This is an optimization exercise on Yosys and OpenROAD, whose aim is small area, a short achievable clock period and few clock cycles per item, not a production implementation. RTL that was checked went through simulation tests only; none was proved equivalent to the original. The series may have gaps, and a smaller design here may also do less where the tests do not look. No functional check of the RTL was part of runs 1 and 17. Power figures rest on the tool's default switching activity, not on a simulated workload.

==> flow/design.v, too long to show whole: its modules and the start of the top module <==
// module tag: 2289 lines
// module mxi: 3 lines
// module fa3: 4 lines
// module rsdp_tag: 29 lines
module rsdp_tag (
   input          clk,
   input          rst,
   input          start,
   input          csel,
   input          ssel,
   input  [237:0] b,
   input  [237:0] a,
   input  [135:0] y,
   input  [135:0] x,
   input  [6:0]   e,
   output         ready,
   output         done,
   output [6:0]   u
);
  // ...
==> flow/flow/run.sh <==
#!/bin/bash
# Standard ORFS layout (standard.sh, unchanged synthesis), except:
# - the port buffers that global placement inserts are buf_1 cells instead of
#   the default delay buffers (every input and output port still gets one);
# - clock tree synthesis uses clkbuf_8 leaf buffers, clusters of up to 16
#   sinks and no dummy loads, which makes a smaller clock tree.
set -euo pipefail
export BUFFER_PORTS_ARGS="-buffer_cell sky130_fd_sc_hd__buf_1"
export CTS_ARGS="-sink_clustering_enable -repair_clock_nets -dont_use_dummy_load -buf_list {sky130_fd_sc_hd__clkbuf_8} -sink_clustering_size 16 -sink_clustering_max_diameter 100"
bash standard.sh > orfs_make.log 2>&1
==> flow/standard.sh <==
#!/bin/bash
# synth_recipe.tcl (not shown) runs the flow's synth.tcl, then flattens the netlist and writes it again
# the make line also repeats each setting of config.mk as NAME=value (left out here)
make -C /OpenROAD-flow-scripts/flow DESIGN_CONFIG=/design/flow/config.mk WORK_HOME=/design/flow/orfs CLKGATE_MAP_FILE= SYNTH_SCRIPT=/design/flow/synth_recipe.tcl "${@:-finish}"
==> flow/config.mk <==
export PLATFORM = sky130hd
export DESIGN_NAME = rsdp_tag
export DESIGN_NICKNAME = rsdp_tag
export VERILOG_FILES = /design/flow/design.v
export SDC_FILE = /design/flow/constraint.sdc
export NUM_CORES = 4
export LEC_CHECK = 0
export CAP_MARGIN = 20
export CORE_MARGIN = 2
export CORE_UTILIZATION = 35
export SETUP_SLACK_MARGIN = 5
export SLEW_MARGIN = 20
export SYNTH_HIERARCHICAL = 1
export SYNTH_MINIMUM_KEEP_SIZE = 0
==> flow/constraint.sdc <==
create_clock -name core_clock -period 8.0 [get_ports {clk}]
set_input_delay 1.6000 -clock core_clock [delete_from_list [all_inputs] [get_ports {clk}]]
set_output_delay 1.6000 -clock core_clock [all_outputs]
set_load 0.01 [all_outputs]
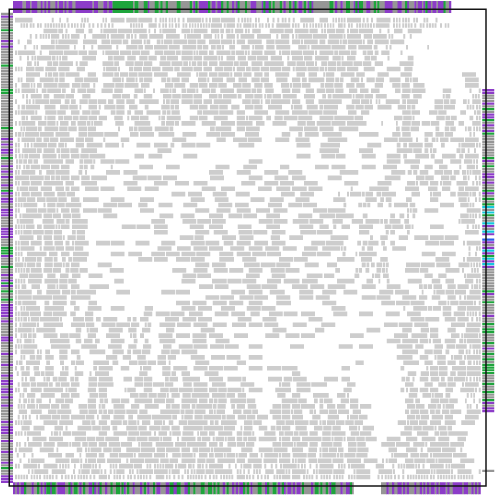
Run 1: pin map
Scale: 2 px per um. Pins as bars across the die edge, other pins in gray.
Key: purple = a [pins 238, direction input, edge 84 top, 77 bottom, 52 left, 25 right]; green = y [pins 136, direction input, edge 48 top, 48 bottom, 25 right, 15 left]; blue = clk [pins 1, direction input, edge right]; cyan = u [pins 7, direction output, edge right]
chip width: 237.6 um
die height: 237.6 um
port bufs: 767

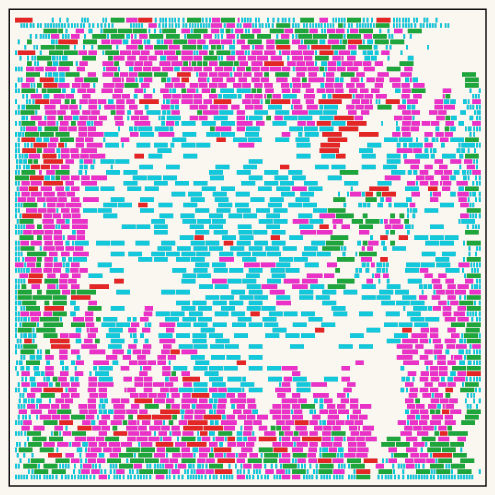
Run 1: cells by drive strength
Scale: 2 px per um.
Key: magenta = drive 2 [cells 991, share 34%, most used o22ai_2]; red = drive 6 and up [cells 106, share 3.6%, most used buf_16]; green = drive 3 to 4 [cells 305, share 10%, most used o22ai_4]; cyan = drive 1 or less [cells 1519, share 52%, most used buf_1]
Non-clk bufs: 939
Layout Area Growth over Synthesis: 80.66%
Final Worst Setup Slack: 4422 ps
Final Cell Area: 34500 sq um

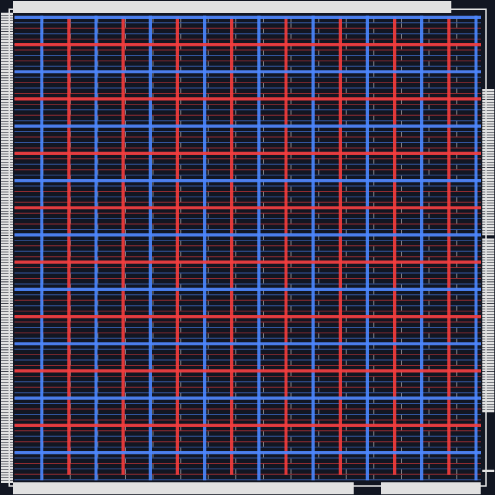
Run 1: supply network
Scale: 2 px per um. Pins as bars on the die edge. Tap cells in gray.
Key: blue = VSS; red = VDD
696 tap cells. The core has 85 rows. 86 met1 rails follow the rows. 17 straps on met5. 769 signal pins sit on the boundary.
Core Region: 53920 sq um
Worst VDD drop: 1.035 mV

==> results_dict.tcl, run 1 <==
set metrics [dict create \
    clockBufferDepth 3 \
    post_dp_cell_area_sq_um 22720 \
    syn_area_sq_um 19100 \
    max_cap_violations 0 \
    async_reset_ff_share_pct 0 \
    clkSinkCount 220 \
    root_buffer "clkbuf_8" \
    grt_setup_unrepaired "yes" \
    place_ws_ps 2631 \
    initial_core_util_pct 35.42 \
    yosys.area.top_type_share_pct 35.64 \
    clkLatencyLatePin_ps 530 \
    grt_max_degree 89 \
    grt_overflow_total 0 \
    synth.area.top_cells "o22ai_1, fa_1, dfxtp_1" \
    met3_usage_pct 3.728 \
    worst_pin_slew_ps 738.9 \
    post-route-drc-count 0 \
    finalCritPeriodShare_pct 44.72 \
    intPower_mw 8.996 \
    slew_headroom_pct 50.74 \
    synth-seq-cells 220 \
    syn_nets 3007 \
    synth_edf_count 0 \
    num_rows 85 \
    worstSetupPathType "input port to register" \
    track_usage_pct 31.88 \
    maxSlewViolCount 0 \
    layoutNonFillerInstCount 3624 \
    status "finished clean" \
    first_iter_violations 1487 \
    fmax_ghz 0.2795 \
    rrSetupSlack_ps 4860 \
    final_nets 3927 \
    die-area_sq_um 56450 \
    utilization_pct 63.99 \
    ctsHoldBuffers 0 \
    yosysSeqAreaShare_pct 23.06 \
    power_mw 17.50 \
    grt_pass1_vias 23084 \
    period_needed_ps 3578 \
    drive_gt1_share_pct 48.00 \
    clk_pin_slew_ps 110 \
    hpwl_um 65850 \
    crit_path_end_kind "register" \
    fin_skew_ps 35.65 \
    hold_violations 0 \
    synth_area_leader_cell "o22ai_1" \
    clkPwrFrac_pct 3.2 \
    syn_inst 2003 \
    routedWlPerCell_um 28.70 \
    report.final.setup_viol 0 \
    syn_area_per_cell_sq_um 9.535 \
    finalSetupTns_ps 0 \
    largest_register_ffs 7 \
    vias 23365 \
    grt_first_pass_wirelength_um 137200 \
    antenna_found_initial 8 \
]
==> run 1: power groups by stage <==
stage                     logic [mW]  clock network [mW]  registers (mW)
after detailed placement        10.0                   0            2.26
after CTS                       12.3               0.579            2.24
final                           14.7               0.551            2.21
after global routing            16.0               0.615            2.26
after floorplan                 7.20                   0            2.03
after global placement          9.94                   0            2.26
==> run 1: logic make-up after synthesis <==
family                     synth area share [%]
AOI/OAI and AO/OA                         36.67
xor gates and xnor gates                  11.14
adders and majority gates                 25.07
buffers and inverters                     3.243
and+or+nand+nor                          0.7993
DFF                                       23.06
other                                   0.01964
==> run 1: timing repair <==
item,in CTS,in global routing
pin swaps,165,173
setup buffers,70,54
gates resized for setup,912,590
gates cloned,28,12
endpoints found under the setup margin,168,168
==> run 1: critical path, cell delays in order <==
cell	delay, ps
clkbuf_16	160
buf_12	120
bufbuf_16	390
o22ai_4	110
buf_12	160
xnor2_1	400
o22ai_2	170
o22ai_2	250
o22ai_2	130
fa_1	460
==> run 1: metal layers <==
metal,share of wire [%],up-vias
li1,-,10078
met1,38,11636
met2,49,1293
met3,7.5,356
met4,5.4,2
met5,0.012,-
==> run 1: layout by cell type (no fill, tap or decap), types with 3 or more instances in the layout <==
cell type   Yosys  routed
a21oi_1        12       7
nor2_1          7       5
ha_2            0       4
o21ai_1         0       3
xnor2_4         0       8
xnor2_1       243      67
buf_12          0      29
dfxtp_2         0       6
xnor2_2         0     168
buf_1           0     765
nand2_1         3       3
inv_1         109      85
dfxtp_1       220     214
fa_1          231     177
clkbuf_8        0      20
o22ai_2         0     726
nor2b_1         5       5
o21ai_0         9       4
nand4_1         3       3
clkinvlp_4      0       6
nand3_1         4       3
inv_2           0      17
clkbuf_16       0      12
buf_4           1      84
fa_2            0      54
ha_4            0       9
o22ai_4         0     192
buf_6           2      10
o22ai_1      1088     170
diode_2         0       7
a21oi_2         0       3
buf_16          0      32
==> run 1: cell type report <==
| cell class | instances | area [sq um] | area share (%) |
|---|---|---|---|
| repair buffers | 939 | 5465 | 15.84 |
| inverters | 109 | 447.9 | 1.298 |
| clock buffers | 17 | 234.0 | 0.6781 |
| diodes | 7 | 17.52 | 0.05077 |
| multi-input cells | 1635 | 23050 | 66.80 |
| well taps | 696 | 870.8 | 2.524 |
| flip-flops and latches | 220 | 4412 | 12.79 |
| repair inverters | 1 | 8.758 | 0.02538 |
Run 1, placement by cell class:
Scale: 2 px per um.
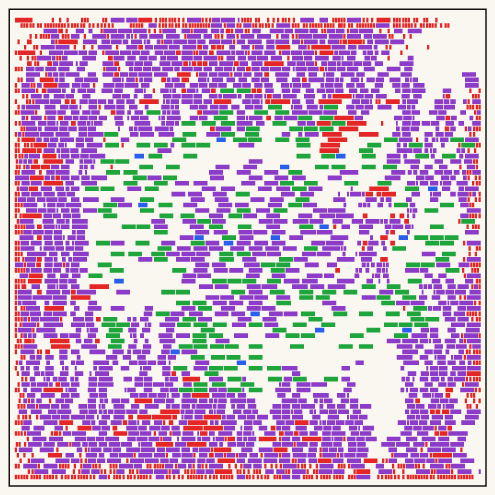

==> run 2: too many edits to list; what changed since run 1 <==
flow/design.v: 2325 -> 2479 lines; modules unchanged: 3
  tag: edited, 2289 -> 2443 lines
--- a/flow/config.mk
+++ b/flow/config.mk
@@ -7,6 +7,6 @@
 export LEC_CHECK = 0
 export CAP_MARGIN = 20
-export CORE_MARGIN = 2
-export CORE_UTILIZATION = 35
+export CORE_AREA = 2 2 358 148
+export DIE_AREA = 0 0 360 150
 export SETUP_SLACK_MARGIN = 5
 export SLEW_MARGIN = 20
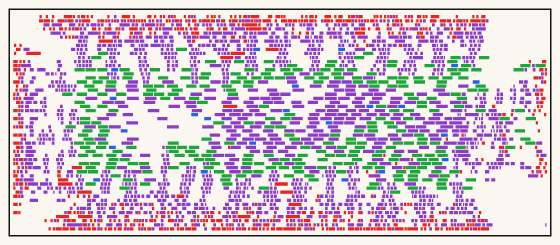
Run 2: placement by cell class
Scale: 1.5 px per um.
Key: blue = cells driving clock nets [cells 22, share of their area 1.2%]; green = flip-flops [cells 297, share of their area 23%]; purple = all other logic [cells 1746, share of their area 62%]; red = other buffers and delay cells [cells 804, share of their area 14%]
Core Region: 51260 sq um
# rows: 53
Final Cell Area: 26580 sq um

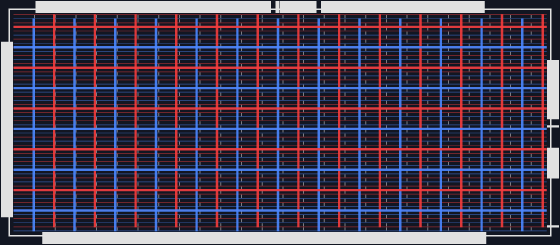
Run 2: supply network
Scale: 1.5 px per um. Pins as bars on the die edge. Tap cells in gray.
Key: blue = VSS; red = VDD
The core has 53 rows. 54 met1 rails follow the rows. 26 straps on met4. 10 straps on met5. 769 signal pins sit on the boundary.
chip width: 360 um
die height: 150 um
Worst VDD drop: 1.125 mV

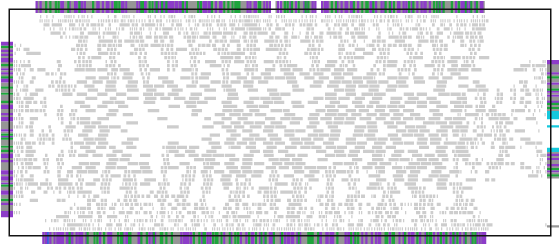
Run 2: pin map
Scale: 1.5 px per um. Pins as bars across the die edge, other pins in gray.
Key: cyan = u [pins 7, direction output, edge right]; blue = clk [pins 1, direction input, edge bottom]; green = y [pins 136, direction input, edge 60 bottom, 58 top, 12 left, 6 right]; purple = a [pins 238, direction input, edge 100 top, 96 bottom, 31 left, 11 right]

==> run 2 against run 1 <==
  * Worst hold slack worse by 16 ps
  * Clock-buffer cell count is 5 higher
  * Fmax is 10% higher
  * Critical endpoint is now core.q2_3_3
  * Worst setup slack better by 320 ps
  * Highest routed layer is now met4
  * Core utilization is 12 points lower
  * Cell count is 1.8% lower
  * Synthesized cell count is 3.8% higher
  * Largest cell class unchanged
  * Cell area is 23% lower
  * Area after synthesis is 8.1% higher
  * Largest power group unchanged
  * Non-clock buffer count is 135 lower
  * Routed wire length is 24% lower
  * Critical path depth is 5 lower
==> results_dict.tcl, run 2 <==
set metrics [dict create \
    status "finished clean" \
    yosys.area.top_type_share_pct 32.98 \
    clkPwrFrac_pct 4.2 \
    hold_violations 0 \
    drive_gt1_share_pct 10.91 \
    max_cap_violations 0 \
    crit_path_end_kind "register" \
    clockBufferDepth 3 \
    clkSinkCount 297 \
    rrSetupSlack_ps 4750 \
    routedWlPerCell_um 22.16 \
    grt_first_pass_wirelength_um 106900 \
    root_buffer "clkbuf_8" \
    ctsHoldBuffers 0 \
    syn_nets 3084 \
    met1_length_um 37000 \
    syn_area_per_cell_sq_um 9.923 \
    post-route-drc-count 0 \
    report.final.setup_viol 0 \
    antenna_found_initial 1 \
    die-area_sq_um 54000 \
    grt_overflow_total 0 \
    path_common_cell "fa_2" \
    worstSetupPathType "register to register" \
    slowest_stage "fa_2" \
    critPathBufInv 0 \
    fin_skew_ps 55.56 \
    area_growth_pct 28.76 \
    port_buffers 767 \
    cp_top_family "adder cells" \
    met2_wirelength_um 33720 \
]
Testbench counts for the RTL of run 2, summed over its fixed seeds: cycles 536, tags 512.
-- run 2: routing by layer --
metal / track usage [%] / vias to the layer above
li1: - / 10013
met1: 38.25 / 10240
met2: 38.56 / 831
met3: 6.390 / 70
met4: 2.626 / 0
met5: 0 / -
-- run 2: metrics by stage --
step                setup slack, ps  instance area [sq um]  total power [mW]  util (%)
floorplan                      3068                  20640             9.827         -
global placement               3394                  24250             13.25     47.31
detailed placement             3351                  24250             13.31     47.31
finish                         4747                  26580             17.53     51.84
global route                   4728                  26580             18.77     51.84
CTS                            4792                  25440             15.49     49.63
-- run 2: power groups by stage --
stage / registers (mW) / logic (mW) / clock network, mW
after floorplan: 2.31 / 7.52 / 0
after detailed placement: 2.39 / 10.9 / 0
after global placement: 2.38 / 10.9 / 0
final: 2.36 / 14.4 / 0.735
after CTS: 2.37 / 12.4 / 0.755
after global routing: 2.41 / 15.6 / 0.805
-- run 2: kinds of logic (layout without fill, tap and decap cells) --
| family | count (synthesis) | in the layout | synth area share [%] |
|---|---|---|---|
| AOI/OAI and AO/OA | 1118 | 1118 | 33.93 |
| DFF | 297 | 297 | 28.81 |
| adders and majority gates | 244 | 244 | 23.19 |
| xor gates and xnor gates | 243 | 243 | 10.31 |
| buffers and inverters | 148 | 937 | 3.001 |
| and+or+nand+nor | 29 | 29 | 0.7396 |
| other | 1 | 2 | 0.01817 |
-- run 2: what timing repair did --
action | CTS | global route
pin swaps | 46 | 60
setup endpoints to repair | 267 | 260
cloned | 2 | 10
gates resized for setup | 188 | 155
buffers inserted | 2 | 16
endpoints found under the hold margin | 0 | 0
-- run 2: area by class of cell --
type	count	area (sq um)
inverters	109	441.7
diodes	1	2.502
well taps	687	859.6
multi-input cells	1635	15450
repair buffers	804	3530
flip-flops and latches	297	5968
fillers	4752	24680
repair inverters	2	22.52
clock buffers	22	302.8
--- run 3 (diff from run 2) ---
--- a/flow/config.mk
+++ b/flow/config.mk
@@ -6,9 +6,9 @@
 export NUM_CORES = 4
 export LEC_CHECK = 0
 export CAP_MARGIN = 20
-export CORE_AREA = 2 2 358 148
-export DIE_AREA = 0 0 360 150
-export SETUP_SLACK_MARGIN = 5
+export CORE_MARGIN = 2
+export CORE_UTILIZATION = 35
+export SETUP_SLACK_MARGIN = 4.4
 export SLEW_MARGIN = 20
 export SYNTH_HIERARCHICAL = 1
 export SYNTH_MINIMUM_KEEP_SIZE = 0
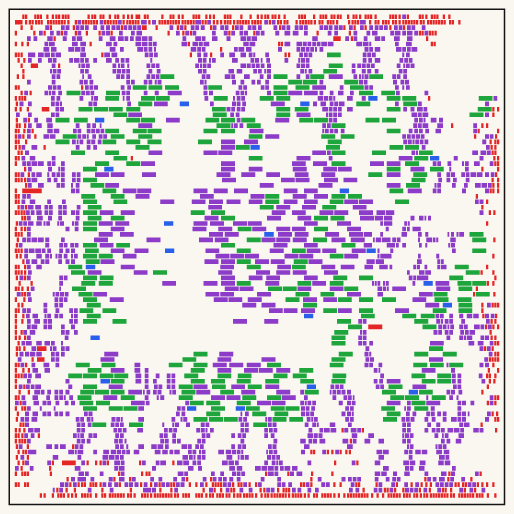
Run 3: placement by cell class
Scale: 2 px per um.
Seq area share: 24.01%
Final Cell Area: 24770 sq um
final design utilization: 42.20%
Core Region: 58690 sq um
# rows: 89

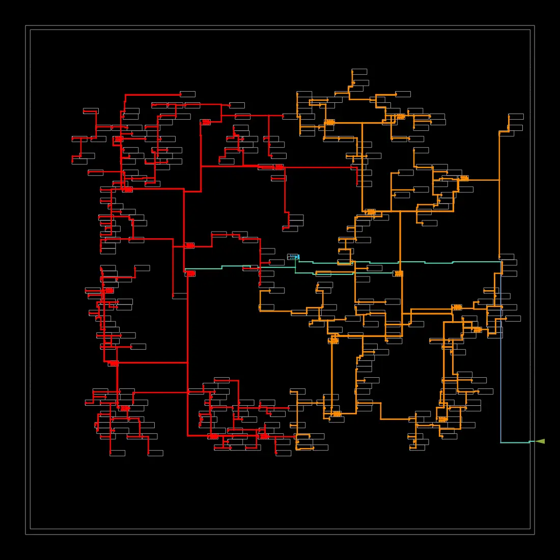
Run 3: the clock tree on the layout
CTS H-Tree Depth: 1
# clock sinks: 297

==> run 3 against run 2 <==
  * Die area up 13%
  * Fmax fell by 8.6%
  * Non-clock buffer count down 28
  * Combinational power down 26%
  * Register-to-register slack got worse by 80 ps
  * Worst hold slack improved by 14 ps
  * Clock power is 2% lower
  * Area after synthesis unchanged
==> results_dict.tcl, run 3 <==
set metrics [dict create \
    grt_setup_unrepaired "no" \
    post-route-drc-count 0 \
    yosys.area_share.simple_pct 0.7396 \
    worst_pin_slew_ps 950.5 \
    synth_edf_count 0 \
    antenna_found_initial 5 \
    syn_inst 2080 \
    first_iter_violations 1337 \
    grt_max_degree 101 \
    status "finished clean" \
    yosysSeqAreaShare_pct 28.81 \
    finalCritPeriodShare_pct 44.50 \
    clk_pin_slew_ps 110 \
    synthMuxAreaShare_pct 0 \
    fin_skew_ps 35.87 \
    crit_path_end_kind "register" \
    grt_first_pass_wirelength_um 114600 \
    max_cap_violations 0 \
    synth-seq-cells 297 \
    synth_xor_area_share_pct 10.31 \
    routedWlPerCell_um 21.99 \
    synth_top_family_by_area "compound AO/OA/AOI/OAI gates" \
    die-area_sq_um 60930 \
    finalSetupTns_ps 0 \
    hpwl_um 67950 \
    port_buffers 767 \
    grt_pass1_vias 20005 \
]
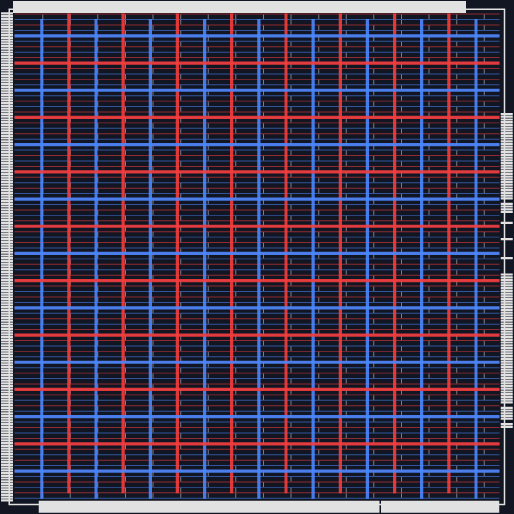
Run 3: supply network
Scale: 2 px per um. Pins as bars on the die edge. Tap cells in gray.
Key: blue = VSS; red = VDD
769 signal pins sit on the boundary. The core has 89 rows. 773 tap cells.
Worst VDD drop: 0.8802 mV
die height: 246.8 um
chip width: 246.8 um

==> run 3: cell counts after synthesis <==
No cell type changed its count.
==> run 3: final cells by class <==
cell class	instances	area, sq um
Multi-Input combinational cell	1635	14090
Fill cell	5769	33920
Inverter	109	420.4
Tap cell	773	967.2
Antenna cell	5	12.51
Sequential cell	297	5946
Clock buffer	22	302.8
Timing Repair Buffer	776	3024
==> run 3: layer usage <==
metal / track usage (%) / wire length [um]
met5: 0 / 0
met4: 4.040 / 1263
met3: 2.366 / 3599
met2: 45.35 / 40890
met1: 31.71 / 33790
==> run 3: report_power, final <==
group / internal [mW] / total, mW / switching [mW]
registers: 2.10 / 2.35 / 0.249
clock network: 0.248 / 0.717 / 0.470
logic: 4.54 / 10.7 / 6.14
total: 6.89 / 13.7 / 6.86
==> run 3: cell families after synthesis <==
group           after synthesis
other cells                   1
xor+xnor                    243
compound gates             1118
simple gates                 29
buf+inv                     148
flops                       297
fa+ha+maj                   244
==> run 3: critical path, stage by stage <==
cell and delay, ps:
clkbuf_4 230, inv_8 150, buf_12 270, o22ai_1 730
xnor2_1 270, o22ai_1 150, o22ai_1 260, o22ai_1 130
==> run 3: through the flow <==
stage | hold slack, ps | instance area [sq um] | setup WS (ps) | total power [mW] | util [%]
2_1_floorplan | 413.8 | 20640 | 3068 | 9.827 | -
3_3_place_gp | 430.6 | 24360 | 3436 | 12.85 | 41.51
3_5_place_dp | 442.8 | 24360 | 3255 | 13.04 | 41.51
4_1_cts | 464.5 | 24700 | 4418 | 13.79 | 42.08
5_1_grt | 467.6 | 24760 | 4404 | 15.09 | 42.20
6_report | 456.8 | 24770 | 4440 | 13.75 | 42.20
--- run 4 (diff from run 3) ---
--- a/flow/config.mk
+++ b/flow/config.mk
@@ -8,7 +8,8 @@
 export CAP_MARGIN = 20
 export CORE_MARGIN = 2
 export CORE_UTILIZATION = 35
-export SETUP_SLACK_MARGIN = 4.4
+export PLACE_DENSITY = 0.75
+export SETUP_SLACK_MARGIN = 5
 export SLEW_MARGIN = 20
 export SYNTH_HIERARCHICAL = 1
 export SYNTH_MINIMUM_KEEP_SIZE = 0
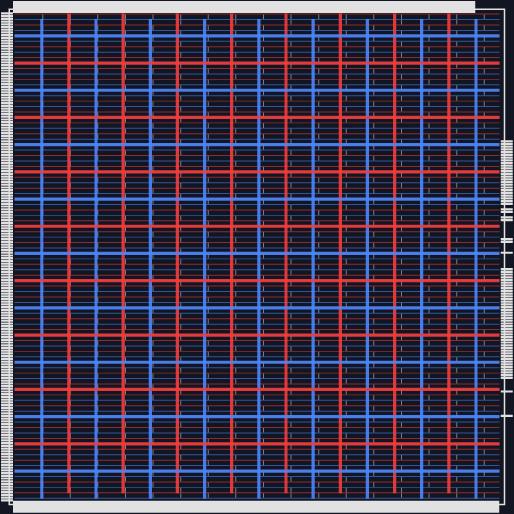
Run 4: supply network
Scale: 2 px per um. Pins as bars on the die edge. Tap cells in gray.
Key: red = VDD; blue = VSS
The core has 89 rows. 17 straps on met4. 90 met1 rails follow the rows. 773 tap cells. 769 signal pins sit on the boundary.
Worst VDD drop: 1.032 mV

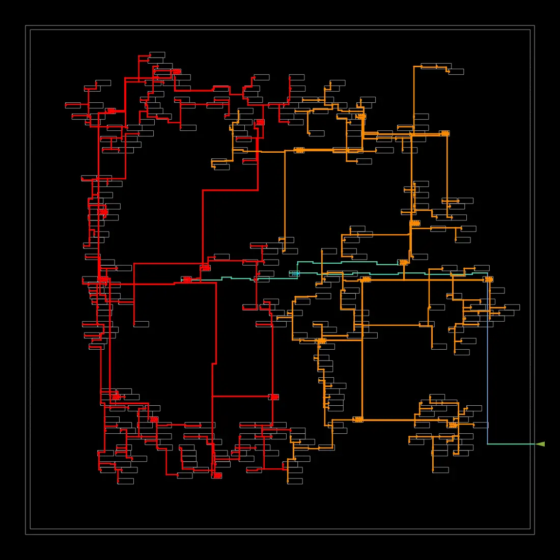
Run 4: the clock tree on the layout
num sequential: 297
root buffer cell: clkbuf_8
CTS buffer count: 22

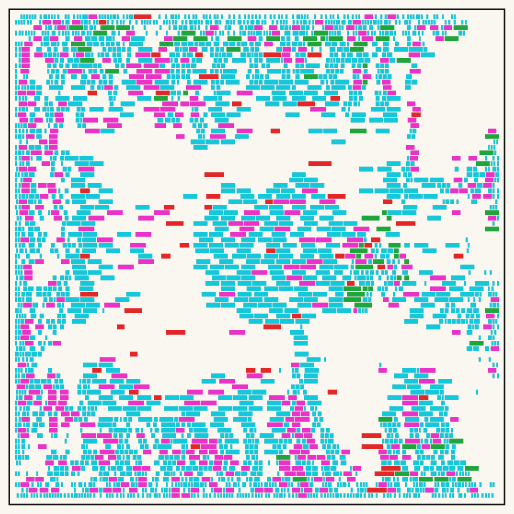
Run 4: cells by drive strength
Scale: 2 px per um.
Final Worst Setup Slack: 4855 ps
Final Cell Area: 28280 sq um
Non-clk bufs: 809
Layout Area Growth over Synthesis: 37.00%

==> run 4 against run 3 <==
  * First-iteration DRC count is 23% higher
  * Sequential power barely moved
  * Power up 18%
  * Routed wire length rose by 16%
  * Sequential cell count unchanged
  * Die area unchanged
  * Area after synthesis stayed put
  * Critical path type is now register to register
  * Largest power group unchanged
==> results_dict.tcl, run 4 <==
set metrics [dict create \
    intPower_mw 8.535 \
    drive_gt1_share_pct 18.55 \
    max_cap_violations 0 \
    worst_pin_slew_ps 816.4 \
    async_reset_ff_share_pct 0 \
    report.final.setup_viol 0 \
    final_nets 3880 \
    seqPwrFrac_pct 14.7 \
    worstSetupPathType "register to register" \
    grt_pass1_vias 19121 \
    finalSetupTns_ps 0 \
    synth-seq-cells 297 \
    slew_headroom_pct 45.57 \
    yosysSeqAreaShare_pct 28.81 \
    clkLatencyLatePin_ps 620 \
    period_needed_ps 3145 \
    grt_max_degree 150 \
    power_mw 16.17 \
    syn_area_sq_um 20640 \
    yosys.area.top_type_share_pct 32.98 \
    die-area_sq_um 60930 \
    syn_nets 3084 \
    vias 22050 \
    clkSinkCount 297 \
    largest_register_ffs 7 \
    die_w_um 246.8 \
    grt_setup_unrepaired "yes" \
    maxSlewViolCount 0 \
    post_dp_cell_area_sq_um 24370 \
    port_buffers 767 \
    grt_overflow_total 0 \
    htree_levels 1 \
    finalCritPeriodShare_pct 39.32 \
    synth_edf_count 0 \
    clockBufferDepth 3 \
    hold_violations 0 \
    final_common_cell "buf_1" \
    die_y_um 246.8 \
    grt_first_pass_wirelength_um 113400 \
    post-route-drc-count 0 \
    clk_pin_slew_ps 110 \
    coreArea_sq_um 58690 \
    antenna_found_initial 8 \
    syn_area_per_cell_sq_um 9.923 \
    clkPwrFrac_pct 4.6 \
    syn_inst 2080 \
    cp-start-kind "register" \
    track_usage_pct 24.79 \
    fillers 5304 \
    p_sw_share_pct 47.23 \
    fin_skew_ps 63.36 \
    pwr-share-comb_pct 80.7 \
    p_sw_mw 7.638 \
    crit_path_end_kind "register" \
    synth.area.top_cells "o22ai_1, dfxtp_1, fa_1" \
    multi_input_area_sq_um 16930 \
    status "finished clean" \
    num_rows 89 \
    routedWlPerCell_um 25.33 \
]
[run 4: repair_timing]
action	4_1_cts	5_1_grt
cloned	3	15
buffers inserted	10	9
hold buffers	0	0
gates resized for setup	177	377
endpoints found under the setup margin	268	260
pin swaps	63	74
[run 4: layer usage]
layer / wire (um) / up-vias / global-route usage, %
li1: - / 10025 / -
met1: 36130 / 10606 / 32.66
met2: 44710 / 1189 / 42.99
met3: 7328 / 228 / 3.451
met4: 4423 / 2 / 5.687
met5: 12 / - / 0
[run 4: stage by stage]
step | util, % | cells | hold slack [ps] | setup WS (ps)
4_1_cts | 43.62 | 3623 | 447.1 | 4851
3_5_place_dp | 41.53 | 3588 | 429.4 | 3475
6_report | 48.18 | 3656 | 444.1 | 4855
3_3_place_gp | 41.53 | 3588 | 416.2 | 3514
5_1_grt | 48.17 | 3652 | 474.1 | 4797
2_1_floorplan | - | 2080 | 413.8 | 3068
[run 4: worst max-delay path: stages (launching register included)]
cell      delay [ps]
dfxtp_2          340
fa_1             540
fa_2             600
fa_2             470
buf_6            140
ha_4             260
a21oi_4          160
o311ai_2         130
a31oi_2          200
xnor2_1          170
[run 4: cell families (layout without fill, tap and decap cells)]
family	Yosys count	in the layout	synth area share (%)
xor+xnor	243	243	10.31
flops	297	297	28.81
other cells	1	10	0.01817
compound gates	1118	1118	33.93
simple gates	29	29	0.7396
buf+inv	148	942	3.001
fa+ha+maj	244	244	23.19
[run 4: layout make-up]
type | instances | share of cell area, %
Multi-Input combinational cell | 1635 | 59.88
Clock buffer | 22 | 1.071
Timing Repair inverter | 2 | 0.07965
Inverter | 109 | 1.553
Tap cell | 773 | 3.420
Sequential cell | 297 | 21.15
Timing Repair Buffer | 809 | 12.77
Antenna cell | 9 | 0.07965
[run 4: power by group through the flow]
| stage | clock network (mW) | logic (mW) | registers [mW] |
|---|---|---|---|
| floorplan | 0 | 7.52 | 2.31 |
| global placement | 0 | 9.96 | 2.40 |
| detailed placement | 0 | 10.2 | 2.40 |
| CTS | 0.770 | 11.9 | 2.39 |
| global route | 0.818 | 14.2 | 2.43 |
| finish | 0.738 | 13.1 | 2.38 |
--- run 5 (diff from run 4) ---
--- a/flow/config.mk
+++ b/flow/config.mk
@@ -8,7 +8,7 @@
 export CAP_MARGIN = 20
 export CORE_MARGIN = 2
 export CORE_UTILIZATION = 35
-export PLACE_DENSITY = 0.75
+export GPL_ROUTABILITY_DRIVEN = 0
 export SETUP_SLACK_MARGIN = 5
 export SLEW_MARGIN = 20
 export SYNTH_HIERARCHICAL = 1
==> run 5 against run 4 <==
  * Cell area fell by 5.4%
  * Critical path depth fell by 4
  * Still clean
  * Sequential share of layout area rose by 1.2 points
==> results_dict.tcl, run 5 <==
set metrics [dict create \
    status "finished clean" \
    final_cell_mix "o22ai_1, buf_1, dfxtp_1" \
    vias 21407 \
    antenna_found_initial 5 \
    worst_pin_slew_ps 689.6 \
    finalSetupTns_ps 0 \
    post-route-drc-count 0 \
    track_usage_pct 24.54 \
    multi_input_area_sq_um 15640 \
    yosysSeqAreaShare_pct 28.81 \
    die_y_um 246.8 \
    finalCritPeriodShare_pct 38.62 \
    maxSlewViolCount 0 \
    worst_ir_drop_vdd_mv 1.075 \
    yosys.area.top_type_share_pct 32.98 \
    ctsHoldBuffers 0 \
    cts_buffers 22 \
    first_iter_violations 1396 \
    cp-start-kind "register" \
    rrSetupSlack_ps 4910 \
    drive_gt1_share_pct 10.88 \
    routedWlPerCell_um 22.71 \
    synth-seq-cells 297 \
    crit_path_end_kind "register" \
    max_cap_violations 0 \
    die-area_sq_um 60930 \
    synth_edf_count 0 \
    slew_headroom_pct 54.03 \
    fin_skew_ps 45.37 \
    syn_inst 2080 \
    power_mw 15.94 \
    seq_area_sq_um 5971 \
    clk_pin_slew_ps 110 \
    initial_core_util_pct 35.17 \
    grt_overflow_total 0 \
    die_w_um 246.8 \
    fillers 5507 \
    worst_slack_ps 4911 \
    htree_levels 1 \
    clkSinkCount 297 \
    grt_first_pass_wirelength_um 114000 \
    final_nets 3864 \
    synth.area.top_cells "o22ai_1, dfxtp_1, fa_1" \
]
[run 5: cell type report]
cell class	instances	area share (%)
Timing Repair Buffer	793	12.72
Tap cell	773	3.616
Inverter	109	1.642
Sequential cell	297	22.32
Clock buffer	22	1.132
Multi-Input combinational cell	1635	58.46
Antenna cell	2	0.01871
Timing Repair inverter	2	0.08420
[run 5: through the flow]
step	instances	area, sq um	utilization, %	hold WS (ps)
floorplan	2080	20640	-	413.8
global placement	3590	24360	41.51	429.0
detailed placement	3590	24360	41.51	432.1
CTS	3620	25710	43.82	457.7
global route	3633	26750	45.58	472.5
finish	3633	26750	45.58	450.3
[run 5: report_power, final]
part           internal (mW)  switching, mW  leakage [nW]
Clock                  0.247          0.472         0.158
Sequential              2.11          0.261          2.51
Combinational           6.05           6.80          5.90
Total                   8.40           7.54          8.56
[run 5: metal layers]
layer / wire [um] / GRT usage [%] / vias up
met1: 34080 / 31.62 / 10414
met4: 2313 / 5.103 / 2
met5: 9 / 0 / -
li1: - / - / 9972
met2: 41780 / 44.70 / 895
met3: 4321 / 2.019 / 124
[run 5: kinds of logic (layout without fill, tap and decap cells)]
logic type / count (synthesis) / in the layout / synth area share (%)
buf+inv: 148 / 926 / 3.001
other cells: 1 / 3 / 0.01817
flops: 297 / 297 / 28.81
simple gates: 29 / 29 / 0.7396
fa+ha+maj: 244 / 244 / 23.19
compound gates: 1118 / 1118 / 33.93
xor+xnor: 243 / 243 / 10.31
[run 5: what timing repair did]
| action | 4_1_cts | 5_1_grt |
|---|---|---|
| pin swaps | 61 | 34 |
| setup endpoints to repair | 265 | 256 |
| endpoints found under the hold margin | 0 | 0 |
| gates resized for setup | 195 | 149 |
| cloned | 3 | 6 |
| buffers inserted | 5 | 5 |
[run 5: worst max-delay path, cell delays in order (launching register included)]
cell and delay [ps]:
dfxtp_2 370, fa_2 470, fa_2 630, fa_1 470, fa_1 580, fa_1 430
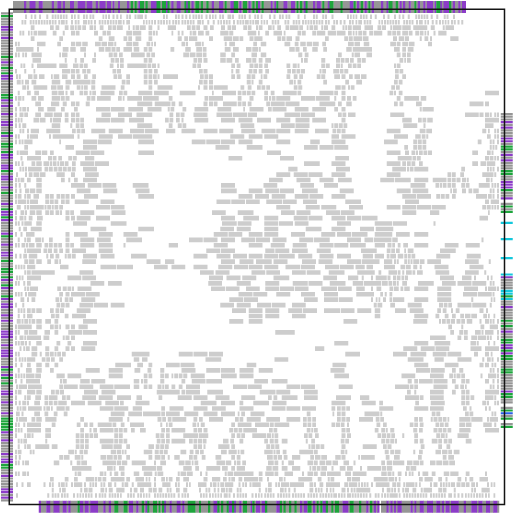
Run 5: pin map
Scale: 2 px per um. Pins as bars across the die edge, other pins in gray.
Key: purple = a [pins 238, direction input, edge 84 bottom, 81 top, 56 left, 17 right]; green = y [pins 136, direction input, edge 42 top, 41 bottom, 31 left, 22 right]; cyan = u [pins 7, direction output, edge right]; blue = clk [pins 1, direction input, edge right]
All pins by edge: 249 bottom, 246 top, 180 left, 94 right.

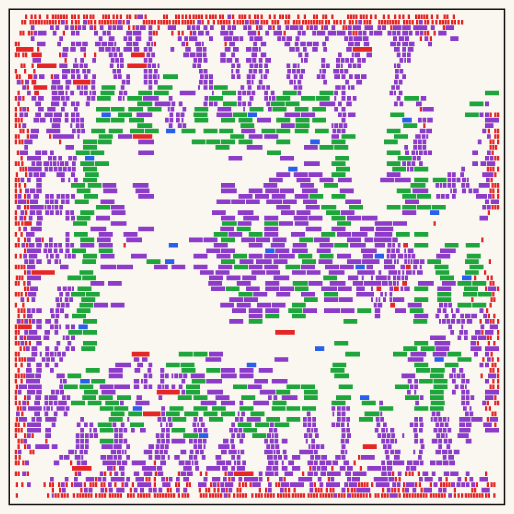
Run 5: placement by cell class
Scale: 2 px per um.
final design utilization: 45.58%
Final Cell Area: 26750 sq um
Seq area share: 22.32%

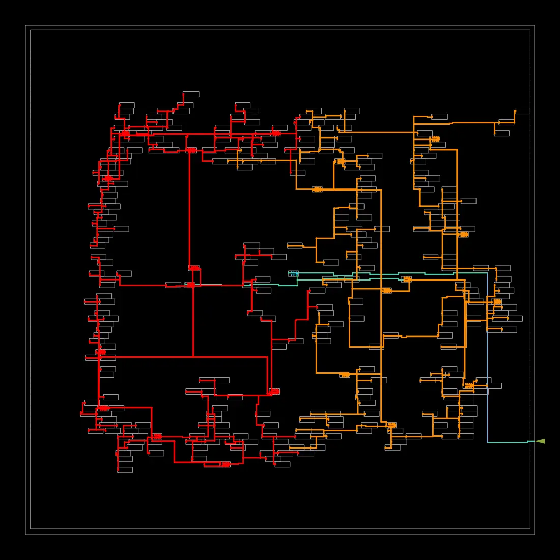
Run 5: the clock tree on the layout

--- run 6 (diff from run 5) ---
--- a/flow/config.mk
+++ b/flow/config.mk
@@ -8,7 +8,6 @@
 export CAP_MARGIN = 20
 export CORE_MARGIN = 2
 export CORE_UTILIZATION = 35
-export GPL_ROUTABILITY_DRIVEN = 0
 export SETUP_SLACK_MARGIN = 5
 export SLEW_MARGIN = 20
 export SYNTH_HIERARCHICAL = 1
==> run 6 against run 5 <==
  * Largest power group unchanged
  * Highest routed layer is now met4
  * Critical path depth unchanged
  * Area after synthesis unchanged
  * Critical path type unchanged
  * Global-route usage increased by 1.1 points
  * Clock power about the same
  * First-iteration DRC count increased by 5.0%
  * Fmax increased by 0.37%
  * Worst hold slack improved by 5.5 ps
==> results_dict.tcl, run 6 <==
set metrics [dict create \
    yosys.area.top_type_share_pct 32.98 \
    initial_core_util_pct 35.17 \
    yosys.area_share.adder_pct 23.19 \
    layoutNonFillerInstCount 3672 \
    synth_edf_count 0 \
    die-area_sq_um 60930 \
    post_dp_cell_area_sq_um 24360 \
    yosysSeqAreaShare_pct 28.81 \
    fmax_ghz 0.3249 \
    htree_levels 1 \
    antenna_found_initial 4 \
    synth_xor_area_share_pct 10.31 \
    cp-start-kind "register" \
    worstSetupPathType "register to register" \
    syn_area_sq_um 20640 \
    port_buffers 767 \
    hold_violations 0 \
    hpwl_um 67950 \
    largest_register_ffs 7 \
    fillers 5508 \
    die_y_um 246.8 \
    post-route-drc-count 0 \
    slew_headroom_pct 46.81 \
    grt_setup_unrepaired "yes" \
    clockBufferDepth 3 \
    clkSinkCount 297 \
    vias 21553 \
    syn_inst 2080 \
    grt_pass1_vias 20400 \
    root_buffer "clkbuf_8" \
    final_common_cell "o22ai_1" \
    syn_nets 3084 \
    drive_gt1_share_pct 13.75 \
    synthMuxAreaShare_pct 0 \
    fin_skew_ps 37.03 \
    num_rows 89 \
    yosys.area_share.simple_pct 0.7396 \
    worst_pin_slew_ps 797.8 \
    finalSetupTns_ps 0 \
    grt_overflow_total 0 \
    routedWlPerCell_um 23.66 \
    synth-seq-cells 297 \
    finalCritPeriodShare_pct 38.48 \
    max_cap_violations 0 \
    syn_area_per_cell_sq_um 9.923 \
    clkLatencyLatePin_ps 590 \
    async_reset_ff_share_pct 0 \
    maxSlewViolCount 0 \
    ctsHoldBuffers 0 \
    cts_buffers 22 \
    synth_top_family_by_area "compound AO/OA/AOI/OAI gates" \
    grt_first_pass_wirelength_um 118200 \
    status "finished clean" \
    place_ws_ps 3255 \
]
-- run 6: cell counts after synthesis --
Identical to the previous run, type by type.
-- run 6: kinds of logic after synthesis --
group,Yosys count
AOI/OAI and AO/OA,1118
xor gates and xnor gates,243
adders and majority gates,244
buffers and inverters,148
DFF,297
other,1
and+or+nand+nor,29
-- run 6: repair_timing --
action | CTS | global route
pin swaps | 59 | 72
endpoints found under the setup margin | 266 | 261
endpoints found under the hold margin | 0 | 0
setup buffers | 6 | 38
cloned | 5 | 7
resized for setup | 202 | 199
-- run 6: report_power, final --
group          switching, mW  leakage [nW]  internal [mW]
combinational           7.20          6.23           6.50
sequential             0.261          2.51           2.11
clock                  0.473         0.158          0.248
-- run 6: area by class of cell --
| class | instances | area, sq um | area share, % |
|---|---|---|---|
| multi-input combinational | 1635 | 15820 | 57.71 |
| timing repair inverter | 2 | 22.52 | 0.08216 |
| tap | 773 | 967.2 | 3.528 |
| inverter | 109 | 439.2 | 1.602 |
| antenna | 4 | 10.01 | 0.03651 |
| sequential | 297 | 5974 | 21.79 |
| timing repair buffer | 830 | 3876 | 14.14 |
| clock buffer | 22 | 302.8 | 1.105 |
-- run 6: critical path: stages, from the launching register on --
cell,delay [ps]
dfxtp_2,350
fa_2,500
fa_2,630
fa_2,480
fa_2,590
fa_1,420
-- run 6: routing by layer --
metal	share of wire (%)	routed length [um]	GRT usage (%)	vias up
li1	-	-	-	10048
met1	41	35730	32.88	10491
met2	50	43680	46.73	881
met3	5.7	4966	2.626	133
met4	2.9	2495	4.589	0
met5	0	0	0	-
-- run 6: per-stage QoR --
step	util, %	hold WS [ps]
6_report	46.71	455.9
5_1_grt	46.71	467.6
4_1_cts	43.98	464.5
3_5_place_dp	41.51	442.8
3_3_place_gp	41.51	430.6
2_1_floorplan	-	413.8
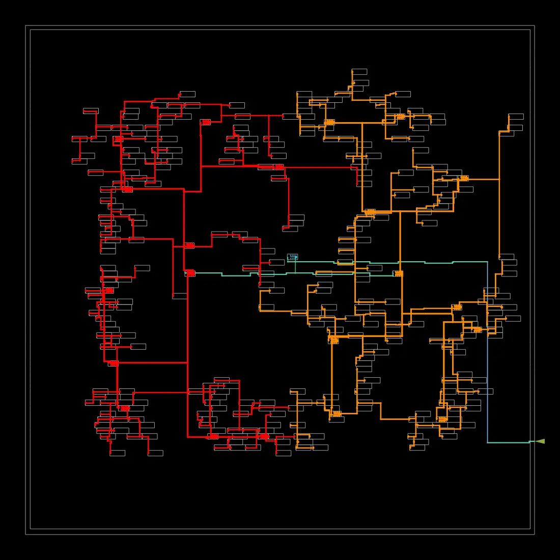
Run 6: the clock tree on the layout

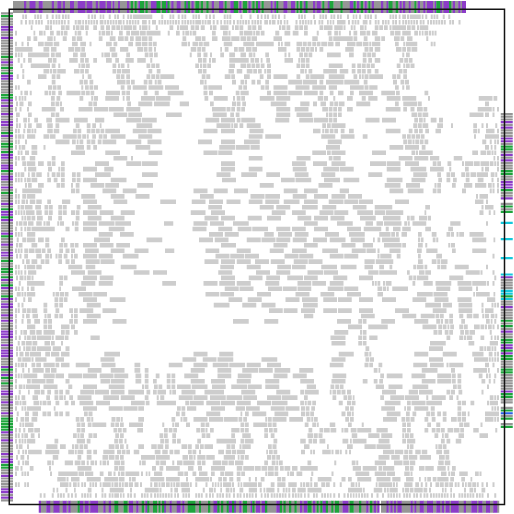
Run 6: pin map
Scale: 2 px per um. Pins as bars across the die edge, other pins in gray.

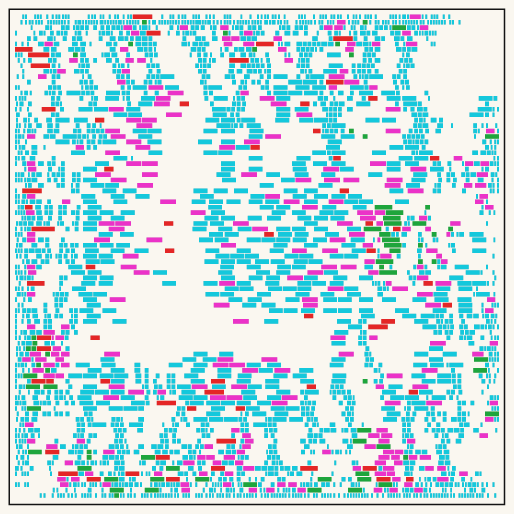
Run 6: cells by drive strength
Scale: 2 px per um.
Layout Area Growth over Synthesis: 32.81%
Non-clk bufs: 830
Final Cell Area: 27410 sq um
Final Worst Setup Slack: 4922 ps

--- run 7 (diff from run 6) ---
--- a/flow/config.mk
+++ b/flow/config.mk
@@ -8,7 +8,8 @@
 export CAP_MARGIN = 20
 export CORE_MARGIN = 2
 export CORE_UTILIZATION = 35
-export SETUP_SLACK_MARGIN = 5
+export PLACE_DENSITY = 0.75
+export SETUP_SLACK_MARGIN = 4.7
 export SLEW_MARGIN = 20
 export SYNTH_HIERARCHICAL = 1
 export SYNTH_MINIMUM_KEEP_SIZE = 0
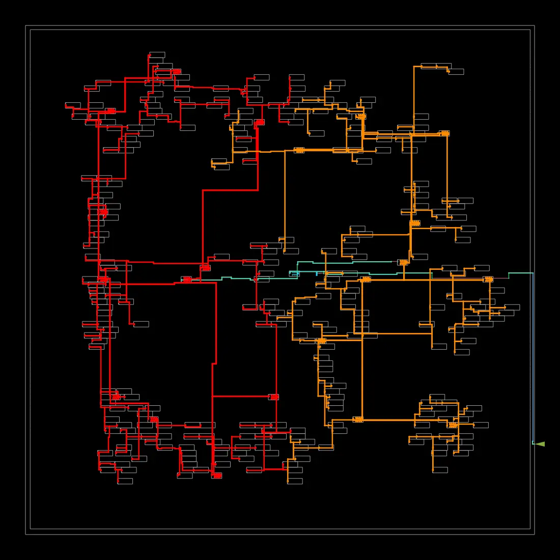
Run 7: the clock tree on the layout

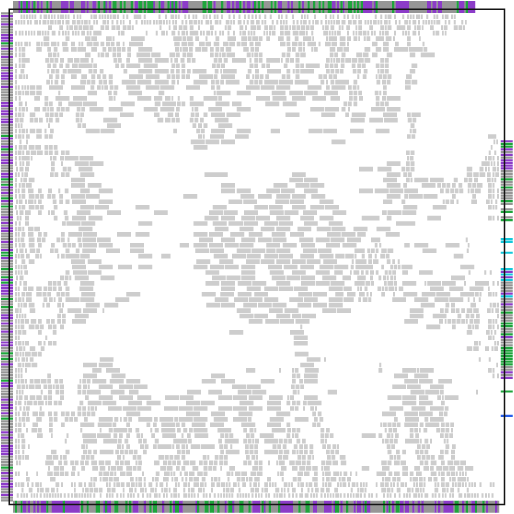
Run 7: pin map
Scale: 2 px per um. Pins as bars across the die edge, other pins in gray.
Key: cyan = u [pins 7, direction output, edge right]; blue = clk [pins 1, direction input, edge right]; purple = a [pins 238, direction input, edge 83 bottom, 77 top, 64 left, 14 right]; green = y [pins 136, direction input, edge 49 top, 49 bottom, 19 right, 19 left]
All pins by edge: 264 bottom, 251 top, 180 left, 74 right.

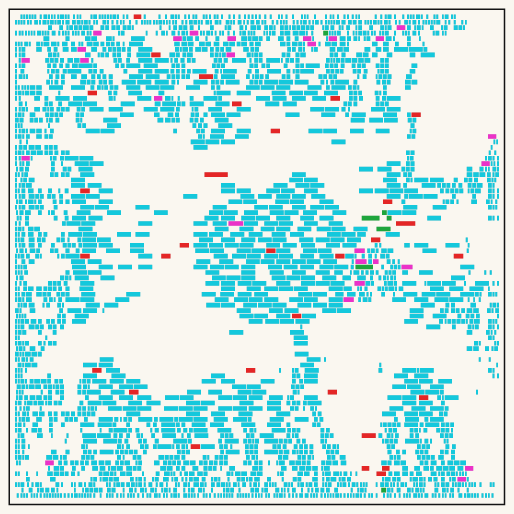
Run 7: cells by drive strength
Scale: 2 px per um.
Key: red = drive 6 and up [cells 30, share 1.1%, most used clkbuf_8]; cyan = drive 1 or less [cells 2774, share 98%, most used o22ai_1]; magenta = drive 2 [cells 27, share 0.95%, most used o22ai_2]; green = drive 3 to 4 [cells 7, share 0.25%]
Non-clk bufs: 775
Final Worst Setup Slack: 4679 ps
Final Cell Area: 24930 sq um
Layout Area Growth over Synthesis: 20.80%

==> run 7 against run 6 <==
  * Still clean on timing, DRC and antenna
  * Sequential cell count did not move
  * Clock-buffer cell count unchanged
  * Worst hold slack worse by 10 ps
  * First-iteration DRC count grew 3.8%
  * Cell count is 1.4% lower
  * Cell area is 9.0% lower
  * Global-route usage shrank 1.6 points
  * Power shrank 18%
  * Clock power rose by 2%
  * Fmax fell by 7.3%
  * Non-clock buffer count decreased by 55
  * Critical path type is now input port to register
==> results_dict.tcl, run 7 <==
set metrics [dict create \
    status "finished clean" \
    grt_overflow_total 0 \
    htree_levels 1 \
    die_y_um 246.8 \
    initial_core_util_pct 35.17 \
    clkSinkCount 297 \
    final_cell_mix "o22ai_1, buf_1, dfxtp_1" \
    largest_register_ffs 7 \
    synth_top_family_by_area "compound AO/OA/AOI/OAI gates" \
    pwr-share-comb_pct 77.6 \
    yosys.area_share.simple_pct 0.7396 \
    intPower_mw 7.096 \
    cts_buffers 22 \
    port_buffers 767 \
    grt_pass1_vias 18757 \
    yosys.area.top_type_share_pct 32.98 \
    grt_max_degree 150 \
    final_common_cell "o22ai_1" \
    synth_compound_area_share_pct 33.93 \
    synth_xor_area_share_pct 10.31 \
    maxSlewViolCount 0 \
    finalSetupTns_ps 0 \
    synth_edf_count 0 \
    async_reset_ff_share_pct 0 \
    coreArea_sq_um 58690 \
    synth-seq-cells 297 \
    syn_area_per_cell_sq_um 9.923 \
    first_iter_violations 1522 \
    worstSetupPathType "input port to register" \
    final_nets 3844 \
]
[run 7: timing repair]
action                                  4_1_cts  5_1_grt
resized for setup                            13       29
hold buffers                                  0        0
endpoints found under the setup margin      196      236
cloned                                        1        0
pin swaps                                     0        1
[run 7: area by class of cell]
cell class,instances,area (sq um)
multi-input cells,1635,14240
well taps,773,967.2
diodes,9,22.52
fillers,5665,33750
inverters,109,420.4
flip-flops and latches,297,5947
clock buffers,22,302.8
repair buffers,775,3030
[run 7: kinds of logic (layout without fill, tap and decap cells)]
logic type               Yosys count  after routing
buffers and inverters            148            906
adder cells (fa/ha/maj)          244            244
AO/OA/AOI/OAI                   1118           1118
AND/OR/NAND/NOR                   29             29
other                              1             10
flip-flops                       297            297
XOR/XNOR                         243            243
[run 7: worst register-to-register path, stage by stage (launching register included)]
cell,delay (ps)
dfxtp_1,330
fa_1,750
fa_1,520
fa_1,520
fa_1,550
fa_1,420
[run 7: per-stage QoR]
step	instance area [sq um]	worst slack [ps]	total power, mW	hold slack, ps
after detailed placement	24370	3475	12.62	429.4
after CTS	24770	4702	13.44	447.1
after global routing	24920	4576	15.09	474.1
final	24930	4679	13.85	445.8
after floorplan	20640	3068	9.827	413.8
after global placement	24370	3514	12.37	416.2
[run 7: routing by layer]
metal | share of wire, % | track usage (%) | wire, um
met3 | 6.3 | 3.343 | 4914
met2 | 49 | 41.72 | 38580
met1 | 42 | 31.70 | 32770
met4 | 2.3 | 5.014 | 1761
met5 | 0.013 | 0 | 10
[run 7: power groups by stage]
stage | Combinational [mW] | Clock [mW] | Sequential, mW
final | 10.8 | 0.732 | 2.36
after detailed placement | 10.2 | 0 | 2.40
after global routing | 11.9 | 0.818 | 2.41
after CTS | 10.3 | 0.770 | 2.37
after global placement | 9.96 | 0 | 2.40
after floorplan | 7.52 | 0 | 2.31
Run 7, placement by cell class:
Scale: 2 px per um.
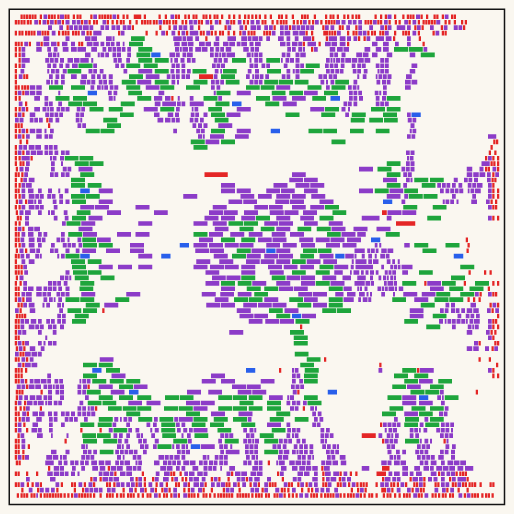

--- run 8 (diff from run 7) ---
--- a/flow/config.mk
+++ b/flow/config.mk
@@ -8,7 +8,6 @@
 export CAP_MARGIN = 20
 export CORE_MARGIN = 2
 export CORE_UTILIZATION = 35
-export PLACE_DENSITY = 0.75
 export SETUP_SLACK_MARGIN = 4.7
 export SLEW_MARGIN = 20
 export SYNTH_HIERARCHICAL = 1
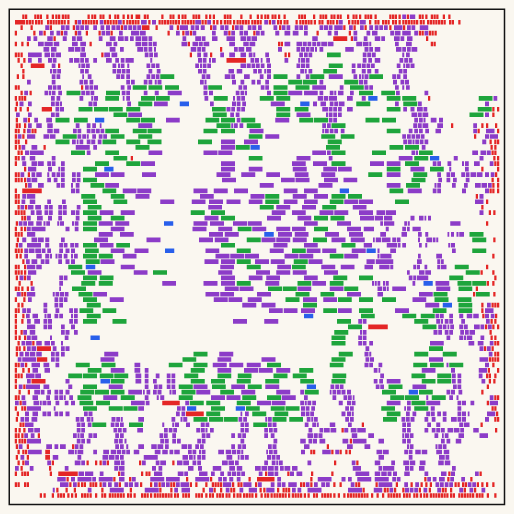
Run 8: placement by cell class
Scale: 2 px per um.
Key: blue = cells driving clock nets [cells 22, share of their area 1.2%]; green = flip-flops [cells 297, share of their area 24%]; red = other buffers and delay cells [cells 783, share of their area 13%]; purple = all other logic [cells 1744, share of their area 62%]
Seq area share: 23.19%
final design utilization: 43.69%

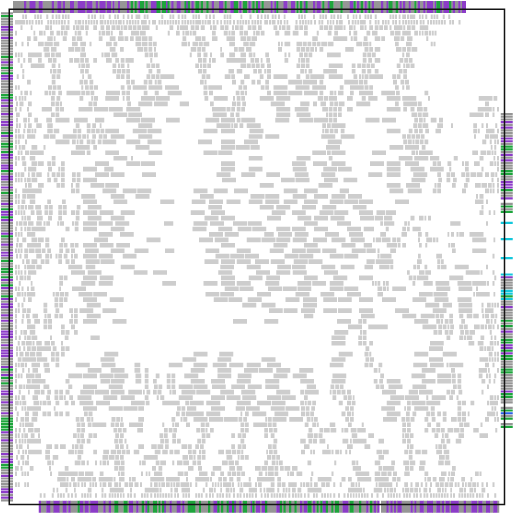
Run 8: pin map
Scale: 2 px per um. Pins as bars across the die edge, other pins in gray.
Key: purple = a [pins 238, direction input, edge 84 bottom, 81 top, 56 left, 17 right]; green = y [pins 136, direction input, edge 42 top, 41 bottom, 31 left, 22 right]; cyan = u [pins 7, direction output, edge right]; blue = clk [pins 1, direction input, edge right]
All pins by edge: 249 bottom, 246 top, 180 left, 94 right.

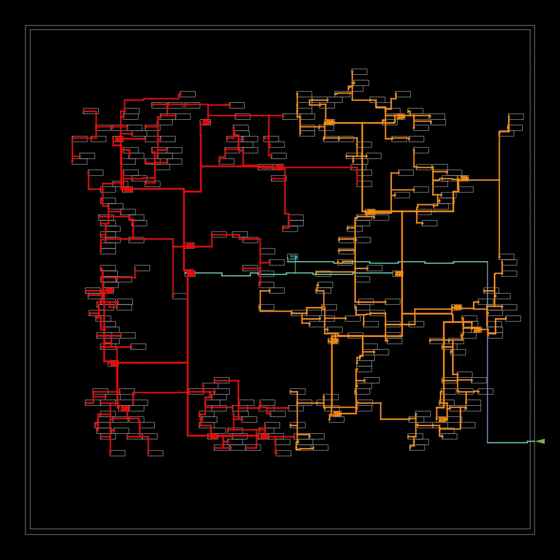
Run 8: the clock tree on the layout

==> run 8 against run 7 <==
  * Routed wire length increased by 4.9%
  * Critical path type unchanged
  * Sequential power about the same
  * Sequential cell count stayed put
  * Highest routed layer is now met4
  * Critical path depth grew 1
  * Sequential share of layout area shrank 0.66 points
==> results_dict.tcl, run 8 <==
set metrics [dict create \
    status "finished clean" \
    slew_headroom_pct 43.81 \
    syn_inst 2080 \
    final_nets 3852 \
    grt_setup_unrepaired "no" \
    seq_area_sq_um 5946 \
    yosys.area.top_type_share_pct 32.98 \
    post-route-drc-count 0 \
    placed_cells 3590 \
    report.final.setup_viol 0 \
    hpwl_um 67950 \
    track_usage_pct 24.89 \
    critical_path.cell_chain "clkbuf_4 -> inv_16 -> clkbuf_16 -> o22ai_2 -> inv_1 -> o22ai_1 -> o22ai_1 -> o22ai_1" \
    port_buffers 767 \
    clkSinkCount 297 \
    htree_levels 1 \
    fmax_ghz 0.3078 \
    clkLatencyLatePin_ps 580 \
    final_common_cell "o22ai_1" \
    worstSetupPathType "input port to register" \
    path_common_cell "o22ai_1" \
    coreArea_sq_um 58690 \
    worst_ir_drop_vdd_mv 0.9110 \
    root_buffer "clkbuf_8" \
    die_w_um 246.8 \
    period_needed_ps 3249 \
    cp-start-kind "input port" \
    worst_pin_slew_ps 842.9 \
    clk_pin_slew_ps 110 \
    ctsHoldBuffers 0 \
    largest_register_ffs 7 \
    antenna_found_initial 4 \
    multi_input_area_sq_um 14770 \
    grt_overflow_total 0 \
    rrSetupSlack_ps 4820 \
    synth_area_leader_cell "o22ai_1" \
    cts_buffers 22 \
    routedWlPerCell_um 22.59 \
    fillers 5695 \
    final_cell_mix "o22ai_1, buf_1, dfxtp_1" \
    layoutNonFillerInstCount 3623 \
]
## run 8: layer usage
layer | routed length, um | vias up | track usage, %
li1 | - | 9950 | -
met4 | 1611 | 0 | 3.898
met2 | 41630 | 785 | 45.69
met5 | 0 | - | 0
met3 | 4014 | 90 | 2.474
met1 | 34600 | 10217 | 32.00
## run 8: cell type report
| type | instances | share of cell area (%) |
|---|---|---|
| inverter | 109 | 1.674 |
| multi-input combinational | 1635 | 57.60 |
| clock buffer | 22 | 1.181 |
| antenna | 4 | 0.03904 |
| tap | 773 | 3.772 |
| timing repair buffer | 783 | 12.54 |
| sequential | 297 | 23.19 |
## run 8: power breakdown
part	leakage, nW	internal [mW]	switching [mW]
Clock	0.158	0.247	0.470
Sequential	2.50	2.10	0.248
Combinational	5.59	4.85	6.31
Total	8.25	7.20	7.03
## run 8: logic make-up (layout without fill, tap and decap cells)
kind of cell	Yosys count	count (layout)	share of synthesized area (%)
AND/OR/NAND/NOR	29	29	0.7396
buffers and inverters	148	914	3.001
XOR/XNOR	243	243	10.31
other	1	5	0.01817
AO/OA/AOI/OAI	1118	1118	33.93
adder cells (fa/ha/maj)	244	244	23.19
flip-flops	297	297	28.81
## run 8: repair_timing
| action | 4_1_cts | 5_1_grt |
|---|---|---|
| pin swaps | 0 | 3 |
| resized for setup | 25 | 123 |
| buffers inserted | 0 | 3 |
| setup endpoints to repair | 239 | 243 |
| gates cloned | 1 | 3 |
## run 8: worst max-delay path, delay by kind of cell
kind | cells | cell delay, ps
buf+inv | 4 | 980
compound gates | 4 | 980
--- run 9 (diff from run 8) ---
--- a/flow/config.mk
+++ b/flow/config.mk
@@ -8,6 +8,7 @@
 export CAP_MARGIN = 20
 export CORE_MARGIN = 2
 export CORE_UTILIZATION = 35
+export GPL_ROUTABILITY_DRIVEN = 0
 export SETUP_SLACK_MARGIN = 4.7
 export SLEW_MARGIN = 20
 export SYNTH_HIERARCHICAL = 1
==> run 9 against run 8 <==
  * Cell count decreased by 0.14%
  * Register-to-register slack worse by 30 ps
  * Largest cell class unchanged
  * Die area unchanged
  * First-iteration DRC count grew 1.7%
  * Critical path depth decreased by 1
  * Critical path type unchanged
  * Combinational power down 4%
  * Still clean on timing, DRC and antenna
  * Synthesized cell count is the same
==> results_dict.tcl, run 9 <==
set metrics [dict create \
    cts_setup_buffers 0 \
    critPathBufInv 2 \
    hpwl_um 66380 \
    ctsHoldBuffers 0 \
    worst_pin_slew_ps 819.8 \
    slowest_stage "o22ai_1" \
    post-route-drc-count 0 \
    synth_edf_count 0 \
    grt_overflow_total 0 \
    placed_cells 3590 \
    die_y_um 246.8 \
    cp.depth 7 \
    worst_ir_drop_vdd_mv 0.9453 \
    status "finished clean" \
    synth.area.top_cells "o22ai_1, dfxtp_1, fa_1" \
    coreArea_sq_um 58690 \
    grt_setup_unrepaired "yes" \
    place_ws_ps 3434 \
    grt_pass1_vias 19880 \
    yosys.area.top_type_share_pct 32.98 \
    cts_buffers 22 \
    post_dp_cell_area_sq_um 24360 \
    vias 21122 \
    period_needed_ps 3243 \
    drive_gt1_share_pct 3.942 \
    slowest_delay_ps 690 \
    largest_register_ffs 7 \
    clockBufferDepth 3 \
    grt_first_pass_wirelength_um 111500 \
    cp-start-kind "input port" \
    slew_headroom_pct 45.35 \
    port_buffers 767 \
    finalCritPeriodShare_pct 40.54 \
    grt_max_degree 105 \
    fmax_ghz 0.3084 \
    crit_path_end_kind "register" \
    initial_core_util_pct 35.17 \
    synth_area_leader_cell "o22ai_1" \
    async_reset_ff_share_pct 0 \
    report.final.setup_viol 0 \
    syn_nets 3084 \
    critical_path.cell_chain "buf_4 -> inv_16 -> o22ai_1 -> xnor2_1 -> o22ai_1 -> o22ai_1 -> o22ai_1" \
]
[run 9: cell count changes in the layout (fill, tap and decap cells not counted), sizes merged]
cell,previous run,this run
buf,779,774
[run 9: where the power goes]
group	internal [mW]	total, mW	leakage [nW]	switching, mW
registers	2.10	2.35	2.50	0.253
clock network	0.247	0.718	0.158	0.470
logic	4.69	10.8	5.51	6.11
[run 9: layer usage]
| layer | track usage, % | up-vias | part of all wire, % |
|---|---|---|---|
| li1 | - | 9947 | - |
| met1 | 30.98 | 10258 | 42 |
| met2 | 44.23 | 833 | 51 |
| met3 | 2.084 | 84 | 4.9 |
| met4 | 3.101 | 0 | 1.7 |
| met5 | 0 | - | 0 |
[run 9: final cells by class]
type | count | area [sq um]
antenna | 4 | 10.01
clock buffer | 22 | 302.8
fill | 5652 | 33330
inverter | 109 | 429.2
multi-input combinational | 1635 | 14590
sequential | 297 | 5946
tap | 773 | 967.2
timing repair buffer | 778 | 3108
[run 9: cells by family (layout without fill, tap and decap cells)]
logic type / Yosys count / count (layout) / synth area share [%]
AND/OR/NAND/NOR: 29 / 29 / 0.7396
adder cells (fa/ha/maj): 244 / 244 / 23.19
other: 1 / 5 / 0.01817
flip-flops: 297 / 297 / 28.81
buffers and inverters: 148 / 909 / 3.001
AO/OA/AOI/OAI: 1118 / 1118 / 33.93
XOR/XNOR: 243 / 243 / 10.31
[run 9: timing repair]
action	CTS	global route
cloned	0	2
endpoints found under the setup margin	227	194
resized for setup	19	96
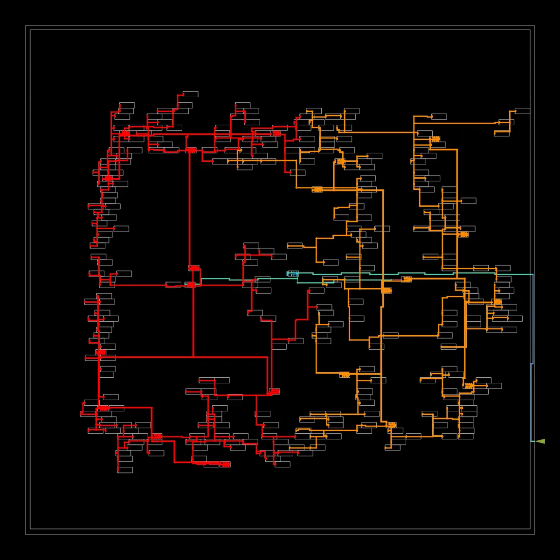
Run 9: the clock tree on the layout

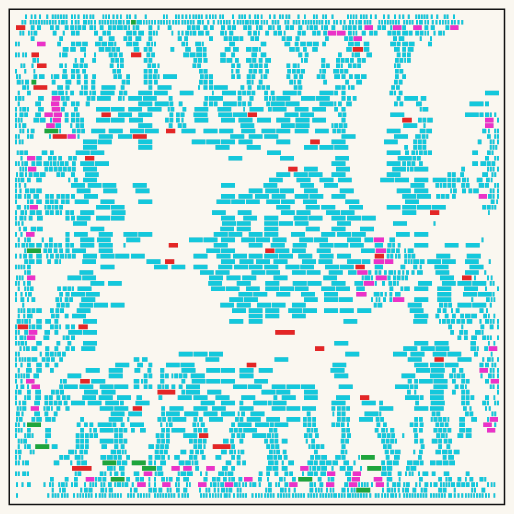
Run 9: cells by drive strength
Scale: 2 px per um.
Key: red = drive 6 and up [cells 35, share 1.2%, most used clkbuf_8]; cyan = drive 1 or less [cells 2729, share 96%, most used o22ai_1]; green = drive 3 to 4 [cells 14, share 0.49%, most used o22ai_4]; magenta = drive 2 [cells 63, share 2.2%, most used o22ai_2]
Non-clk bufs: 778
Final Cell Area: 25360 sq um
Layout Area Growth over Synthesis: 22.85%
Final Worst Setup Slack: 4757 ps

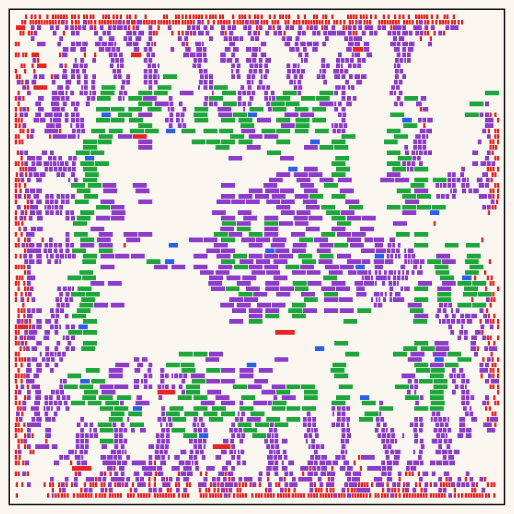
Run 9: placement by cell class
Scale: 2 px per um.
Key: red = other buffers and delay cells [cells 778, share of their area 13%]; purple = all other logic [cells 1744, share of their area 62%]; blue = cells driving clock nets [cells 22, share of their area 1.2%]; green = flip-flops [cells 297, share of their area 24%]
Seq area share: 23.45%
final design utilization: 43.21%

--- run 10 (diff from run 9) ---
--- a/flow/config.mk
+++ b/flow/config.mk
@@ -9,7 +9,7 @@
 export CORE_MARGIN = 2
 export CORE_UTILIZATION = 35
 export GPL_ROUTABILITY_DRIVEN = 0
-export SETUP_SLACK_MARGIN = 4.7
+export SETUP_SLACK_MARGIN = 4.95
 export SLEW_MARGIN = 20
 export SYNTH_HIERARCHICAL = 1
 export SYNTH_MINIMUM_KEEP_SIZE = 0
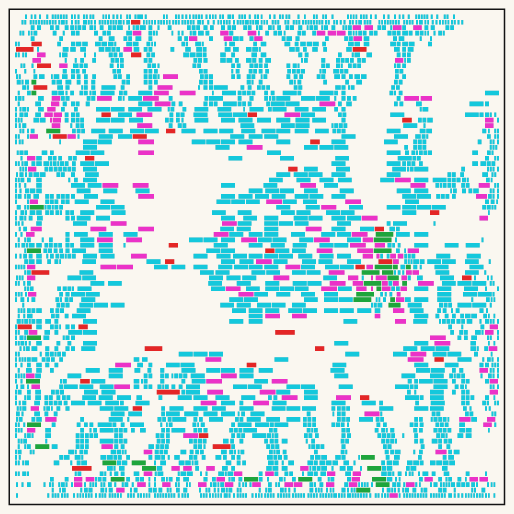
Run 10: cells by drive strength
Scale: 2 px per um.
Key: green = drive 3 to 4 [cells 36, share 1.3%, most used o22ai_4]; magenta = drive 2 [cells 188, share 6.6%, most used o22ai_2]; red = drive 6 and up [cells 39, share 1.4%, most used clkbuf_8]; cyan = drive 1 or less [cells 2588, share 91%, most used o22ai_1]
Final Worst Setup Slack: 4869 ps
Layout Area Growth over Synthesis: 26.87%
Final Cell Area: 26190 sq um
Non-clk bufs: 788

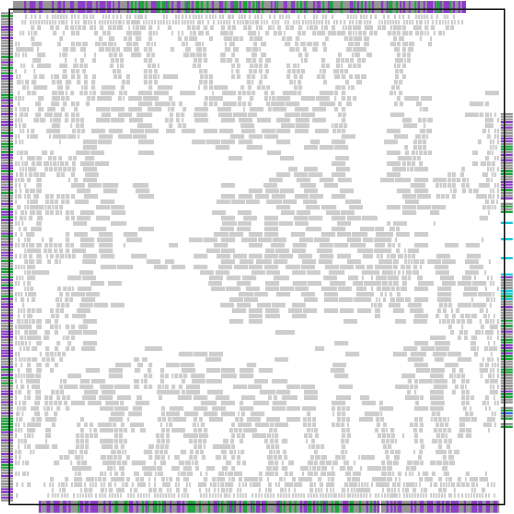
Run 10: pin map
Scale: 2 px per um. Pins as bars across the die edge, other pins in gray.
Key: cyan = u [pins 7, direction output, edge right]; green = y [pins 136, direction input, edge 42 top, 41 bottom, 31 left, 22 right]; blue = clk [pins 1, direction input, edge right]; purple = a [pins 238, direction input, edge 84 bottom, 81 top, 56 left, 17 right]
All pins by edge: 249 bottom, 246 top, 180 left, 94 right.

==> run 10 against run 9 <==
  * Combinational power rose by 25%
  * Critical path depth did not move
  * Cell count rose by 0.19%
  * Largest power group unchanged
  * Core utilization rose by 1.4 points
  * Synthesized cell count did not move
  * Worst hold slack barely moved
  * Still clean
  * Critical path type unchanged
==> results_dict.tcl, run 10 <==
set metrics [dict create \
    status "finished clean" \
    pwr-share-comb_pct 81.4 \
    hold_violations 0 \
    seqPwrFrac_pct 14.3 \
    clkPwrFrac_pct 4.3 \
    finalSetupTns_ps 0 \
    die_y_um 246.8 \
    clk_pin_slew_ps 110 \
    initial_core_util_pct 35.17 \
    synth_top_family_by_area "compound AO/OA/AOI/OAI gates" \
    grt_overflow_total 0 \
    synth_compound_area_share_pct 33.93 \
    grt_first_pass_wirelength_um 113100 \
    die_w_um 246.8 \
    post_dp_cell_area_sq_um 24360 \
    syn_nets 3084 \
    drive_gt1_share_pct 9.225 \
    crit_path_end_kind "register" \
    routedWlPerCell_um 22.25 \
    rrSetupSlack_ps 4890 \
    coreArea_sq_um 58690 \
    synth_xor_area_share_pct 10.31 \
    syn_inst 2080 \
    report.final.setup_viol 0 \
    antenna_found_initial 4 \
    slew_headroom_pct 48.70 \
    final_common_cell "o22ai_1" \
    synthMuxAreaShare_pct 0 \
    yosysSeqAreaShare_pct 28.81 \
    async_reset_ff_share_pct 0 \
    num_rows 89 \
    synth_edf_count 0 \
    clkLatencyLatePin_ps 600 \
    post-route-drc-count 0 \
    clockBufferDepth 3 \
    p_sw_mw 7.898 \
    maxSlewViolCount 0 \
    track_usage_pct 24.32 \
    yosys.area.top_type_share_pct 32.98 \
    cts_buffers 22 \
    port_buffers 767 \
    clkSinkCount 297 \
    layoutNonFillerInstCount 3625 \
    placed_cells 3590 \
]
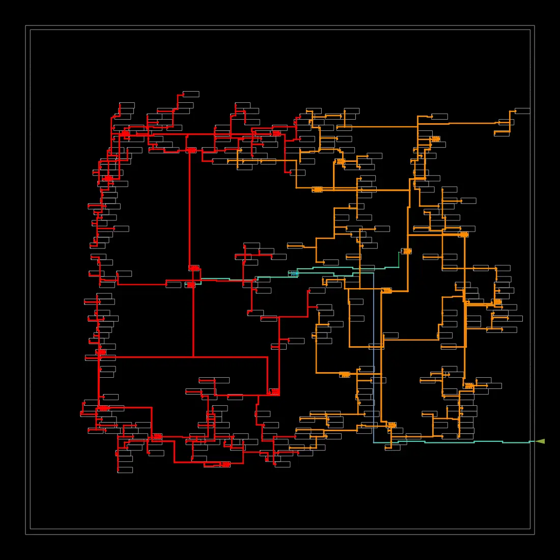
Run 10: the clock tree on the layout

run 10: kinds of logic (layout without fill, tap and decap cells):
| kind of cell | Yosys count | count (layout) |
|---|---|---|
| XOR/XNOR | 243 | 243 |
| flip-flops | 297 | 297 |
| other | 1 | 2 |
| adder cells (fa/ha/maj) | 244 | 244 |
| AO/OA/AOI/OAI | 1118 | 1118 |
| AND/OR/NAND/NOR | 29 | 29 |
| buffers and inverters | 148 | 919 |
run 10: critical path, cell delays in order:
cell and delay, ps:
clkbuf_8 250, buf_12 350, o22ai_2 330, xnor2_1 320
o22ai_1 140, o22ai_1 240, o22ai_1 130
run 10: timing repair:
item                                    4_1_cts  5_1_grt
hold buffers                                  0        0
pin swaps                                    44       63
gates resized for setup                     162      119
gates cloned                                  1        3
endpoints found under the setup margin      258      250
setup buffers                                 3        5
run 10: final cells by class:
type | instances | area [sq um]
clock buffer | 22 | 302.8
fill | 5583 | 32500
inverter | 109 | 429.2
tap | 773 | 967.2
timing repair buffer | 788 | 3273
sequential | 297 | 5968
antenna | 1 | 2.502
multi-input combinational | 1635 | 15240
run 10: power groups by stage:
stage                     sequential [mW]  combinational, mW  clock [mW]
final                                2.37               13.5       0.717
after detailed placement             2.40               10.4           0
after global placement               2.40               10.1           0
after floorplan                      2.31               7.52           0
after global routing                 2.42               14.6       0.805
after CTS                            2.38               11.6       0.756
run 10: per-stage QoR:
| stage | hold WS (ps) | power [mW] | setup slack (ps) |
|---|---|---|---|
| detailed placement | 432.1 | 12.84 | 3434 |
| global route | 472.5 | 17.83 | 4798 |
| finish | 450.0 | 16.58 | 4869 |
| CTS | 457.7 | 14.76 | 4888 |
| global placement | 429.0 | 12.49 | 3539 |
| floorplan | 413.8 | 9.827 | 3068 |
run 10: layer usage:
metal	vias up	global-route usage, %	wire, um
li1	9964	-	-
met1	10299	31.40	33940
met2	839	44.56	41150
met3	101	2.030	3826
met4	0	4.288	1734
met5	-	0	0
Run 10, placement by cell class:
Scale: 2 px per um.
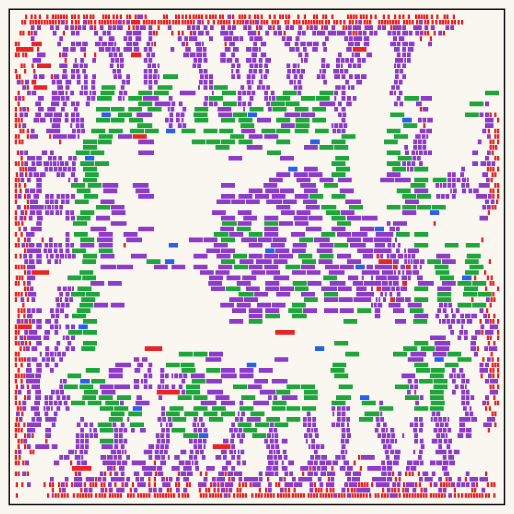

--- run 11 (diff from run 10) ---
--- a/flow/config.mk
+++ b/flow/config.mk
@@ -9,7 +9,7 @@
 export CORE_MARGIN = 2
 export CORE_UTILIZATION = 35
 export GPL_ROUTABILITY_DRIVEN = 0
-export SETUP_SLACK_MARGIN = 4.95
+export SETUP_SLACK_MARGIN = 4.85
 export SLEW_MARGIN = 20
 export SYNTH_HIERARCHICAL = 1
 export SYNTH_MINIMUM_KEEP_SIZE = 0
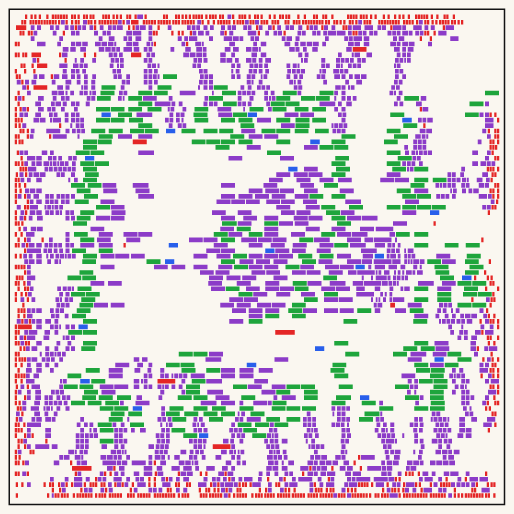
Run 11: placement by cell class
Scale: 2 px per um.
Key: red = other buffers and delay cells [cells 779, share of their area 13%]; green = flip-flops [cells 297, share of their area 24%]; purple = all other logic [cells 1744, share of their area 62%]; blue = cells driving clock nets [cells 22, share of their area 1.2%]
Seq area share: 23.24%
Final Cell Area: 25610 sq um

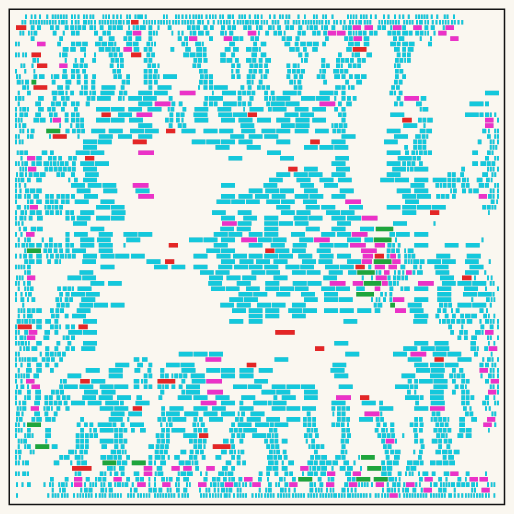
Run 11: cells by drive strength
Scale: 2 px per um.
Key: cyan = drive 1 or less [cells 2678, share 94%, most used o22ai_1]; magenta = drive 2 [cells 109, share 3.8%, most used o22ai_2]; red = drive 6 and up [cells 36, share 1.3%, most used clkbuf_8]; green = drive 3 to 4 [cells 19, share 0.67%, most used o22ai_4]
Layout Area Growth over Synthesis: 24.10%
Final Worst Setup Slack: 4848 ps
Non-clk bufs: 779

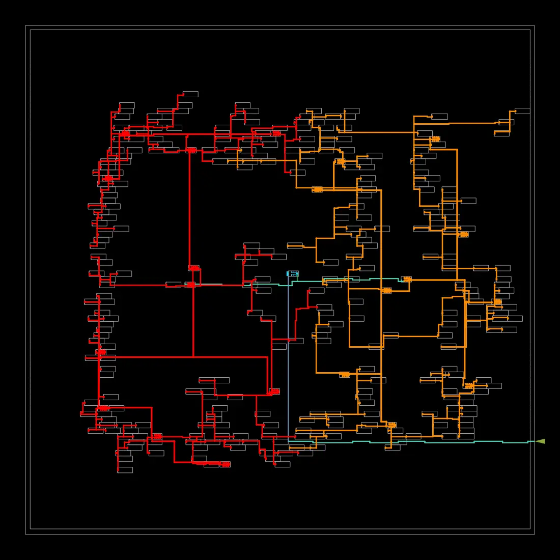
Run 11: the clock tree on the layout

==> run 11 against run 10 <==
  * Fmax is 0.67% lower
  * Worst setup slack worse by 21 ps
  * Global-route usage down 0.26 points
  * First-iteration DRC count is 5.0% higher
  * Core utilization decreased by 0.97 points
==> results_dict.tcl, run 11 <==
set metrics [dict create \
    num_rows 89 \
    crit_path_end_kind "register" \
    yosys.area_share.simple_pct 0.7396 \
    syn_nets 3084 \
    yosys.area_share.adder_pct 23.19 \
    status "finished clean" \
    fin_skew_ps 46.20 \
    synth_area_leader_cell "o22ai_1" \
    clkLatencyLatePin_ps 610 \
    largest_register_ffs 7 \
    die_w_um 246.8 \
    grt.met1_usage_pct 31.14 \
    post_dp_cell_area_sq_um 24360 \
    synth_compound_area_share_pct 33.93 \
    drive_gt1_share_pct 5.771 \
    die-area_sq_um 60930 \
    finalCritPeriodShare_pct 39.40 \
    worstSetupPathType "input port to register" \
    grt_max_degree 105 \
    initial_core_util_pct 35.17 \
    grt_pass1_vias 19990 \
    max_cap_violations 0 \
    maxSlewViolCount 0 \
    grt_overflow_total 0 \
    syn_inst 2080 \
    clkSinkCount 297 \
    cp-start-kind "input port" \
    coreArea_sq_um 58690 \
    clockBufferDepth 3 \
    clk_pin_slew_ps 110 \
    fillers 5652 \
    met3_usage_pct 1.997 \
    worst_pin_slew_ps 795.3 \
    grt.busiest_layer "met2" \
    synth_xor_area_share_pct 10.31 \
    port_buffers 767 \
    syn_area_per_cell_sq_um 9.923 \
    period_needed_ps 3152 \
    grt_first_pass_wirelength_um 112000 \
    yosysSeqAreaShare_pct 28.81 \
    cts_buffers 22 \
    track_usage_pct 24.06 \
    worst_ir_drop_vdd_mv 1.084 \
    htree_levels 1 \
    slew_headroom_pct 46.98 \
    syn_area_sq_um 20640 \
]
==> run 11: repair_timing <==
action	CTS	global route
gates resized for setup	77	102
hold buffers	0	0
endpoints found under the hold margin	0	0
buffers inserted	0	1
gates cloned	0	2
pin swaps	2	17
setup endpoints to repair	247	248
==> run 11: final cells by class <==
type	count	area (sq um)	area share, %
inverters	109	429.2	1.675
repair buffers	779	3134	12.24
flip-flops and latches	297	5952	23.24
clock buffers	22	302.8	1.182
multi-input cells	1635	14830	57.88
diodes	1	2.502	0.009769
well taps	773	967.2	3.776
==> run 11: metrics by stage <==
stage | worst slack (ps) | total power [mW]
3_5_place_dp | 3434 | 12.84
3_3_place_gp | 3539 | 12.49
2_1_floorplan | 3068 | 9.827
4_1_cts | 4771 | 14.02
6_report | 4848 | 15.05
5_1_grt | 4830 | 16.27
==> run 11: report_power, final <==
group	internal, mW	leakage [nW]	switching, mW
clock network	0.247	0.158	0.471
logic	5.47	5.55	6.50
registers	2.10	2.50	0.257
==> run 11: critical path, cell delays in order <==
cell and delay (ps):
buf_8 220, clkinvlp_4 190, buf_12 210, clkbuf_16 270
o22ai_1 250, xnor2_1 190, o22ai_1 150, o22ai_1 280
o22ai_1 140
==> run 11: logic make-up after synthesis <==
group                    count (synthesis)
XOR/XNOR                               243
AO/OA/AOI/OAI                         1118
buffers and inverters                  148
flip-flops                             297
adder cells (fa/ha/maj)                244
other                                    1
AND/OR/NAND/NOR                         29
==> run 11: routing by layer <==
layer  part of all wire, %  vias to the layer above
met3                   4.8                       83
li1                      -                     9930
met5                     0                        -
met2                    51                      826
met4                   1.4                        0
met1                    42                    10288
--- run 12 (diff from run 11) ---
--- a/flow/config.mk
+++ b/flow/config.mk
@@ -9,6 +9,7 @@
 export CORE_MARGIN = 2
 export CORE_UTILIZATION = 35
 export GPL_ROUTABILITY_DRIVEN = 0
+export PLACE_DENSITY = 0.7
 export SETUP_SLACK_MARGIN = 4.85
 export SLEW_MARGIN = 20
 export SYNTH_HIERARCHICAL = 1
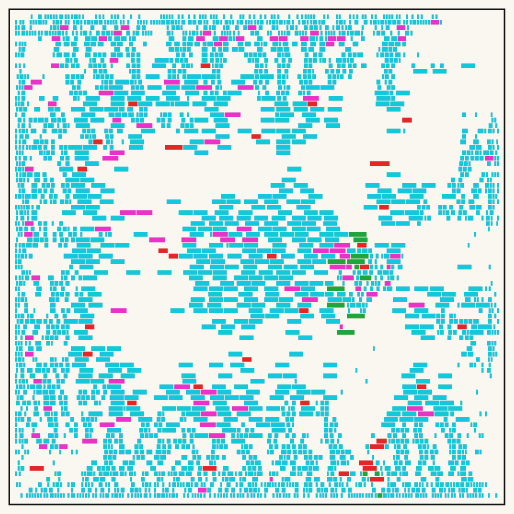
Run 12: cells by drive strength
Scale: 2 px per um.
Key: cyan = drive 1 or less [cells 2706, share 95%, most used o22ai_1]; red = drive 6 and up [cells 32, share 1.1%, most used clkbuf_8]; green = drive 3 to 4 [cells 14, share 0.49%, most used ha_4]; magenta = drive 2 [cells 90, share 3.2%, most used o22ai_2]
Final Worst Setup Slack: 4742 ps
Layout Area Growth over Synthesis: 22.68%

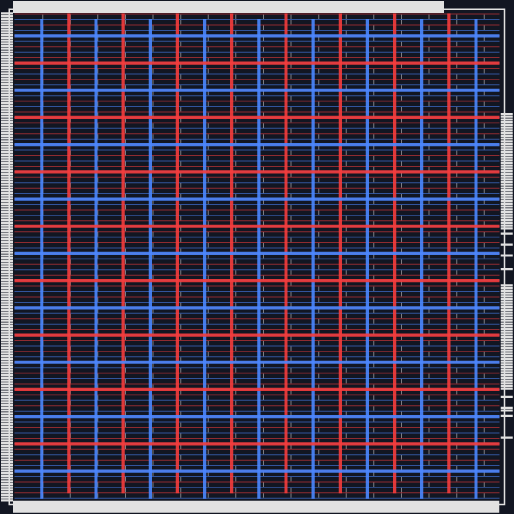
Run 12: supply network
Scale: 2 px per um. Pins as bars on the die edge. Tap cells in gray.
Key: red = VDD; blue = VSS
17 straps on met5. 90 met1 rails follow the rows. 17 straps on met4. 773 tap cells. The core has 89 rows.
Worst VDD drop: 0.9881 mV

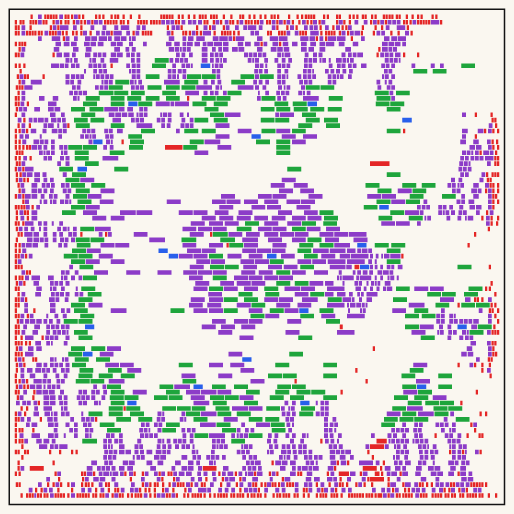
Run 12: placement by cell class
Scale: 2 px per um.
Key: red = other buffers and delay cells [cells 778, share of their area 13%]; blue = cells driving clock nets [cells 22, share of their area 1.2%]; green = flip-flops [cells 297, share of their area 24%]; purple = all other logic [cells 1745, share of their area 62%]
Seq area share: 23.53%
final design utilization: 43.15%
Final Cell Area: 25320 sq um

==> run 12 against run 11 <==
  * Still clean on timing, DRC and antenna
  * Routed wire length rose by 0.27%
  * Register-to-register slack hardly changed
  * Area after synthesis unchanged
  * Cell count grew 0.30%
  * Global-route usage is 0.28 points higher
  * First-iteration DRC count up 12%
  * Sequential share of layout area rose by 0.29 points
  * Largest cell class unchanged
  * Largest power group unchanged
==> results_dict.tcl, run 12 <==
set metrics [dict create \
    post_dp_cell_area_sq_um 24350 \
    synth_area_leader_cell "o22ai_1" \
    yosysSeqAreaShare_pct 28.81 \
    placed_cells 3589 \
    final_common_cell "o22ai_1" \
    post-route-drc-count 0 \
    num_rows 89 \
    yosys.area_share.adder_pct 23.19 \
    synth.area.top_cells "o22ai_1, dfxtp_1, fa_1" \
    root_buffer "clkbuf_8" \
    htree_levels 1 \
    syn_area_sq_um 20640 \
    grt_setup_unrepaired "yes" \
    cts_buffers 22 \
    drive_gt1_share_pct 4.785 \
    yosys.area.top_type_share_pct 32.98 \
    clkLatencyLatePin_ps 610 \
    period_needed_ps 3258 \
    crit_path_end_kind "register" \
    max_cap_violations 0 \
    antenna_found_initial 13 \
    initial_core_util_pct 35.17 \
    final_nets 3848 \
    rrSetupSlack_ps 4890 \
    maxSlewViolCount 0 \
    report.final.setup_viol 0 \
    fin_skew_ps 60.99 \
    fmax_ghz 0.3070 \
    die_y_um 246.8 \
    largest_register_ffs 7 \
    clk_pin_slew_ps 110 \
    synthMuxAreaShare_pct 0 \
    routedWlPerCell_um 21.98 \
    final_cell_mix "o22ai_1, buf_1, dfxtp_1" \
    worstSetupPathType "input port to register" \
    status "finished clean" \
    synth-seq-cells 297 \
    worst_pin_slew_ps 895.6 \
    power_mw 15.08 \
    grt_first_pass_wirelength_um 110600 \
    clockBufferDepth 3 \
    ctsHoldBuffers 0 \
    grt_overflow_total 0 \
    synth_compound_area_share_pct 33.93 \
    first_iter_violations 1566 \
    grt_pass1_vias 19043 \
]
run 12: report_power, final:
group | switching, mW | internal [mW]
Clock | 0.476 | 0.248
Sequential | 0.268 | 2.10
Combinational | 6.48 | 5.50
Total | 7.23 | 7.86
run 12: per-stage QoR:
stage / setup WS, ps / hold slack (ps)
after global placement: 3446 / 416.6
after detailed placement: 3368 / 432.9
after CTS: 4790 / 460.0
after global routing: 4640 / 464.9
final: 4742 / 451.2
after floorplan: 3068 / 413.8
run 12: worst max-delay path: stages:
cell and delay [ps]:
clkbuf_4 300, inv_16 160, buf_16 230, o22ai_1 550, inv_1 250, o22ai_1 280
o22ai_1 150, o22ai_1 190
run 12: repair_timing:
action / 4_1_cts / 5_1_grt
pin swaps: 19 / 18
gates cloned: 1 / 1
resized for setup: 84 / 50
setup buffers: 1 / 1
setup endpoints to repair: 243 / 244
run 12: final cells by class:
type                    instances  area share [%]
diodes                         12          0.1186
clock buffers                  22           1.196
repair buffers                778           12.17
well taps                     773           3.820
flip-flops and latches        297           23.53
inverters                     109           1.695
multi-input cells            1635           57.46
repair inverters                1         0.01976
run 12: logic make-up (layout without fill, tap and decap cells):
logic type	Yosys count	in the layout
adder cells (fa/ha/maj)	244	244
buffers and inverters	148	910
XOR/XNOR	243	243
other	1	13
AO/OA/AOI/OAI	1118	1118
AND/OR/NAND/NOR	29	29
flip-flops	297	297
run 12: routing by layer:
| metal | global-route usage, % | part of all wire (%) | vias to the layer above |
|---|---|---|---|
| li1 | - | - | 9930 |
| met1 | 30.90 | 41 | 9770 |
| met2 | 41.23 | 49 | 905 |
| met3 | 4.699 | 7.3 | 117 |
| met4 | 8.505 | 3.4 | 4 |
| met5 | 0 | 0.030 | - |
--- run 13 (diff from run 12) ---
--- a/flow/config.mk
+++ b/flow/config.mk
@@ -8,8 +8,6 @@
 export CAP_MARGIN = 20
 export CORE_MARGIN = 2
 export CORE_UTILIZATION = 35
-export GPL_ROUTABILITY_DRIVEN = 0
-export PLACE_DENSITY = 0.7
 export SETUP_SLACK_MARGIN = 4.85
 export SLEW_MARGIN = 20
 export SYNTH_HIERARCHICAL = 1
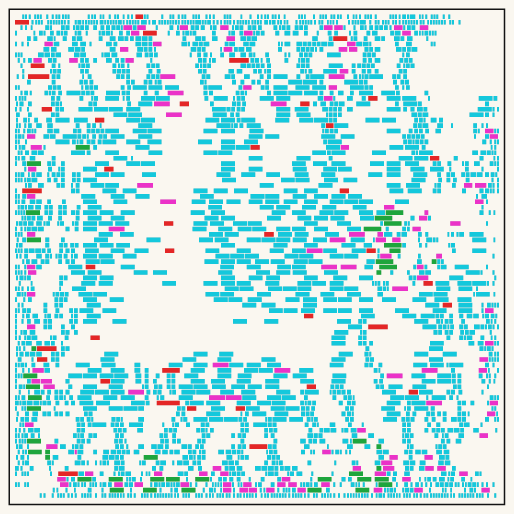
Run 13: cells by drive strength
Scale: 2 px per um.
Final Cell Area: 26150 sq um
Final Worst Setup Slack: 4797 ps
Layout Area Growth over Synthesis: 26.72%

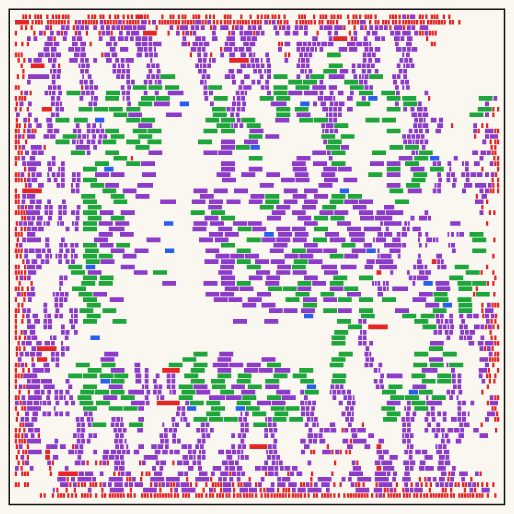
Run 13: placement by cell class
Scale: 2 px per um.
Key: red = other buffers and delay cells [cells 786, share of their area 13%]; green = flip-flops [cells 297, share of their area 24%]; blue = cells driving clock nets [cells 22, share of their area 1.2%]; purple = all other logic [cells 1745, share of their area 62%]
final design utilization: 44.57%
Seq area share: 22.74%

==> run 13 against run 12 <==
  * Worst hold slack better by 5.6 ps
  * Routed wire length up 4.0%
  * Clock power is 1% lower
  * Sequential share of layout area decreased by 0.79 points
  * Core utilization increased by 1.4 points
  * Fmax rose by 1.7%
  * Worst setup slack better by 55 ps
  * Clock-buffer cell count stayed put
  * Sequential power about the same
  * Largest cell class unchanged
==> results_dict.tcl, run 13 <==
set metrics [dict create \
    status "finished clean" \
    worstSetupPathType "input port to register" \
    p_sw_share_pct 48.00 \
    synth-seq-cells 297 \
    hpwl_um 67950 \
    cp-start-kind "input port" \
    syn_inst 2080 \
    hold_violations 0 \
    layoutNonFillerInstCount 3628 \
    grt_setup_unrepaired "yes" \
    slowest_stage "buf_12" \
    syn_area_sq_um 20640 \
    period_needed_ps 3203 \
    slowest_delay_ps 360 \
    intPower_mw 7.959 \
    finalCritPeriodShare_pct 40.04 \
    root_buffer "clkbuf_8" \
    clkPwrFrac_pct 4.7 \
    synth_area_leader_cell "o22ai_1" \
    antenna_found_initial 5 \
    initial_core_util_pct 35.17 \
    coreArea_sq_um 58690 \
    p_sw_mw 7.346 \
    die_w_um 246.8 \
    clkLatencyLatePin_ps 580 \
    synth_compound_area_share_pct 33.93 \
    path_common_cell "o22ai_1" \
    synthMuxAreaShare_pct 0 \
    seqPwrFrac_pct 15.4 \
]
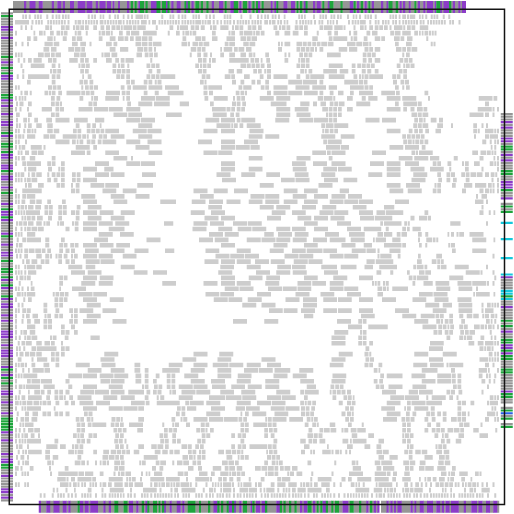
Run 13: pin map
Scale: 2 px per um. Pins as bars across the die edge, other pins in gray.
Key: blue = clk [pins 1, direction input, edge right]; green = y [pins 136, direction input, edge 42 top, 41 bottom, 31 left, 22 right]; cyan = u [pins 7, direction output, edge right]; purple = a [pins 238, direction input, edge 84 bottom, 81 top, 56 left, 17 right]

run 13: cell counts after synthesis:
No cell type changed its count.
run 13: area by class of cell:
cell class                      count  area [sq um]
Fill cell                        5619         32530
Multi-Input combinational cell   1635         15220
Sequential cell                   297          5947
Timing Repair Buffer              786          3258
Tap cell                          773         967.2
Inverter                          109         439.2
Clock buffer                       22         302.8
Antenna cell                        5         12.51
Timing Repair inverter              1         11.26
run 13: cell families after synthesis:
family          after synthesis
buf+inv                     148
flops                       297
simple gates                 29
compound gates             1118
xor+xnor                    243
fa+ha+maj                   244
other cells                   1
run 13: stage by stage:
stage                     worst slack [ps]  total power, mW
after detailed placement              3255            13.04
after floorplan                       3068            9.827
after CTS                             4726            14.45
after global placement                3436            12.85
after global routing                  4795            16.73
final                                 4797            15.30
run 13: power groups by stage:
stage               Sequential, mW  Clock, mW  Combinational (mW)
CTS                           2.36      0.755                11.3
detailed placement            2.39          0                10.6
floorplan                     2.31          0                7.52
global route                  2.40      0.804                13.5
global placement              2.39          0                10.5
finish                        2.35      0.717                12.2
run 13: timing repair:
action	4_1_cts	5_1_grt
pin swaps	3	18
resized for setup	85	152
gates cloned	2	3
setup buffers	0	6
setup endpoints to repair	248	249
run 13: critical path, delay by kind of cell:
family                 cells  cell delay, ps
AO/OA/AOI/OAI              4             790
XOR/XNOR                   1             340
buffers and inverters      2             620
run 13: routing by layer:
| layer | share of wire (%) | track usage (%) | wire [um] |
|---|---|---|---|
| met3 | 5.0 | 2.507 | 4141 |
| met1 | 42 | 32.38 | 34760 |
| met5 | 0 | 0 | 0 |
| met2 | 51 | 46.09 | 42500 |
| met4 | 1.8 | 3.916 | 1505 |
--- run 14 (diff from run 13) ---
--- a/flow/config.mk
+++ b/flow/config.mk
@@ -7,7 +7,8 @@
 export LEC_CHECK = 0
 export CAP_MARGIN = 20
 export CORE_MARGIN = 2
-export CORE_UTILIZATION = 35
+export CORE_UTILIZATION = 39
+export GPL_ROUTABILITY_DRIVEN = 0
 export SETUP_SLACK_MARGIN = 4.85
 export SLEW_MARGIN = 20
 export SYNTH_HIERARCHICAL = 1
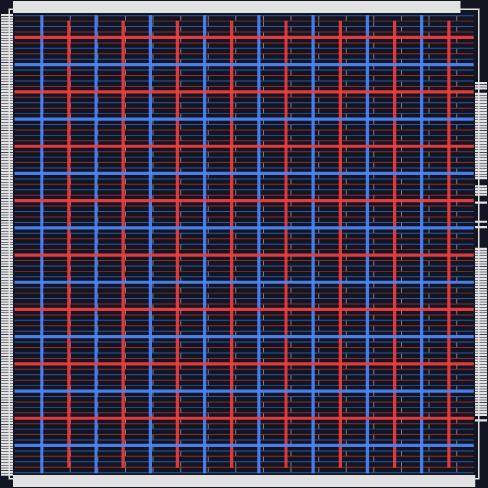
Run 14: supply network
Scale: 2 px per um. Pins as bars on the die edge. Tap cells in gray.
Core Region: 52450 sq um
Worst VDD drop: 1.154 mV
chip width: 234.1 um

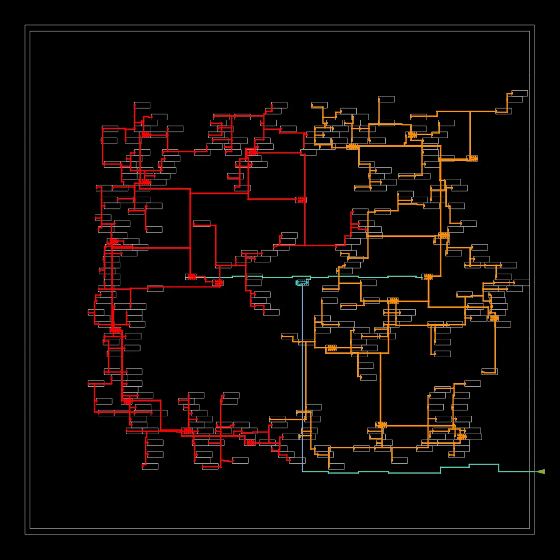
Run 14: the clock tree on the layout

==> run 14 against run 13 <==
  * Still clean on timing, DRC and antenna
  * Sequential power about the same
  * Area after synthesis unchanged
  * Routed wire length fell by 5.0%
  * Cell count down 2.6%
  * Die area decreased by 10%
  * Power shrank 4.3%
  * Worst setup slack worse by 49 ps
==> results_dict.tcl, run 14 <==
set metrics [dict create \
    grt_pass1_vias 19869 \
    path_common_cell "o22ai_1" \
    yosys.area.top_type_share_pct 32.98 \
    slowest_stage "o22ai_1" \
    post-route-drc-count 0 \
    syn_area_sq_um 20640 \
    cp-start-kind "input port" \
    num_rows 84 \
    fillers 4974 \
    fmax_ghz 0.3075 \
    first_iter_violations 1437 \
    worstSetupPathType "input port to register" \
    clkLatencyLatePin_ps 580 \
    htree_levels 1 \
    synth_edf_count 0 \
    grt_setup_unrepaired "yes" \
    synth.area.top_cells "o22ai_1, dfxtp_1, fa_1" \
    largest_register_ffs 7 \
    grt_first_pass_wirelength_um 111800 \
    async_reset_ff_share_pct 0 \
    status "finished clean" \
    max_cap_violations 0 \
    ctsHoldBuffers 0 \
    cp_top_family "compound AO/OA/AOI/OAI gates" \
    track_usage_pct 26.70 \
    finalSetupTns_ps 0 \
    syn_nets 3084 \
    placed_cells 3503 \
    initial_core_util_pct 39.35 \
    drive_gt1_share_pct 4.640 \
    slew_headroom_pct 41.68 \
    clockBufferDepth 3 \
    seq_area_sq_um 5947 \
    finalCritPeriodShare_pct 40.65 \
    final_common_cell "o22ai_1" \
    yosysSeqAreaShare_pct 28.81 \
    cp.depth 7 \
    multi_input_area_sq_um 14620 \
    grt_max_degree 118 \
    syn_area_per_cell_sq_um 9.923 \
    maxSlewViolCount 0 \
    crit_path_end_kind "register" \
    critPathBufInv 2 \
    final_cell_mix "o22ai_1, buf_1, dfxtp_1" \
    power_mw 14.64 \
    cts_buffers 22 \
    root_buffer "clkbuf_8" \
    synth-seq-cells 297 \
    grt_overflow_total 0 \
    port_buffers 767 \
    syn_inst 2080 \
    final_nets 3851 \
    die-area_sq_um 54780 \
]
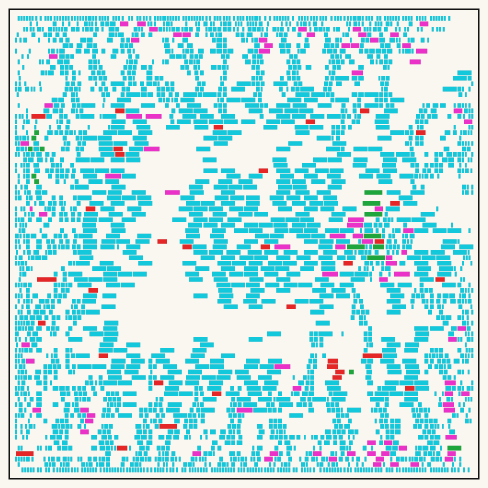
Run 14: cells by drive strength
Scale: 2 px per um.
Key: magenta = drive 2 [cells 84, share 3.0%, most used o22ai_2]; green = drive 3 to 4 [cells 15, share 0.53%, most used ha_4]; red = drive 6 and up [cells 33, share 1.2%, most used clkbuf_8]; cyan = drive 1 or less [cells 2713, share 95%, most used o22ai_1]
Non-clk bufs: 781
Final Worst Setup Slack: 4748 ps
Layout Area Growth over Synthesis: 22.47%
Final Cell Area: 25280 sq um

## run 14: per-stage QoR
stage / util (%) / instance area, sq um / hold slack [ps]
floorplan: - / 20640 / 413.8
global route: 48.19 / 25280 / 475.5
global placement: 46.22 / 24240 / 429.1
finish: 48.20 / 25280 / 450.0
detailed placement: 46.22 / 24240 / 439.0
CTS: 47.32 / 24820 / 456.5
## run 14: kinds of logic (layout without fill, tap and decap cells)
group | Yosys count | after routing | synth area share (%)
AND/OR/NAND/NOR | 29 | 29 | 0.7396
AO/OA/AOI/OAI | 1118 | 1118 | 33.93
buffers and inverters | 148 | 913 | 3.001
flip-flops | 297 | 297 | 28.81
other | 1 | 3 | 0.01817
adder cells (fa/ha/maj) | 244 | 244 | 23.19
XOR/XNOR | 243 | 243 | 10.31
## run 14: what timing repair did
action | in CTS | in global routing
pin swaps | 3 | 5
gates cloned | 1 | 2
resized for setup | 53 | 70
setup endpoints to repair | 247 | 232
setup buffers | 2 | 3
## run 14: layout make-up
cell class,count,share of cell area [%]
multi-input cells,1635,57.84
clock buffers,22,1.198
well taps,688,3.405
inverters,109,1.683
flip-flops and latches,297,23.53
repair buffers,781,12.31
diodes,2,0.01980
repair inverters,1,0.01980
## run 14: where the power goes
part           internal (mW)  total [mW]  switching [mW]
Clock                  0.248       0.711           0.463
Sequential              2.10        2.35           0.247
Combinational           5.23        11.6            6.36
Total                   7.58        14.6            7.07
## run 14: routing by layer
| layer | part of all wire (%) | vias up | GRT usage (%) |
|---|---|---|---|
| met3 | 6.1 | 93 | 3.356 |
| met5 | 0.070 | - | 0 |
| met1 | 42 | 10221 | 34.70 |
| li1 | - | 9940 | - |
| met4 | 1.5 | 10 | 3.263 |
| met2 | 51 | 870 | 48.53 |
--- run 15 (diff from run 14) ---
==> flow/config.mk (replaced) <==
export PLATFORM = sky130hd
export DESIGN_NAME = rsdp_tag
export DESIGN_NICKNAME = rsdp_tag
export VERILOG_FILES = /design/flow/design.v
export SDC_FILE = /design/flow/constraint.sdc
export NUM_CORES = 4
export LEC_CHECK = 0
export CAP_MARGIN = 0
export CORE_MARGIN = 2
export CORE_UTILIZATION = 35
export SETUP_SLACK_MARGIN = 4.7
export SLEW_MARGIN = 0
export SYNTH_HIERARCHICAL = 1
export SYNTH_MINIMUM_KEEP_SIZE = 0
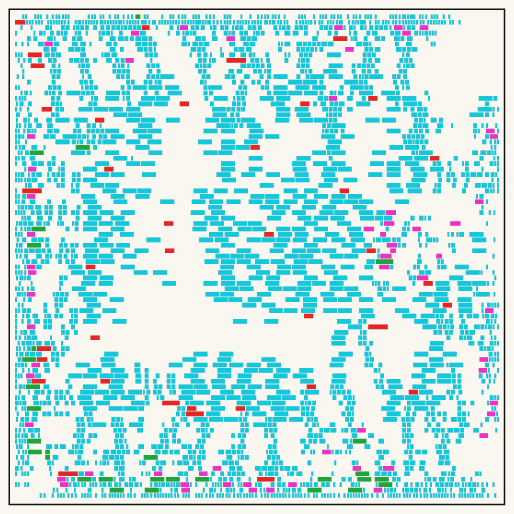
Run 15: cells by drive strength
Scale: 2 px per um.
Key: red = drive 6 and up [cells 38, share 1.3%, most used clkbuf_8]; cyan = drive 1 or less [cells 2717, share 95%, most used o22ai_1]; magenta = drive 2 [cells 61, share 2.1%, most used o22ai_2]; green = drive 3 to 4 [cells 30, share 1.1%, most used o22ai_4]
Non-clk bufs: 783
Layout Area Growth over Synthesis: 24.22%
Final Cell Area: 25640 sq um

==> run 15 against run 14 <==
  * Still clean on timing, DRC and antenna
  * Cell area grew 1.4%
  * Via count decreased by 0.44%
  * Clock power is 0.8% higher
  * Cell count grew 2.5%
  * Core utilization decreased by 4.5 points
  * Clock skew is 11 ps higher
  * Area after synthesis is the same
  * First-iteration DRC count shrank 4.2%
  * Synthesized cell count unchanged
  * Die area increased by 11%
  * Largest cell class unchanged
  * Largest power group unchanged
  * Highest routed layer is now met4
==> results_dict.tcl, run 15 <==
set metrics [dict create \
    fin_skew_ps 36.03 \
    syn_inst 2080 \
    hpwl_um 67950 \
    first_iter_violations 1377 \
    grt_pass1_vias 20047 \
    slew_headroom_pct 43.81 \
    grt_first_pass_wirelength_um 115500 \
    slowest_delay_ps 370 \
    ctsHoldBuffers 0 \
    slowest_stage "clkbuf_16" \
    synth_edf_count 0 \
    crit_path_end_kind "register" \
    cts_buffers 22 \
    worstSetupPathType "input port to register" \
    seq_area_sq_um 5946 \
    path_common_cell "o22ai_1" \
    die_y_um 246.8 \
    die_w_um 246.8 \
    status "finished clean" \
    yosysSeqAreaShare_pct 28.81 \
    fillers 5695 \
    multi_input_area_sq_um 14770 \
    clockBufferDepth 3 \
    htree_levels 1 \
    synth.area.top_cells "o22ai_1, dfxtp_1, fa_1" \
    coreArea_sq_um 58690 \
    critical_path.cell_chain "clkbuf_4 -> inv_16 -> clkbuf_16 -> o22ai_2 -> inv_1 -> o22ai_1 -> o22ai_1 -> o22ai_1" \
    report.final.setup_viol 0 \
    hold_violations 0 \
    initial_core_util_pct 35.17 \
    synth_area_leader_cell "o22ai_1" \
    final_common_cell "o22ai_1" \
    period_needed_ps 3249 \
    final_nets 3852 \
    final_cell_mix "o22ai_1, buf_1, dfxtp_1" \
    clkSinkCount 297 \
    fmax_ghz 0.3078 \
]
==> run 15: cell counts after synthesis <==
No cell type changed its count.
==> run 15: worst max-delay path, delay by kind of cell <==
kind,cells,cell delay (ps)
AO/OA/AOI/OAI,4,980
buffers and inverters,4,980
==> run 15: cells by family (layout without fill, tap and decap cells) <==
family	count (synthesis)	in the layout	share of synthesized area [%]
adders and majority gates	244	244	23.19
and+or+nand+nor	29	29	0.7396
DFF	297	297	28.81
xor gates and xnor gates	243	243	10.31
AOI/OAI and AO/OA	1118	1118	33.93
other	1	5	0.01817
buffers and inverters	148	914	3.001
==> run 15: routing by layer <==
layer / up-vias / track usage [%]
met3: 90 / 2.474
met2: 785 / 45.69
met1: 10217 / 32.00
li1: 9950 / -
met5: - / 0
met4: 0 / 3.898
==> run 15: report_power, final <==
part	internal, mW	switching [mW]	leakage [nW]	total (mW)
Combinational	4.85	6.31	5.59	11.2
Sequential	2.10	0.248	2.50	2.35
Clock	0.247	0.470	0.158	0.717
Total	7.20	7.03	8.25	14.2
==> run 15: metrics by stage <==
| step | hold slack (ps) | setup WS [ps] | total power, mW | instance area [sq um] | utilization [%] |
|---|---|---|---|---|---|
| CTS | 464.5 | 4600 | 13.83 | 24820 | 42.29 |
| detailed placement | 442.8 | 3255 | 13.04 | 24360 | 41.51 |
| global placement | 430.6 | 3436 | 12.85 | 24360 | 41.51 |
| finish | 456.1 | 4751 | 14.23 | 25640 | 43.69 |
| global route | 467.6 | 4700 | 15.61 | 25640 | 43.69 |
| floorplan | 413.8 | 3068 | 9.827 | 20640 | - |
==> run 15: repair_timing <==
| item | CTS | global route |
|---|---|---|
| pin swaps | 0 | 3 |
| cloned | 1 | 3 |
| resized for setup | 25 | 123 |
| buffers inserted | 0 | 3 |
| hold endpoints to repair | 0 | 0 |
| endpoints found under the setup margin | 239 | 243 |
==> run 15: final cells by class <==
| type | count | area share, % |
|---|---|---|
| sequential | 297 | 23.19 |
| antenna | 4 | 0.03904 |
| clock buffer | 22 | 1.181 |
| multi-input combinational | 1635 | 57.60 |
| tap | 773 | 3.772 |
| inverter | 109 | 1.674 |
| timing repair buffer | 783 | 12.54 |
--- run 16 (diff from run 15) ---
==> flow/flow/run.sh (replaced) <==
#!/bin/bash
# Standard ORFS layout (standard.sh, unchanged synthesis), except:
# - the port buffers that global placement inserts are buf_1 cells instead of
#   the default delay buffers (every input and output port still gets one);
# - clock tree synthesis uses clkbuf_8 leaf buffers, clusters of up to 24
#   sinks and no dummy loads, which makes a smaller clock tree.
set -euo pipefail
export BUFFER_PORTS_ARGS="-buffer_cell sky130_fd_sc_hd__buf_1"
export CTS_ARGS="-sink_clustering_enable -repair_clock_nets -dont_use_dummy_load -buf_list {sky130_fd_sc_hd__clkbuf_8} -sink_clustering_size 24 -sink_clustering_max_diameter 50"
bash standard.sh > orfs_make.log 2>&1
==> flow/config.mk (replaced) <==
export PLATFORM = sky130hd
export DESIGN_NAME = rsdp_tag
export DESIGN_NICKNAME = rsdp_tag
export VERILOG_FILES = /design/flow/design.v
export SDC_FILE = /design/flow/constraint.sdc
export NUM_CORES = 4
export LEC_CHECK = 0
export CAP_MARGIN = 20
export CORE_MARGIN = 2
export CORE_UTILIZATION = 35
export GPL_ROUTABILITY_DRIVEN = 0
export SETUP_SLACK_MARGIN = 4.85
export SLEW_MARGIN = 20
export SYNTH_HIERARCHICAL = 1
export SYNTH_MINIMUM_KEEP_SIZE = 0
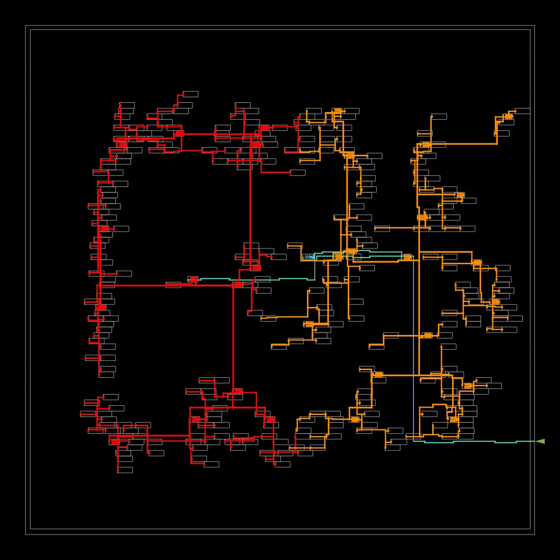
Run 16: the clock tree on the layout
CTS buffer count: 31

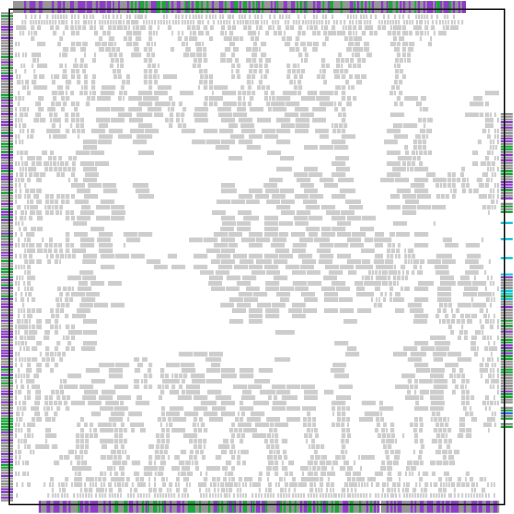
Run 16: pin map
Scale: 2 px per um. Pins as bars across the die edge, other pins in gray.
Key: purple = a [pins 238, direction input, edge 84 bottom, 81 top, 56 left, 17 right]; cyan = u [pins 7, direction output, edge right]; green = y [pins 136, direction input, edge 42 top, 41 bottom, 31 left, 22 right]; blue = clk [pins 1, direction input, edge right]
All pins by edge: 249 bottom, 246 top, 180 left, 94 right.
chip width: 246.8 um

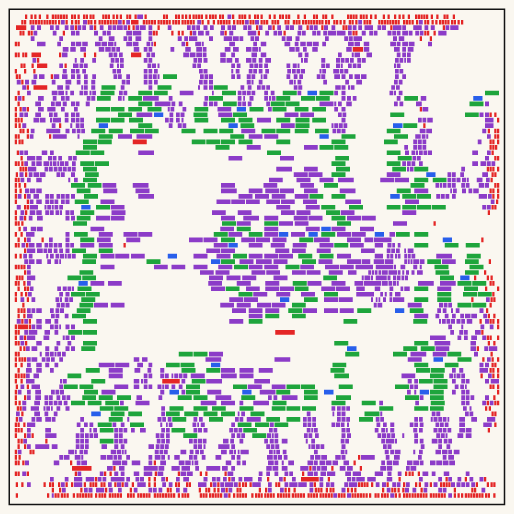
Run 16: placement by cell class
Scale: 2 px per um.
Key: blue = cells driving clock nets [cells 31, share of their area 1.7%]; red = other buffers and delay cells [cells 778, share of their area 13%]; green = flip-flops [cells 297, share of their area 24%]; purple = all other logic [cells 1744, share of their area 61%]
Final Cell Area: 25600 sq um
Seq area share: 23.24%
final design utilization: 43.62%
Core Region: 58690 sq um

==> run 16 against run 15 <==
  * Critical path type unchanged
  * Cell count hardly changed
  * Register-to-register slack better by 80 ps
  * Cell area is 0.16% lower
  * Critical path depth stayed put
  * Largest power group unchanged
  * Global-route usage is 0.98 points lower
  * Highest routed layer unchanged
==> results_dict.tcl, run 16 <==
set metrics [dict create \
    cp-start-kind "input port" \
    drive_gt1_share_pct 5.649 \
    status "finished clean" \
    hpwl_um 66380 \
    fmax_ghz 0.3138 \
    crit_path_end_kind "register" \
    synth_edf_count 0 \
    cts_setup_buffers 0 \
    met1_length_um 33120 \
    yosysSeqAreaShare_pct 28.81 \
    grt_max_degree 105 \
    async_reset_ff_share_pct 0 \
    grt_pass1_vias 20056 \
    period_needed_ps 3187 \
    grt_setup_unrepaired "yes" \
    dr_wl_met3_um 4123 \
    finalSetupTns_ps 0 \
    port_buffers 767 \
    routedWlPerCell_um 21.82 \
    largest_register_ffs 7 \
    rrSetupSlack_ps 4900 \
    post_dp_cell_area_sq_um 24360 \
    worst_ir_drop_vdd_mv 1.567 \
    first_iter_violations 1512 \
    syn_area_per_cell_sq_um 9.923 \
]
-- run 16: cell count changes in the layout (fill, tap and decap cells not counted), moves of 4 or more --
cell	delta
fa_1	-32
o22ai_1	+7
fa_2	+32
o22ai_4	-19
clkbuf_8	+10
ha_2	-4
o22ai_2	+12
ha_4	+4
-- run 16: layout make-up --
cell class	instances	area share (%)
Antenna cell	2	0.01955
Clock buffer	31	1.667
Inverter	109	1.676
Multi-Input combinational cell	1635	57.44
Sequential cell	297	23.24
Tap cell	773	3.778
Timing Repair Buffer	778	12.17
-- run 16: where the power goes --
| part | switching [mW] | total, mW | leakage (nW) | internal, mW |
|---|---|---|---|---|
| combinational | 6.27 | 11.4 | 5.51 | 5.11 |
| clock | 0.476 | 0.816 | 0.223 | 0.340 |
| sequential | 0.259 | 2.36 | 2.50 | 2.10 |
-- run 16: kinds of logic (layout without fill, tap and decap cells) --
logic type / Yosys count / in the layout / synth area share, %
simple gates: 29 / 29 / 0.7396
xor+xnor: 243 / 243 / 10.31
flops: 297 / 297 / 28.81
other cells: 1 / 3 / 0.01817
compound gates: 1118 / 1118 / 33.93
fa+ha+maj: 244 / 244 / 23.19
buf+inv: 148 / 918 / 3.001
-- run 16: per-stage QoR --
stage / hold slack (ps) / std cells
global route: 460.8 / 3623
finish: 432.6 / 3625
floorplan: 413.8 / 2080
CTS: 441.5 / 3621
detailed placement: 432.1 / 3590
global placement: 429.0 / 3590
-- run 16: timing repair --
action	CTS	global route
hold buffers	0	0
cloned	0	2
gates resized for setup	61	98
endpoints found under the setup margin	248	251
pin swaps	3	20
-- run 16: metal layers --
layer | vias to the layer above | track usage (%)
li1 | 9956 | -
met1 | 10235 | 30.49
met2 | 893 | 44.18
met3 | 93 | 2.572
met4 | 0 | 3.490
met5 | - | 0
-- run 16: critical path, cell delays in order --
cell	delay, ps
buf_6	240
inv_16	140
buf_16	270
o22ai_2	460
xnor2_1	230
o22ai_1	170
o22ai_1	290
o22ai_1	130
==> run 17: too many edits to list; what changed since run 16 <==
flow/design.v: 2479 -> 2584 lines; modules unchanged: 3
  tag: edited, 2443 -> 2545 lines
  mxp: new, 3 lines
==> module mxp as of run 17 <==
module mxp (input a, input b, input s, input sn, output y);
   assign y = (a & s) | (b & sn);
endmodule
==> flow/flow/run.sh (replaced) <==
#!/bin/bash
# Standard ORFS layout (standard.sh, unchanged synthesis), except:
# - the port buffers that global placement inserts are buf_1 cells instead of
#   the default delay buffers (every input and output port still gets one);
# - clock tree synthesis uses clkbuf_8 leaf buffers, clusters of up to 16
#   sinks and no dummy loads, which makes a smaller clock tree.
set -euo pipefail
export BUFFER_PORTS_ARGS="-buffer_cell sky130_fd_sc_hd__buf_1"
export CTS_ARGS="-sink_clustering_enable -repair_clock_nets -dont_use_dummy_load -buf_list {sky130_fd_sc_hd__clkbuf_8} -sink_clustering_size 16 -sink_clustering_max_diameter 100"
bash standard.sh > orfs_make.log 2>&1
--- a/flow/config.mk
+++ b/flow/config.mk
@@ -9,6 +9,5 @@
 export CORE_MARGIN = 2
 export CORE_UTILIZATION = 35
-export GPL_ROUTABILITY_DRIVEN = 0
-export SETUP_SLACK_MARGIN = 4.85
+export SETUP_SLACK_MARGIN = 4.7
 export SLEW_MARGIN = 20
 export SYNTH_HIERARCHICAL = 1
==> run 17 against run 16 <==
  * Non-clock buffer count is 3 higher
  * First-iteration DRC count decreased by 9.7%
  * Largest power group unchanged
  * Critical endpoint is now core.q1_0_14
  * Sequential cell count did not move
==> results_dict.tcl, run 17 <==
set metrics [dict create \
    vias 21985 \
    first_iter_violations 1366 \
    place_ws_ps 3062 \
    finalSetupTns_ps 0 \
    htree_levels 1 \
    initial_core_util_pct 35.24 \
    hpwl_um 71410 \
    layoutNonFillerInstCount 3628 \
    final_common_cell "o22ai_1" \
    synth_edf_count 0 \
    area_growth_pct 22.52 \
    final_cell_mix "o22ai_1, buf_1, dfxtp_1" \
    period_needed_ps 3354 \
    synth_area_leader_cell "o22ai_1" \
    finalInstanceArea_sq_um 25910 \
    crit_path_end_kind "register" \
    max_cap_violations 0 \
    drive_gt1_share_pct 3.656 \
    synth-seq-cells 297 \
    syn_area_per_cell_sq_um 10.17 \
    worst_slack_ps 4646 \
    clockBufferDepth 3 \
    status "finished clean" \
    post-route-drc-count 0 \
    ctsHoldBuffers 0 \
    yosys.area.top_type_share_pct 32.18 \
    clkLatencyLatePin_ps 600 \
    clkSinkCount 297 \
    syn_inst 2080 \
    syn_nets 3084 \
    port_buffers 767 \
    fillers 5874 \
    yosysSeqAreaShare_pct 28.11 \
    fin_skew_ps 40.01 \
    root_buffer "clkbuf_8" \
    placed_cells 3601 \
    grt_overflow_total 0 \
    synth.area.top_cells "o22ai_1, dfxtp_1, fa_1" \
    report.final.setup_viol 0 \
    worstSetupPathType "input port to register" \
    async_reset_ff_share_pct 0 \
    routedWlPerCell_um 23.67 \
    grt_first_pass_wirelength_um 125500 \
    final_nets 3851 \
    track_usage_pct 26.03 \
    fmax_ghz 0.2981 \
    largest_register_ffs 7 \
    post_dp_cell_area_sq_um 24900 \
    grt_setup_unrepaired "yes" \
]
run 17: changes by cell type after synthesis, sizes merged:
cell | before | now
a22o | 0 | 102
inv | 109 | 7
run 17: kinds of logic after synthesis:
| logic type | Yosys count | synth area share, % |
|---|---|---|
| AND/OR/NAND/NOR | 29 | 0.7218 |
| AO/OA/AOI/OAI | 1220 | 37.33 |
| XOR/XNOR | 243 | 10.06 |
| other | 1 | 0.01773 |
| adder cells (fa/ha/maj) | 244 | 22.63 |
| flip-flops | 297 | 28.11 |
| buffers and inverters | 46 | 1.118 |
run 17: timing repair:
action                                 in CTS  in global routing
cloned                                      1                  1
endpoints found under the hold margin       0                  0
setup buffers                               2                  0
setup endpoints to repair                 239                238
resized for setup                          52                 67
pin swaps                                   1                  1
run 17: metal layers:
metal	part of all wire [%]	track usage, %	routed length (um)
met3	4.4	2.920	3789
met2	52	48.54	44650
met1	41	32.30	35510
met5	0.059	0	51
met4	2.2	4.974	1859
run 17: layout make-up:
cell class / count / area (sq um) / area share (%)
multi-input combinational: 1737 / 15480 / 59.74
sequential: 297 / 5947 / 22.95
timing repair buffer: 781 / 3163 / 12.21
tap: 782 / 978.4 / 3.776
clock buffer: 22 / 302.8 / 1.168
inverter: 7 / 33.78 / 0.1304
timing repair inverter: 1 / 5.005 / 0.01931
antenna: 1 / 2.502 / 0.009657
run 17: power breakdown:
part | internal, mW | switching, mW
sequential | 2.14 | 0.263
combinational | 5.04 | 6.44
clock | 0.247 | 0.479
total | 7.43 | 7.19
run 17: worst max-delay path, stage by stage:
cell and delay, ps:
clkbuf_16 220, clkinvlp_4 170, buf_6 230, o22ai_1 700, xnor2_1 230, o22ai_1 270, o22ai_1 130, o22ai_1 250
run 17: stage by stage:
stage          hold WS (ps)  power (mW)
2_1_floorplan         413.8       10.19
3_3_place_gp          429.3       13.20
3_5_place_dp          434.1       13.40
4_1_cts               457.9       14.24
5_1_grt               475.7       16.10
6_report              448.7       14.61
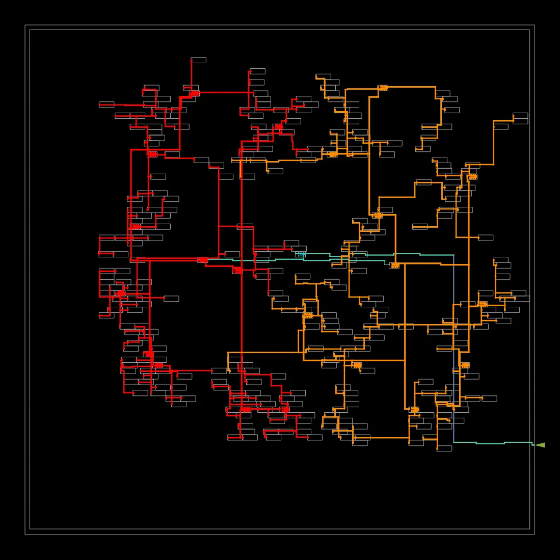
Run 17: the clock tree on the layout
CTS buffer count: 22

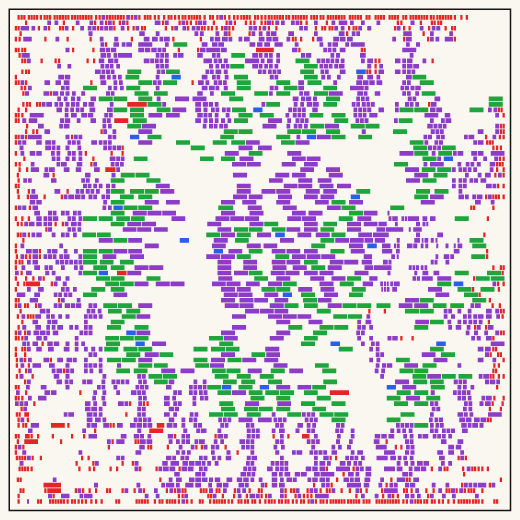
Run 17: placement by cell class
Scale: 2 px per um.
Key: green = flip-flops [cells 297, share of their area 24%]; red = other buffers and delay cells [cells 781, share of their area 13%]; purple = all other logic [cells 1745, share of their area 62%]; blue = cells driving clock nets [cells 22, share of their area 1.2%]
Core Region: 60020 sq um
Seq area share: 22.95%
# rows: 90

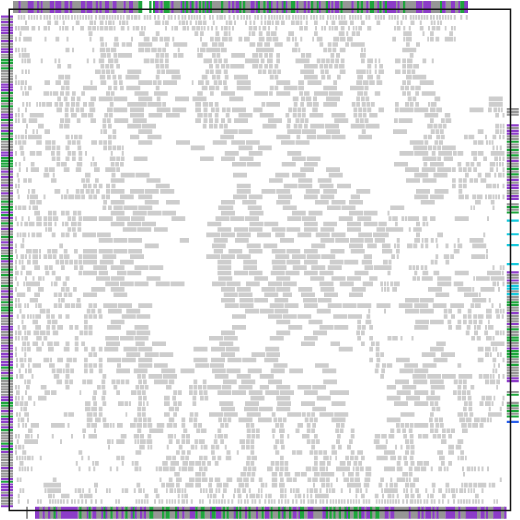
Run 17: pin map
Scale: 2 px per um. Pins as bars across the die edge, other pins in gray.
Key: blue = clk [pins 1, direction input, edge right]; purple = a [pins 238, direction input, edge 85 bottom, 82 top, 55 left, 16 right]; green = y [pins 136, direction input, edge 42 bottom, 37 top, 37 left, 20 right]; cyan = u [pins 7, direction output, edge right]
die height: 249.8 um
chip width: 249.8 um


==> notes/layouts.md <==
Pictures saved along the way, in no particular order.

The clock tree on the layout.
Plate I
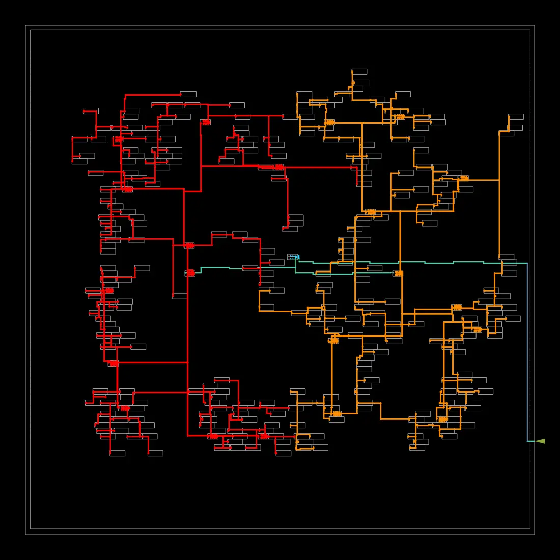
Plate II
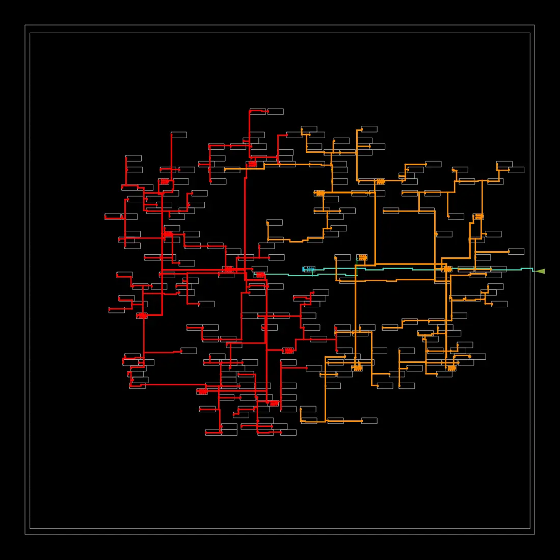
- most sequential cells: Plate I
- Plate II = run 1
- Plate I = run 13


## Gallery

Placement by cell class.
Scale: 2 px per um.
shot_01.png
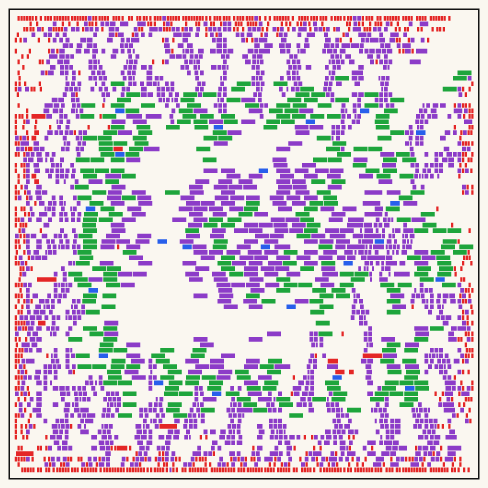
shot_02.png
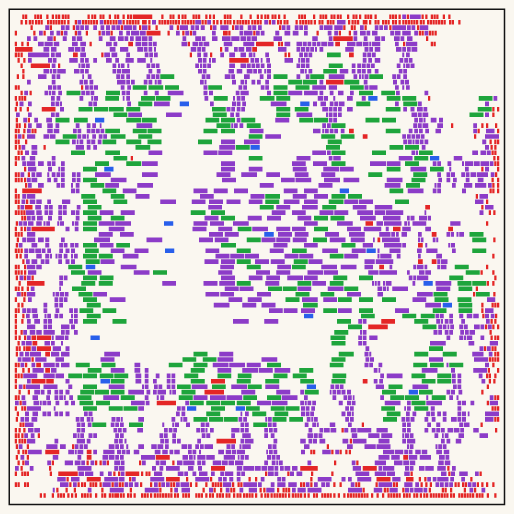
- shot_01.png = run 14
- shot_02.png = run 6

Key to shot_01.png:
Key: blue = cells driving clock nets [cells 22, share of their area 1.2%]; purple = all other logic [cells 1745, share of their area 62%]; green = flip-flops [cells 297, share of their area 24%]; red = other buffers and delay cells [cells 781, share of their area 13%]

==> port drivers added, routing unchanged <==
How much do the figures lean on ideal ports? The routed layouts below were timed once more, with nothing changed but the port constraints. Step 1: set_driving_cell puts a clkbuf_16 on clk and a buf_2 on each other input, an assumption about the parent block. Step 2 adds t to the input delays and takes it off the output delays; t is the mean of the earliest and latest rising clock arrival at the registers after step 1. Input paths then give back, and output paths get back, about the clock's delay inside the block. Slacks: ideal / step 1 / step 2; pairs: ideal / step 1.
run | t (ns) | setup WS [ns] | worst setup path after step 2 | worst data-port slew with drivers (ns)
run 1 | 0.554 | 4.422 / 4.321 / 3.767 | input to register | 0.16
run 2 | 0.619 | 4.747 / 4.747 / 4.377 | input to register | 0.09
run 3 | 0.621 | 4.440 / 4.473 / 3.852 | input to register | 0.14
run 4 | 0.647 | 4.855 / 4.822 / 4.175 | input to register | 0.20
run 5 | 0.637 | 4.911 / 4.903 / 4.267 | input to register | 0.17
run 6 | 0.629 | 4.922 / 4.892 / 4.263 | input to register | 0.14
run 7 | 0.637 | 4.679 / 4.708 / 4.071 | input to register | 0.17
run 8 | 0.623 | 4.751 / 4.786 / 4.163 | input to register | 0.15
run 9 | 0.627 | 4.757 / 4.781 / 4.154 | input to register | 0.16
run 10 | 0.633 | 4.869 / 4.889 / 4.256 | input to register | 0.15
run 11 | 0.639 | 4.848 / 4.852 / 4.213 | input to register | 0.12
run 12 | 0.635 | 4.742 / 4.773 / 4.139 | input to register | 0.15
run 13 | 0.623 | 4.797 / 4.816 / 4.193 | input to register | 0.15
run 14 | 0.623 | 4.748 / 4.751 / 4.128 | input to register | 0.16
run 15 | 0.623 | 4.751 / 4.786 / 4.163 | input to register | 0.15
run 16 | 0.676 | 4.813 / 4.828 / 4.152 | input to register | 0.13
run 17 | 0.638 | 4.646 / 4.643 / 4.005 | input to register | 0.11
After both steps every run listed still meets setup and hold. The setup slack of run 4, which loses most, moves by -0.033 ns with the drivers and by -0.680 ns with both steps.
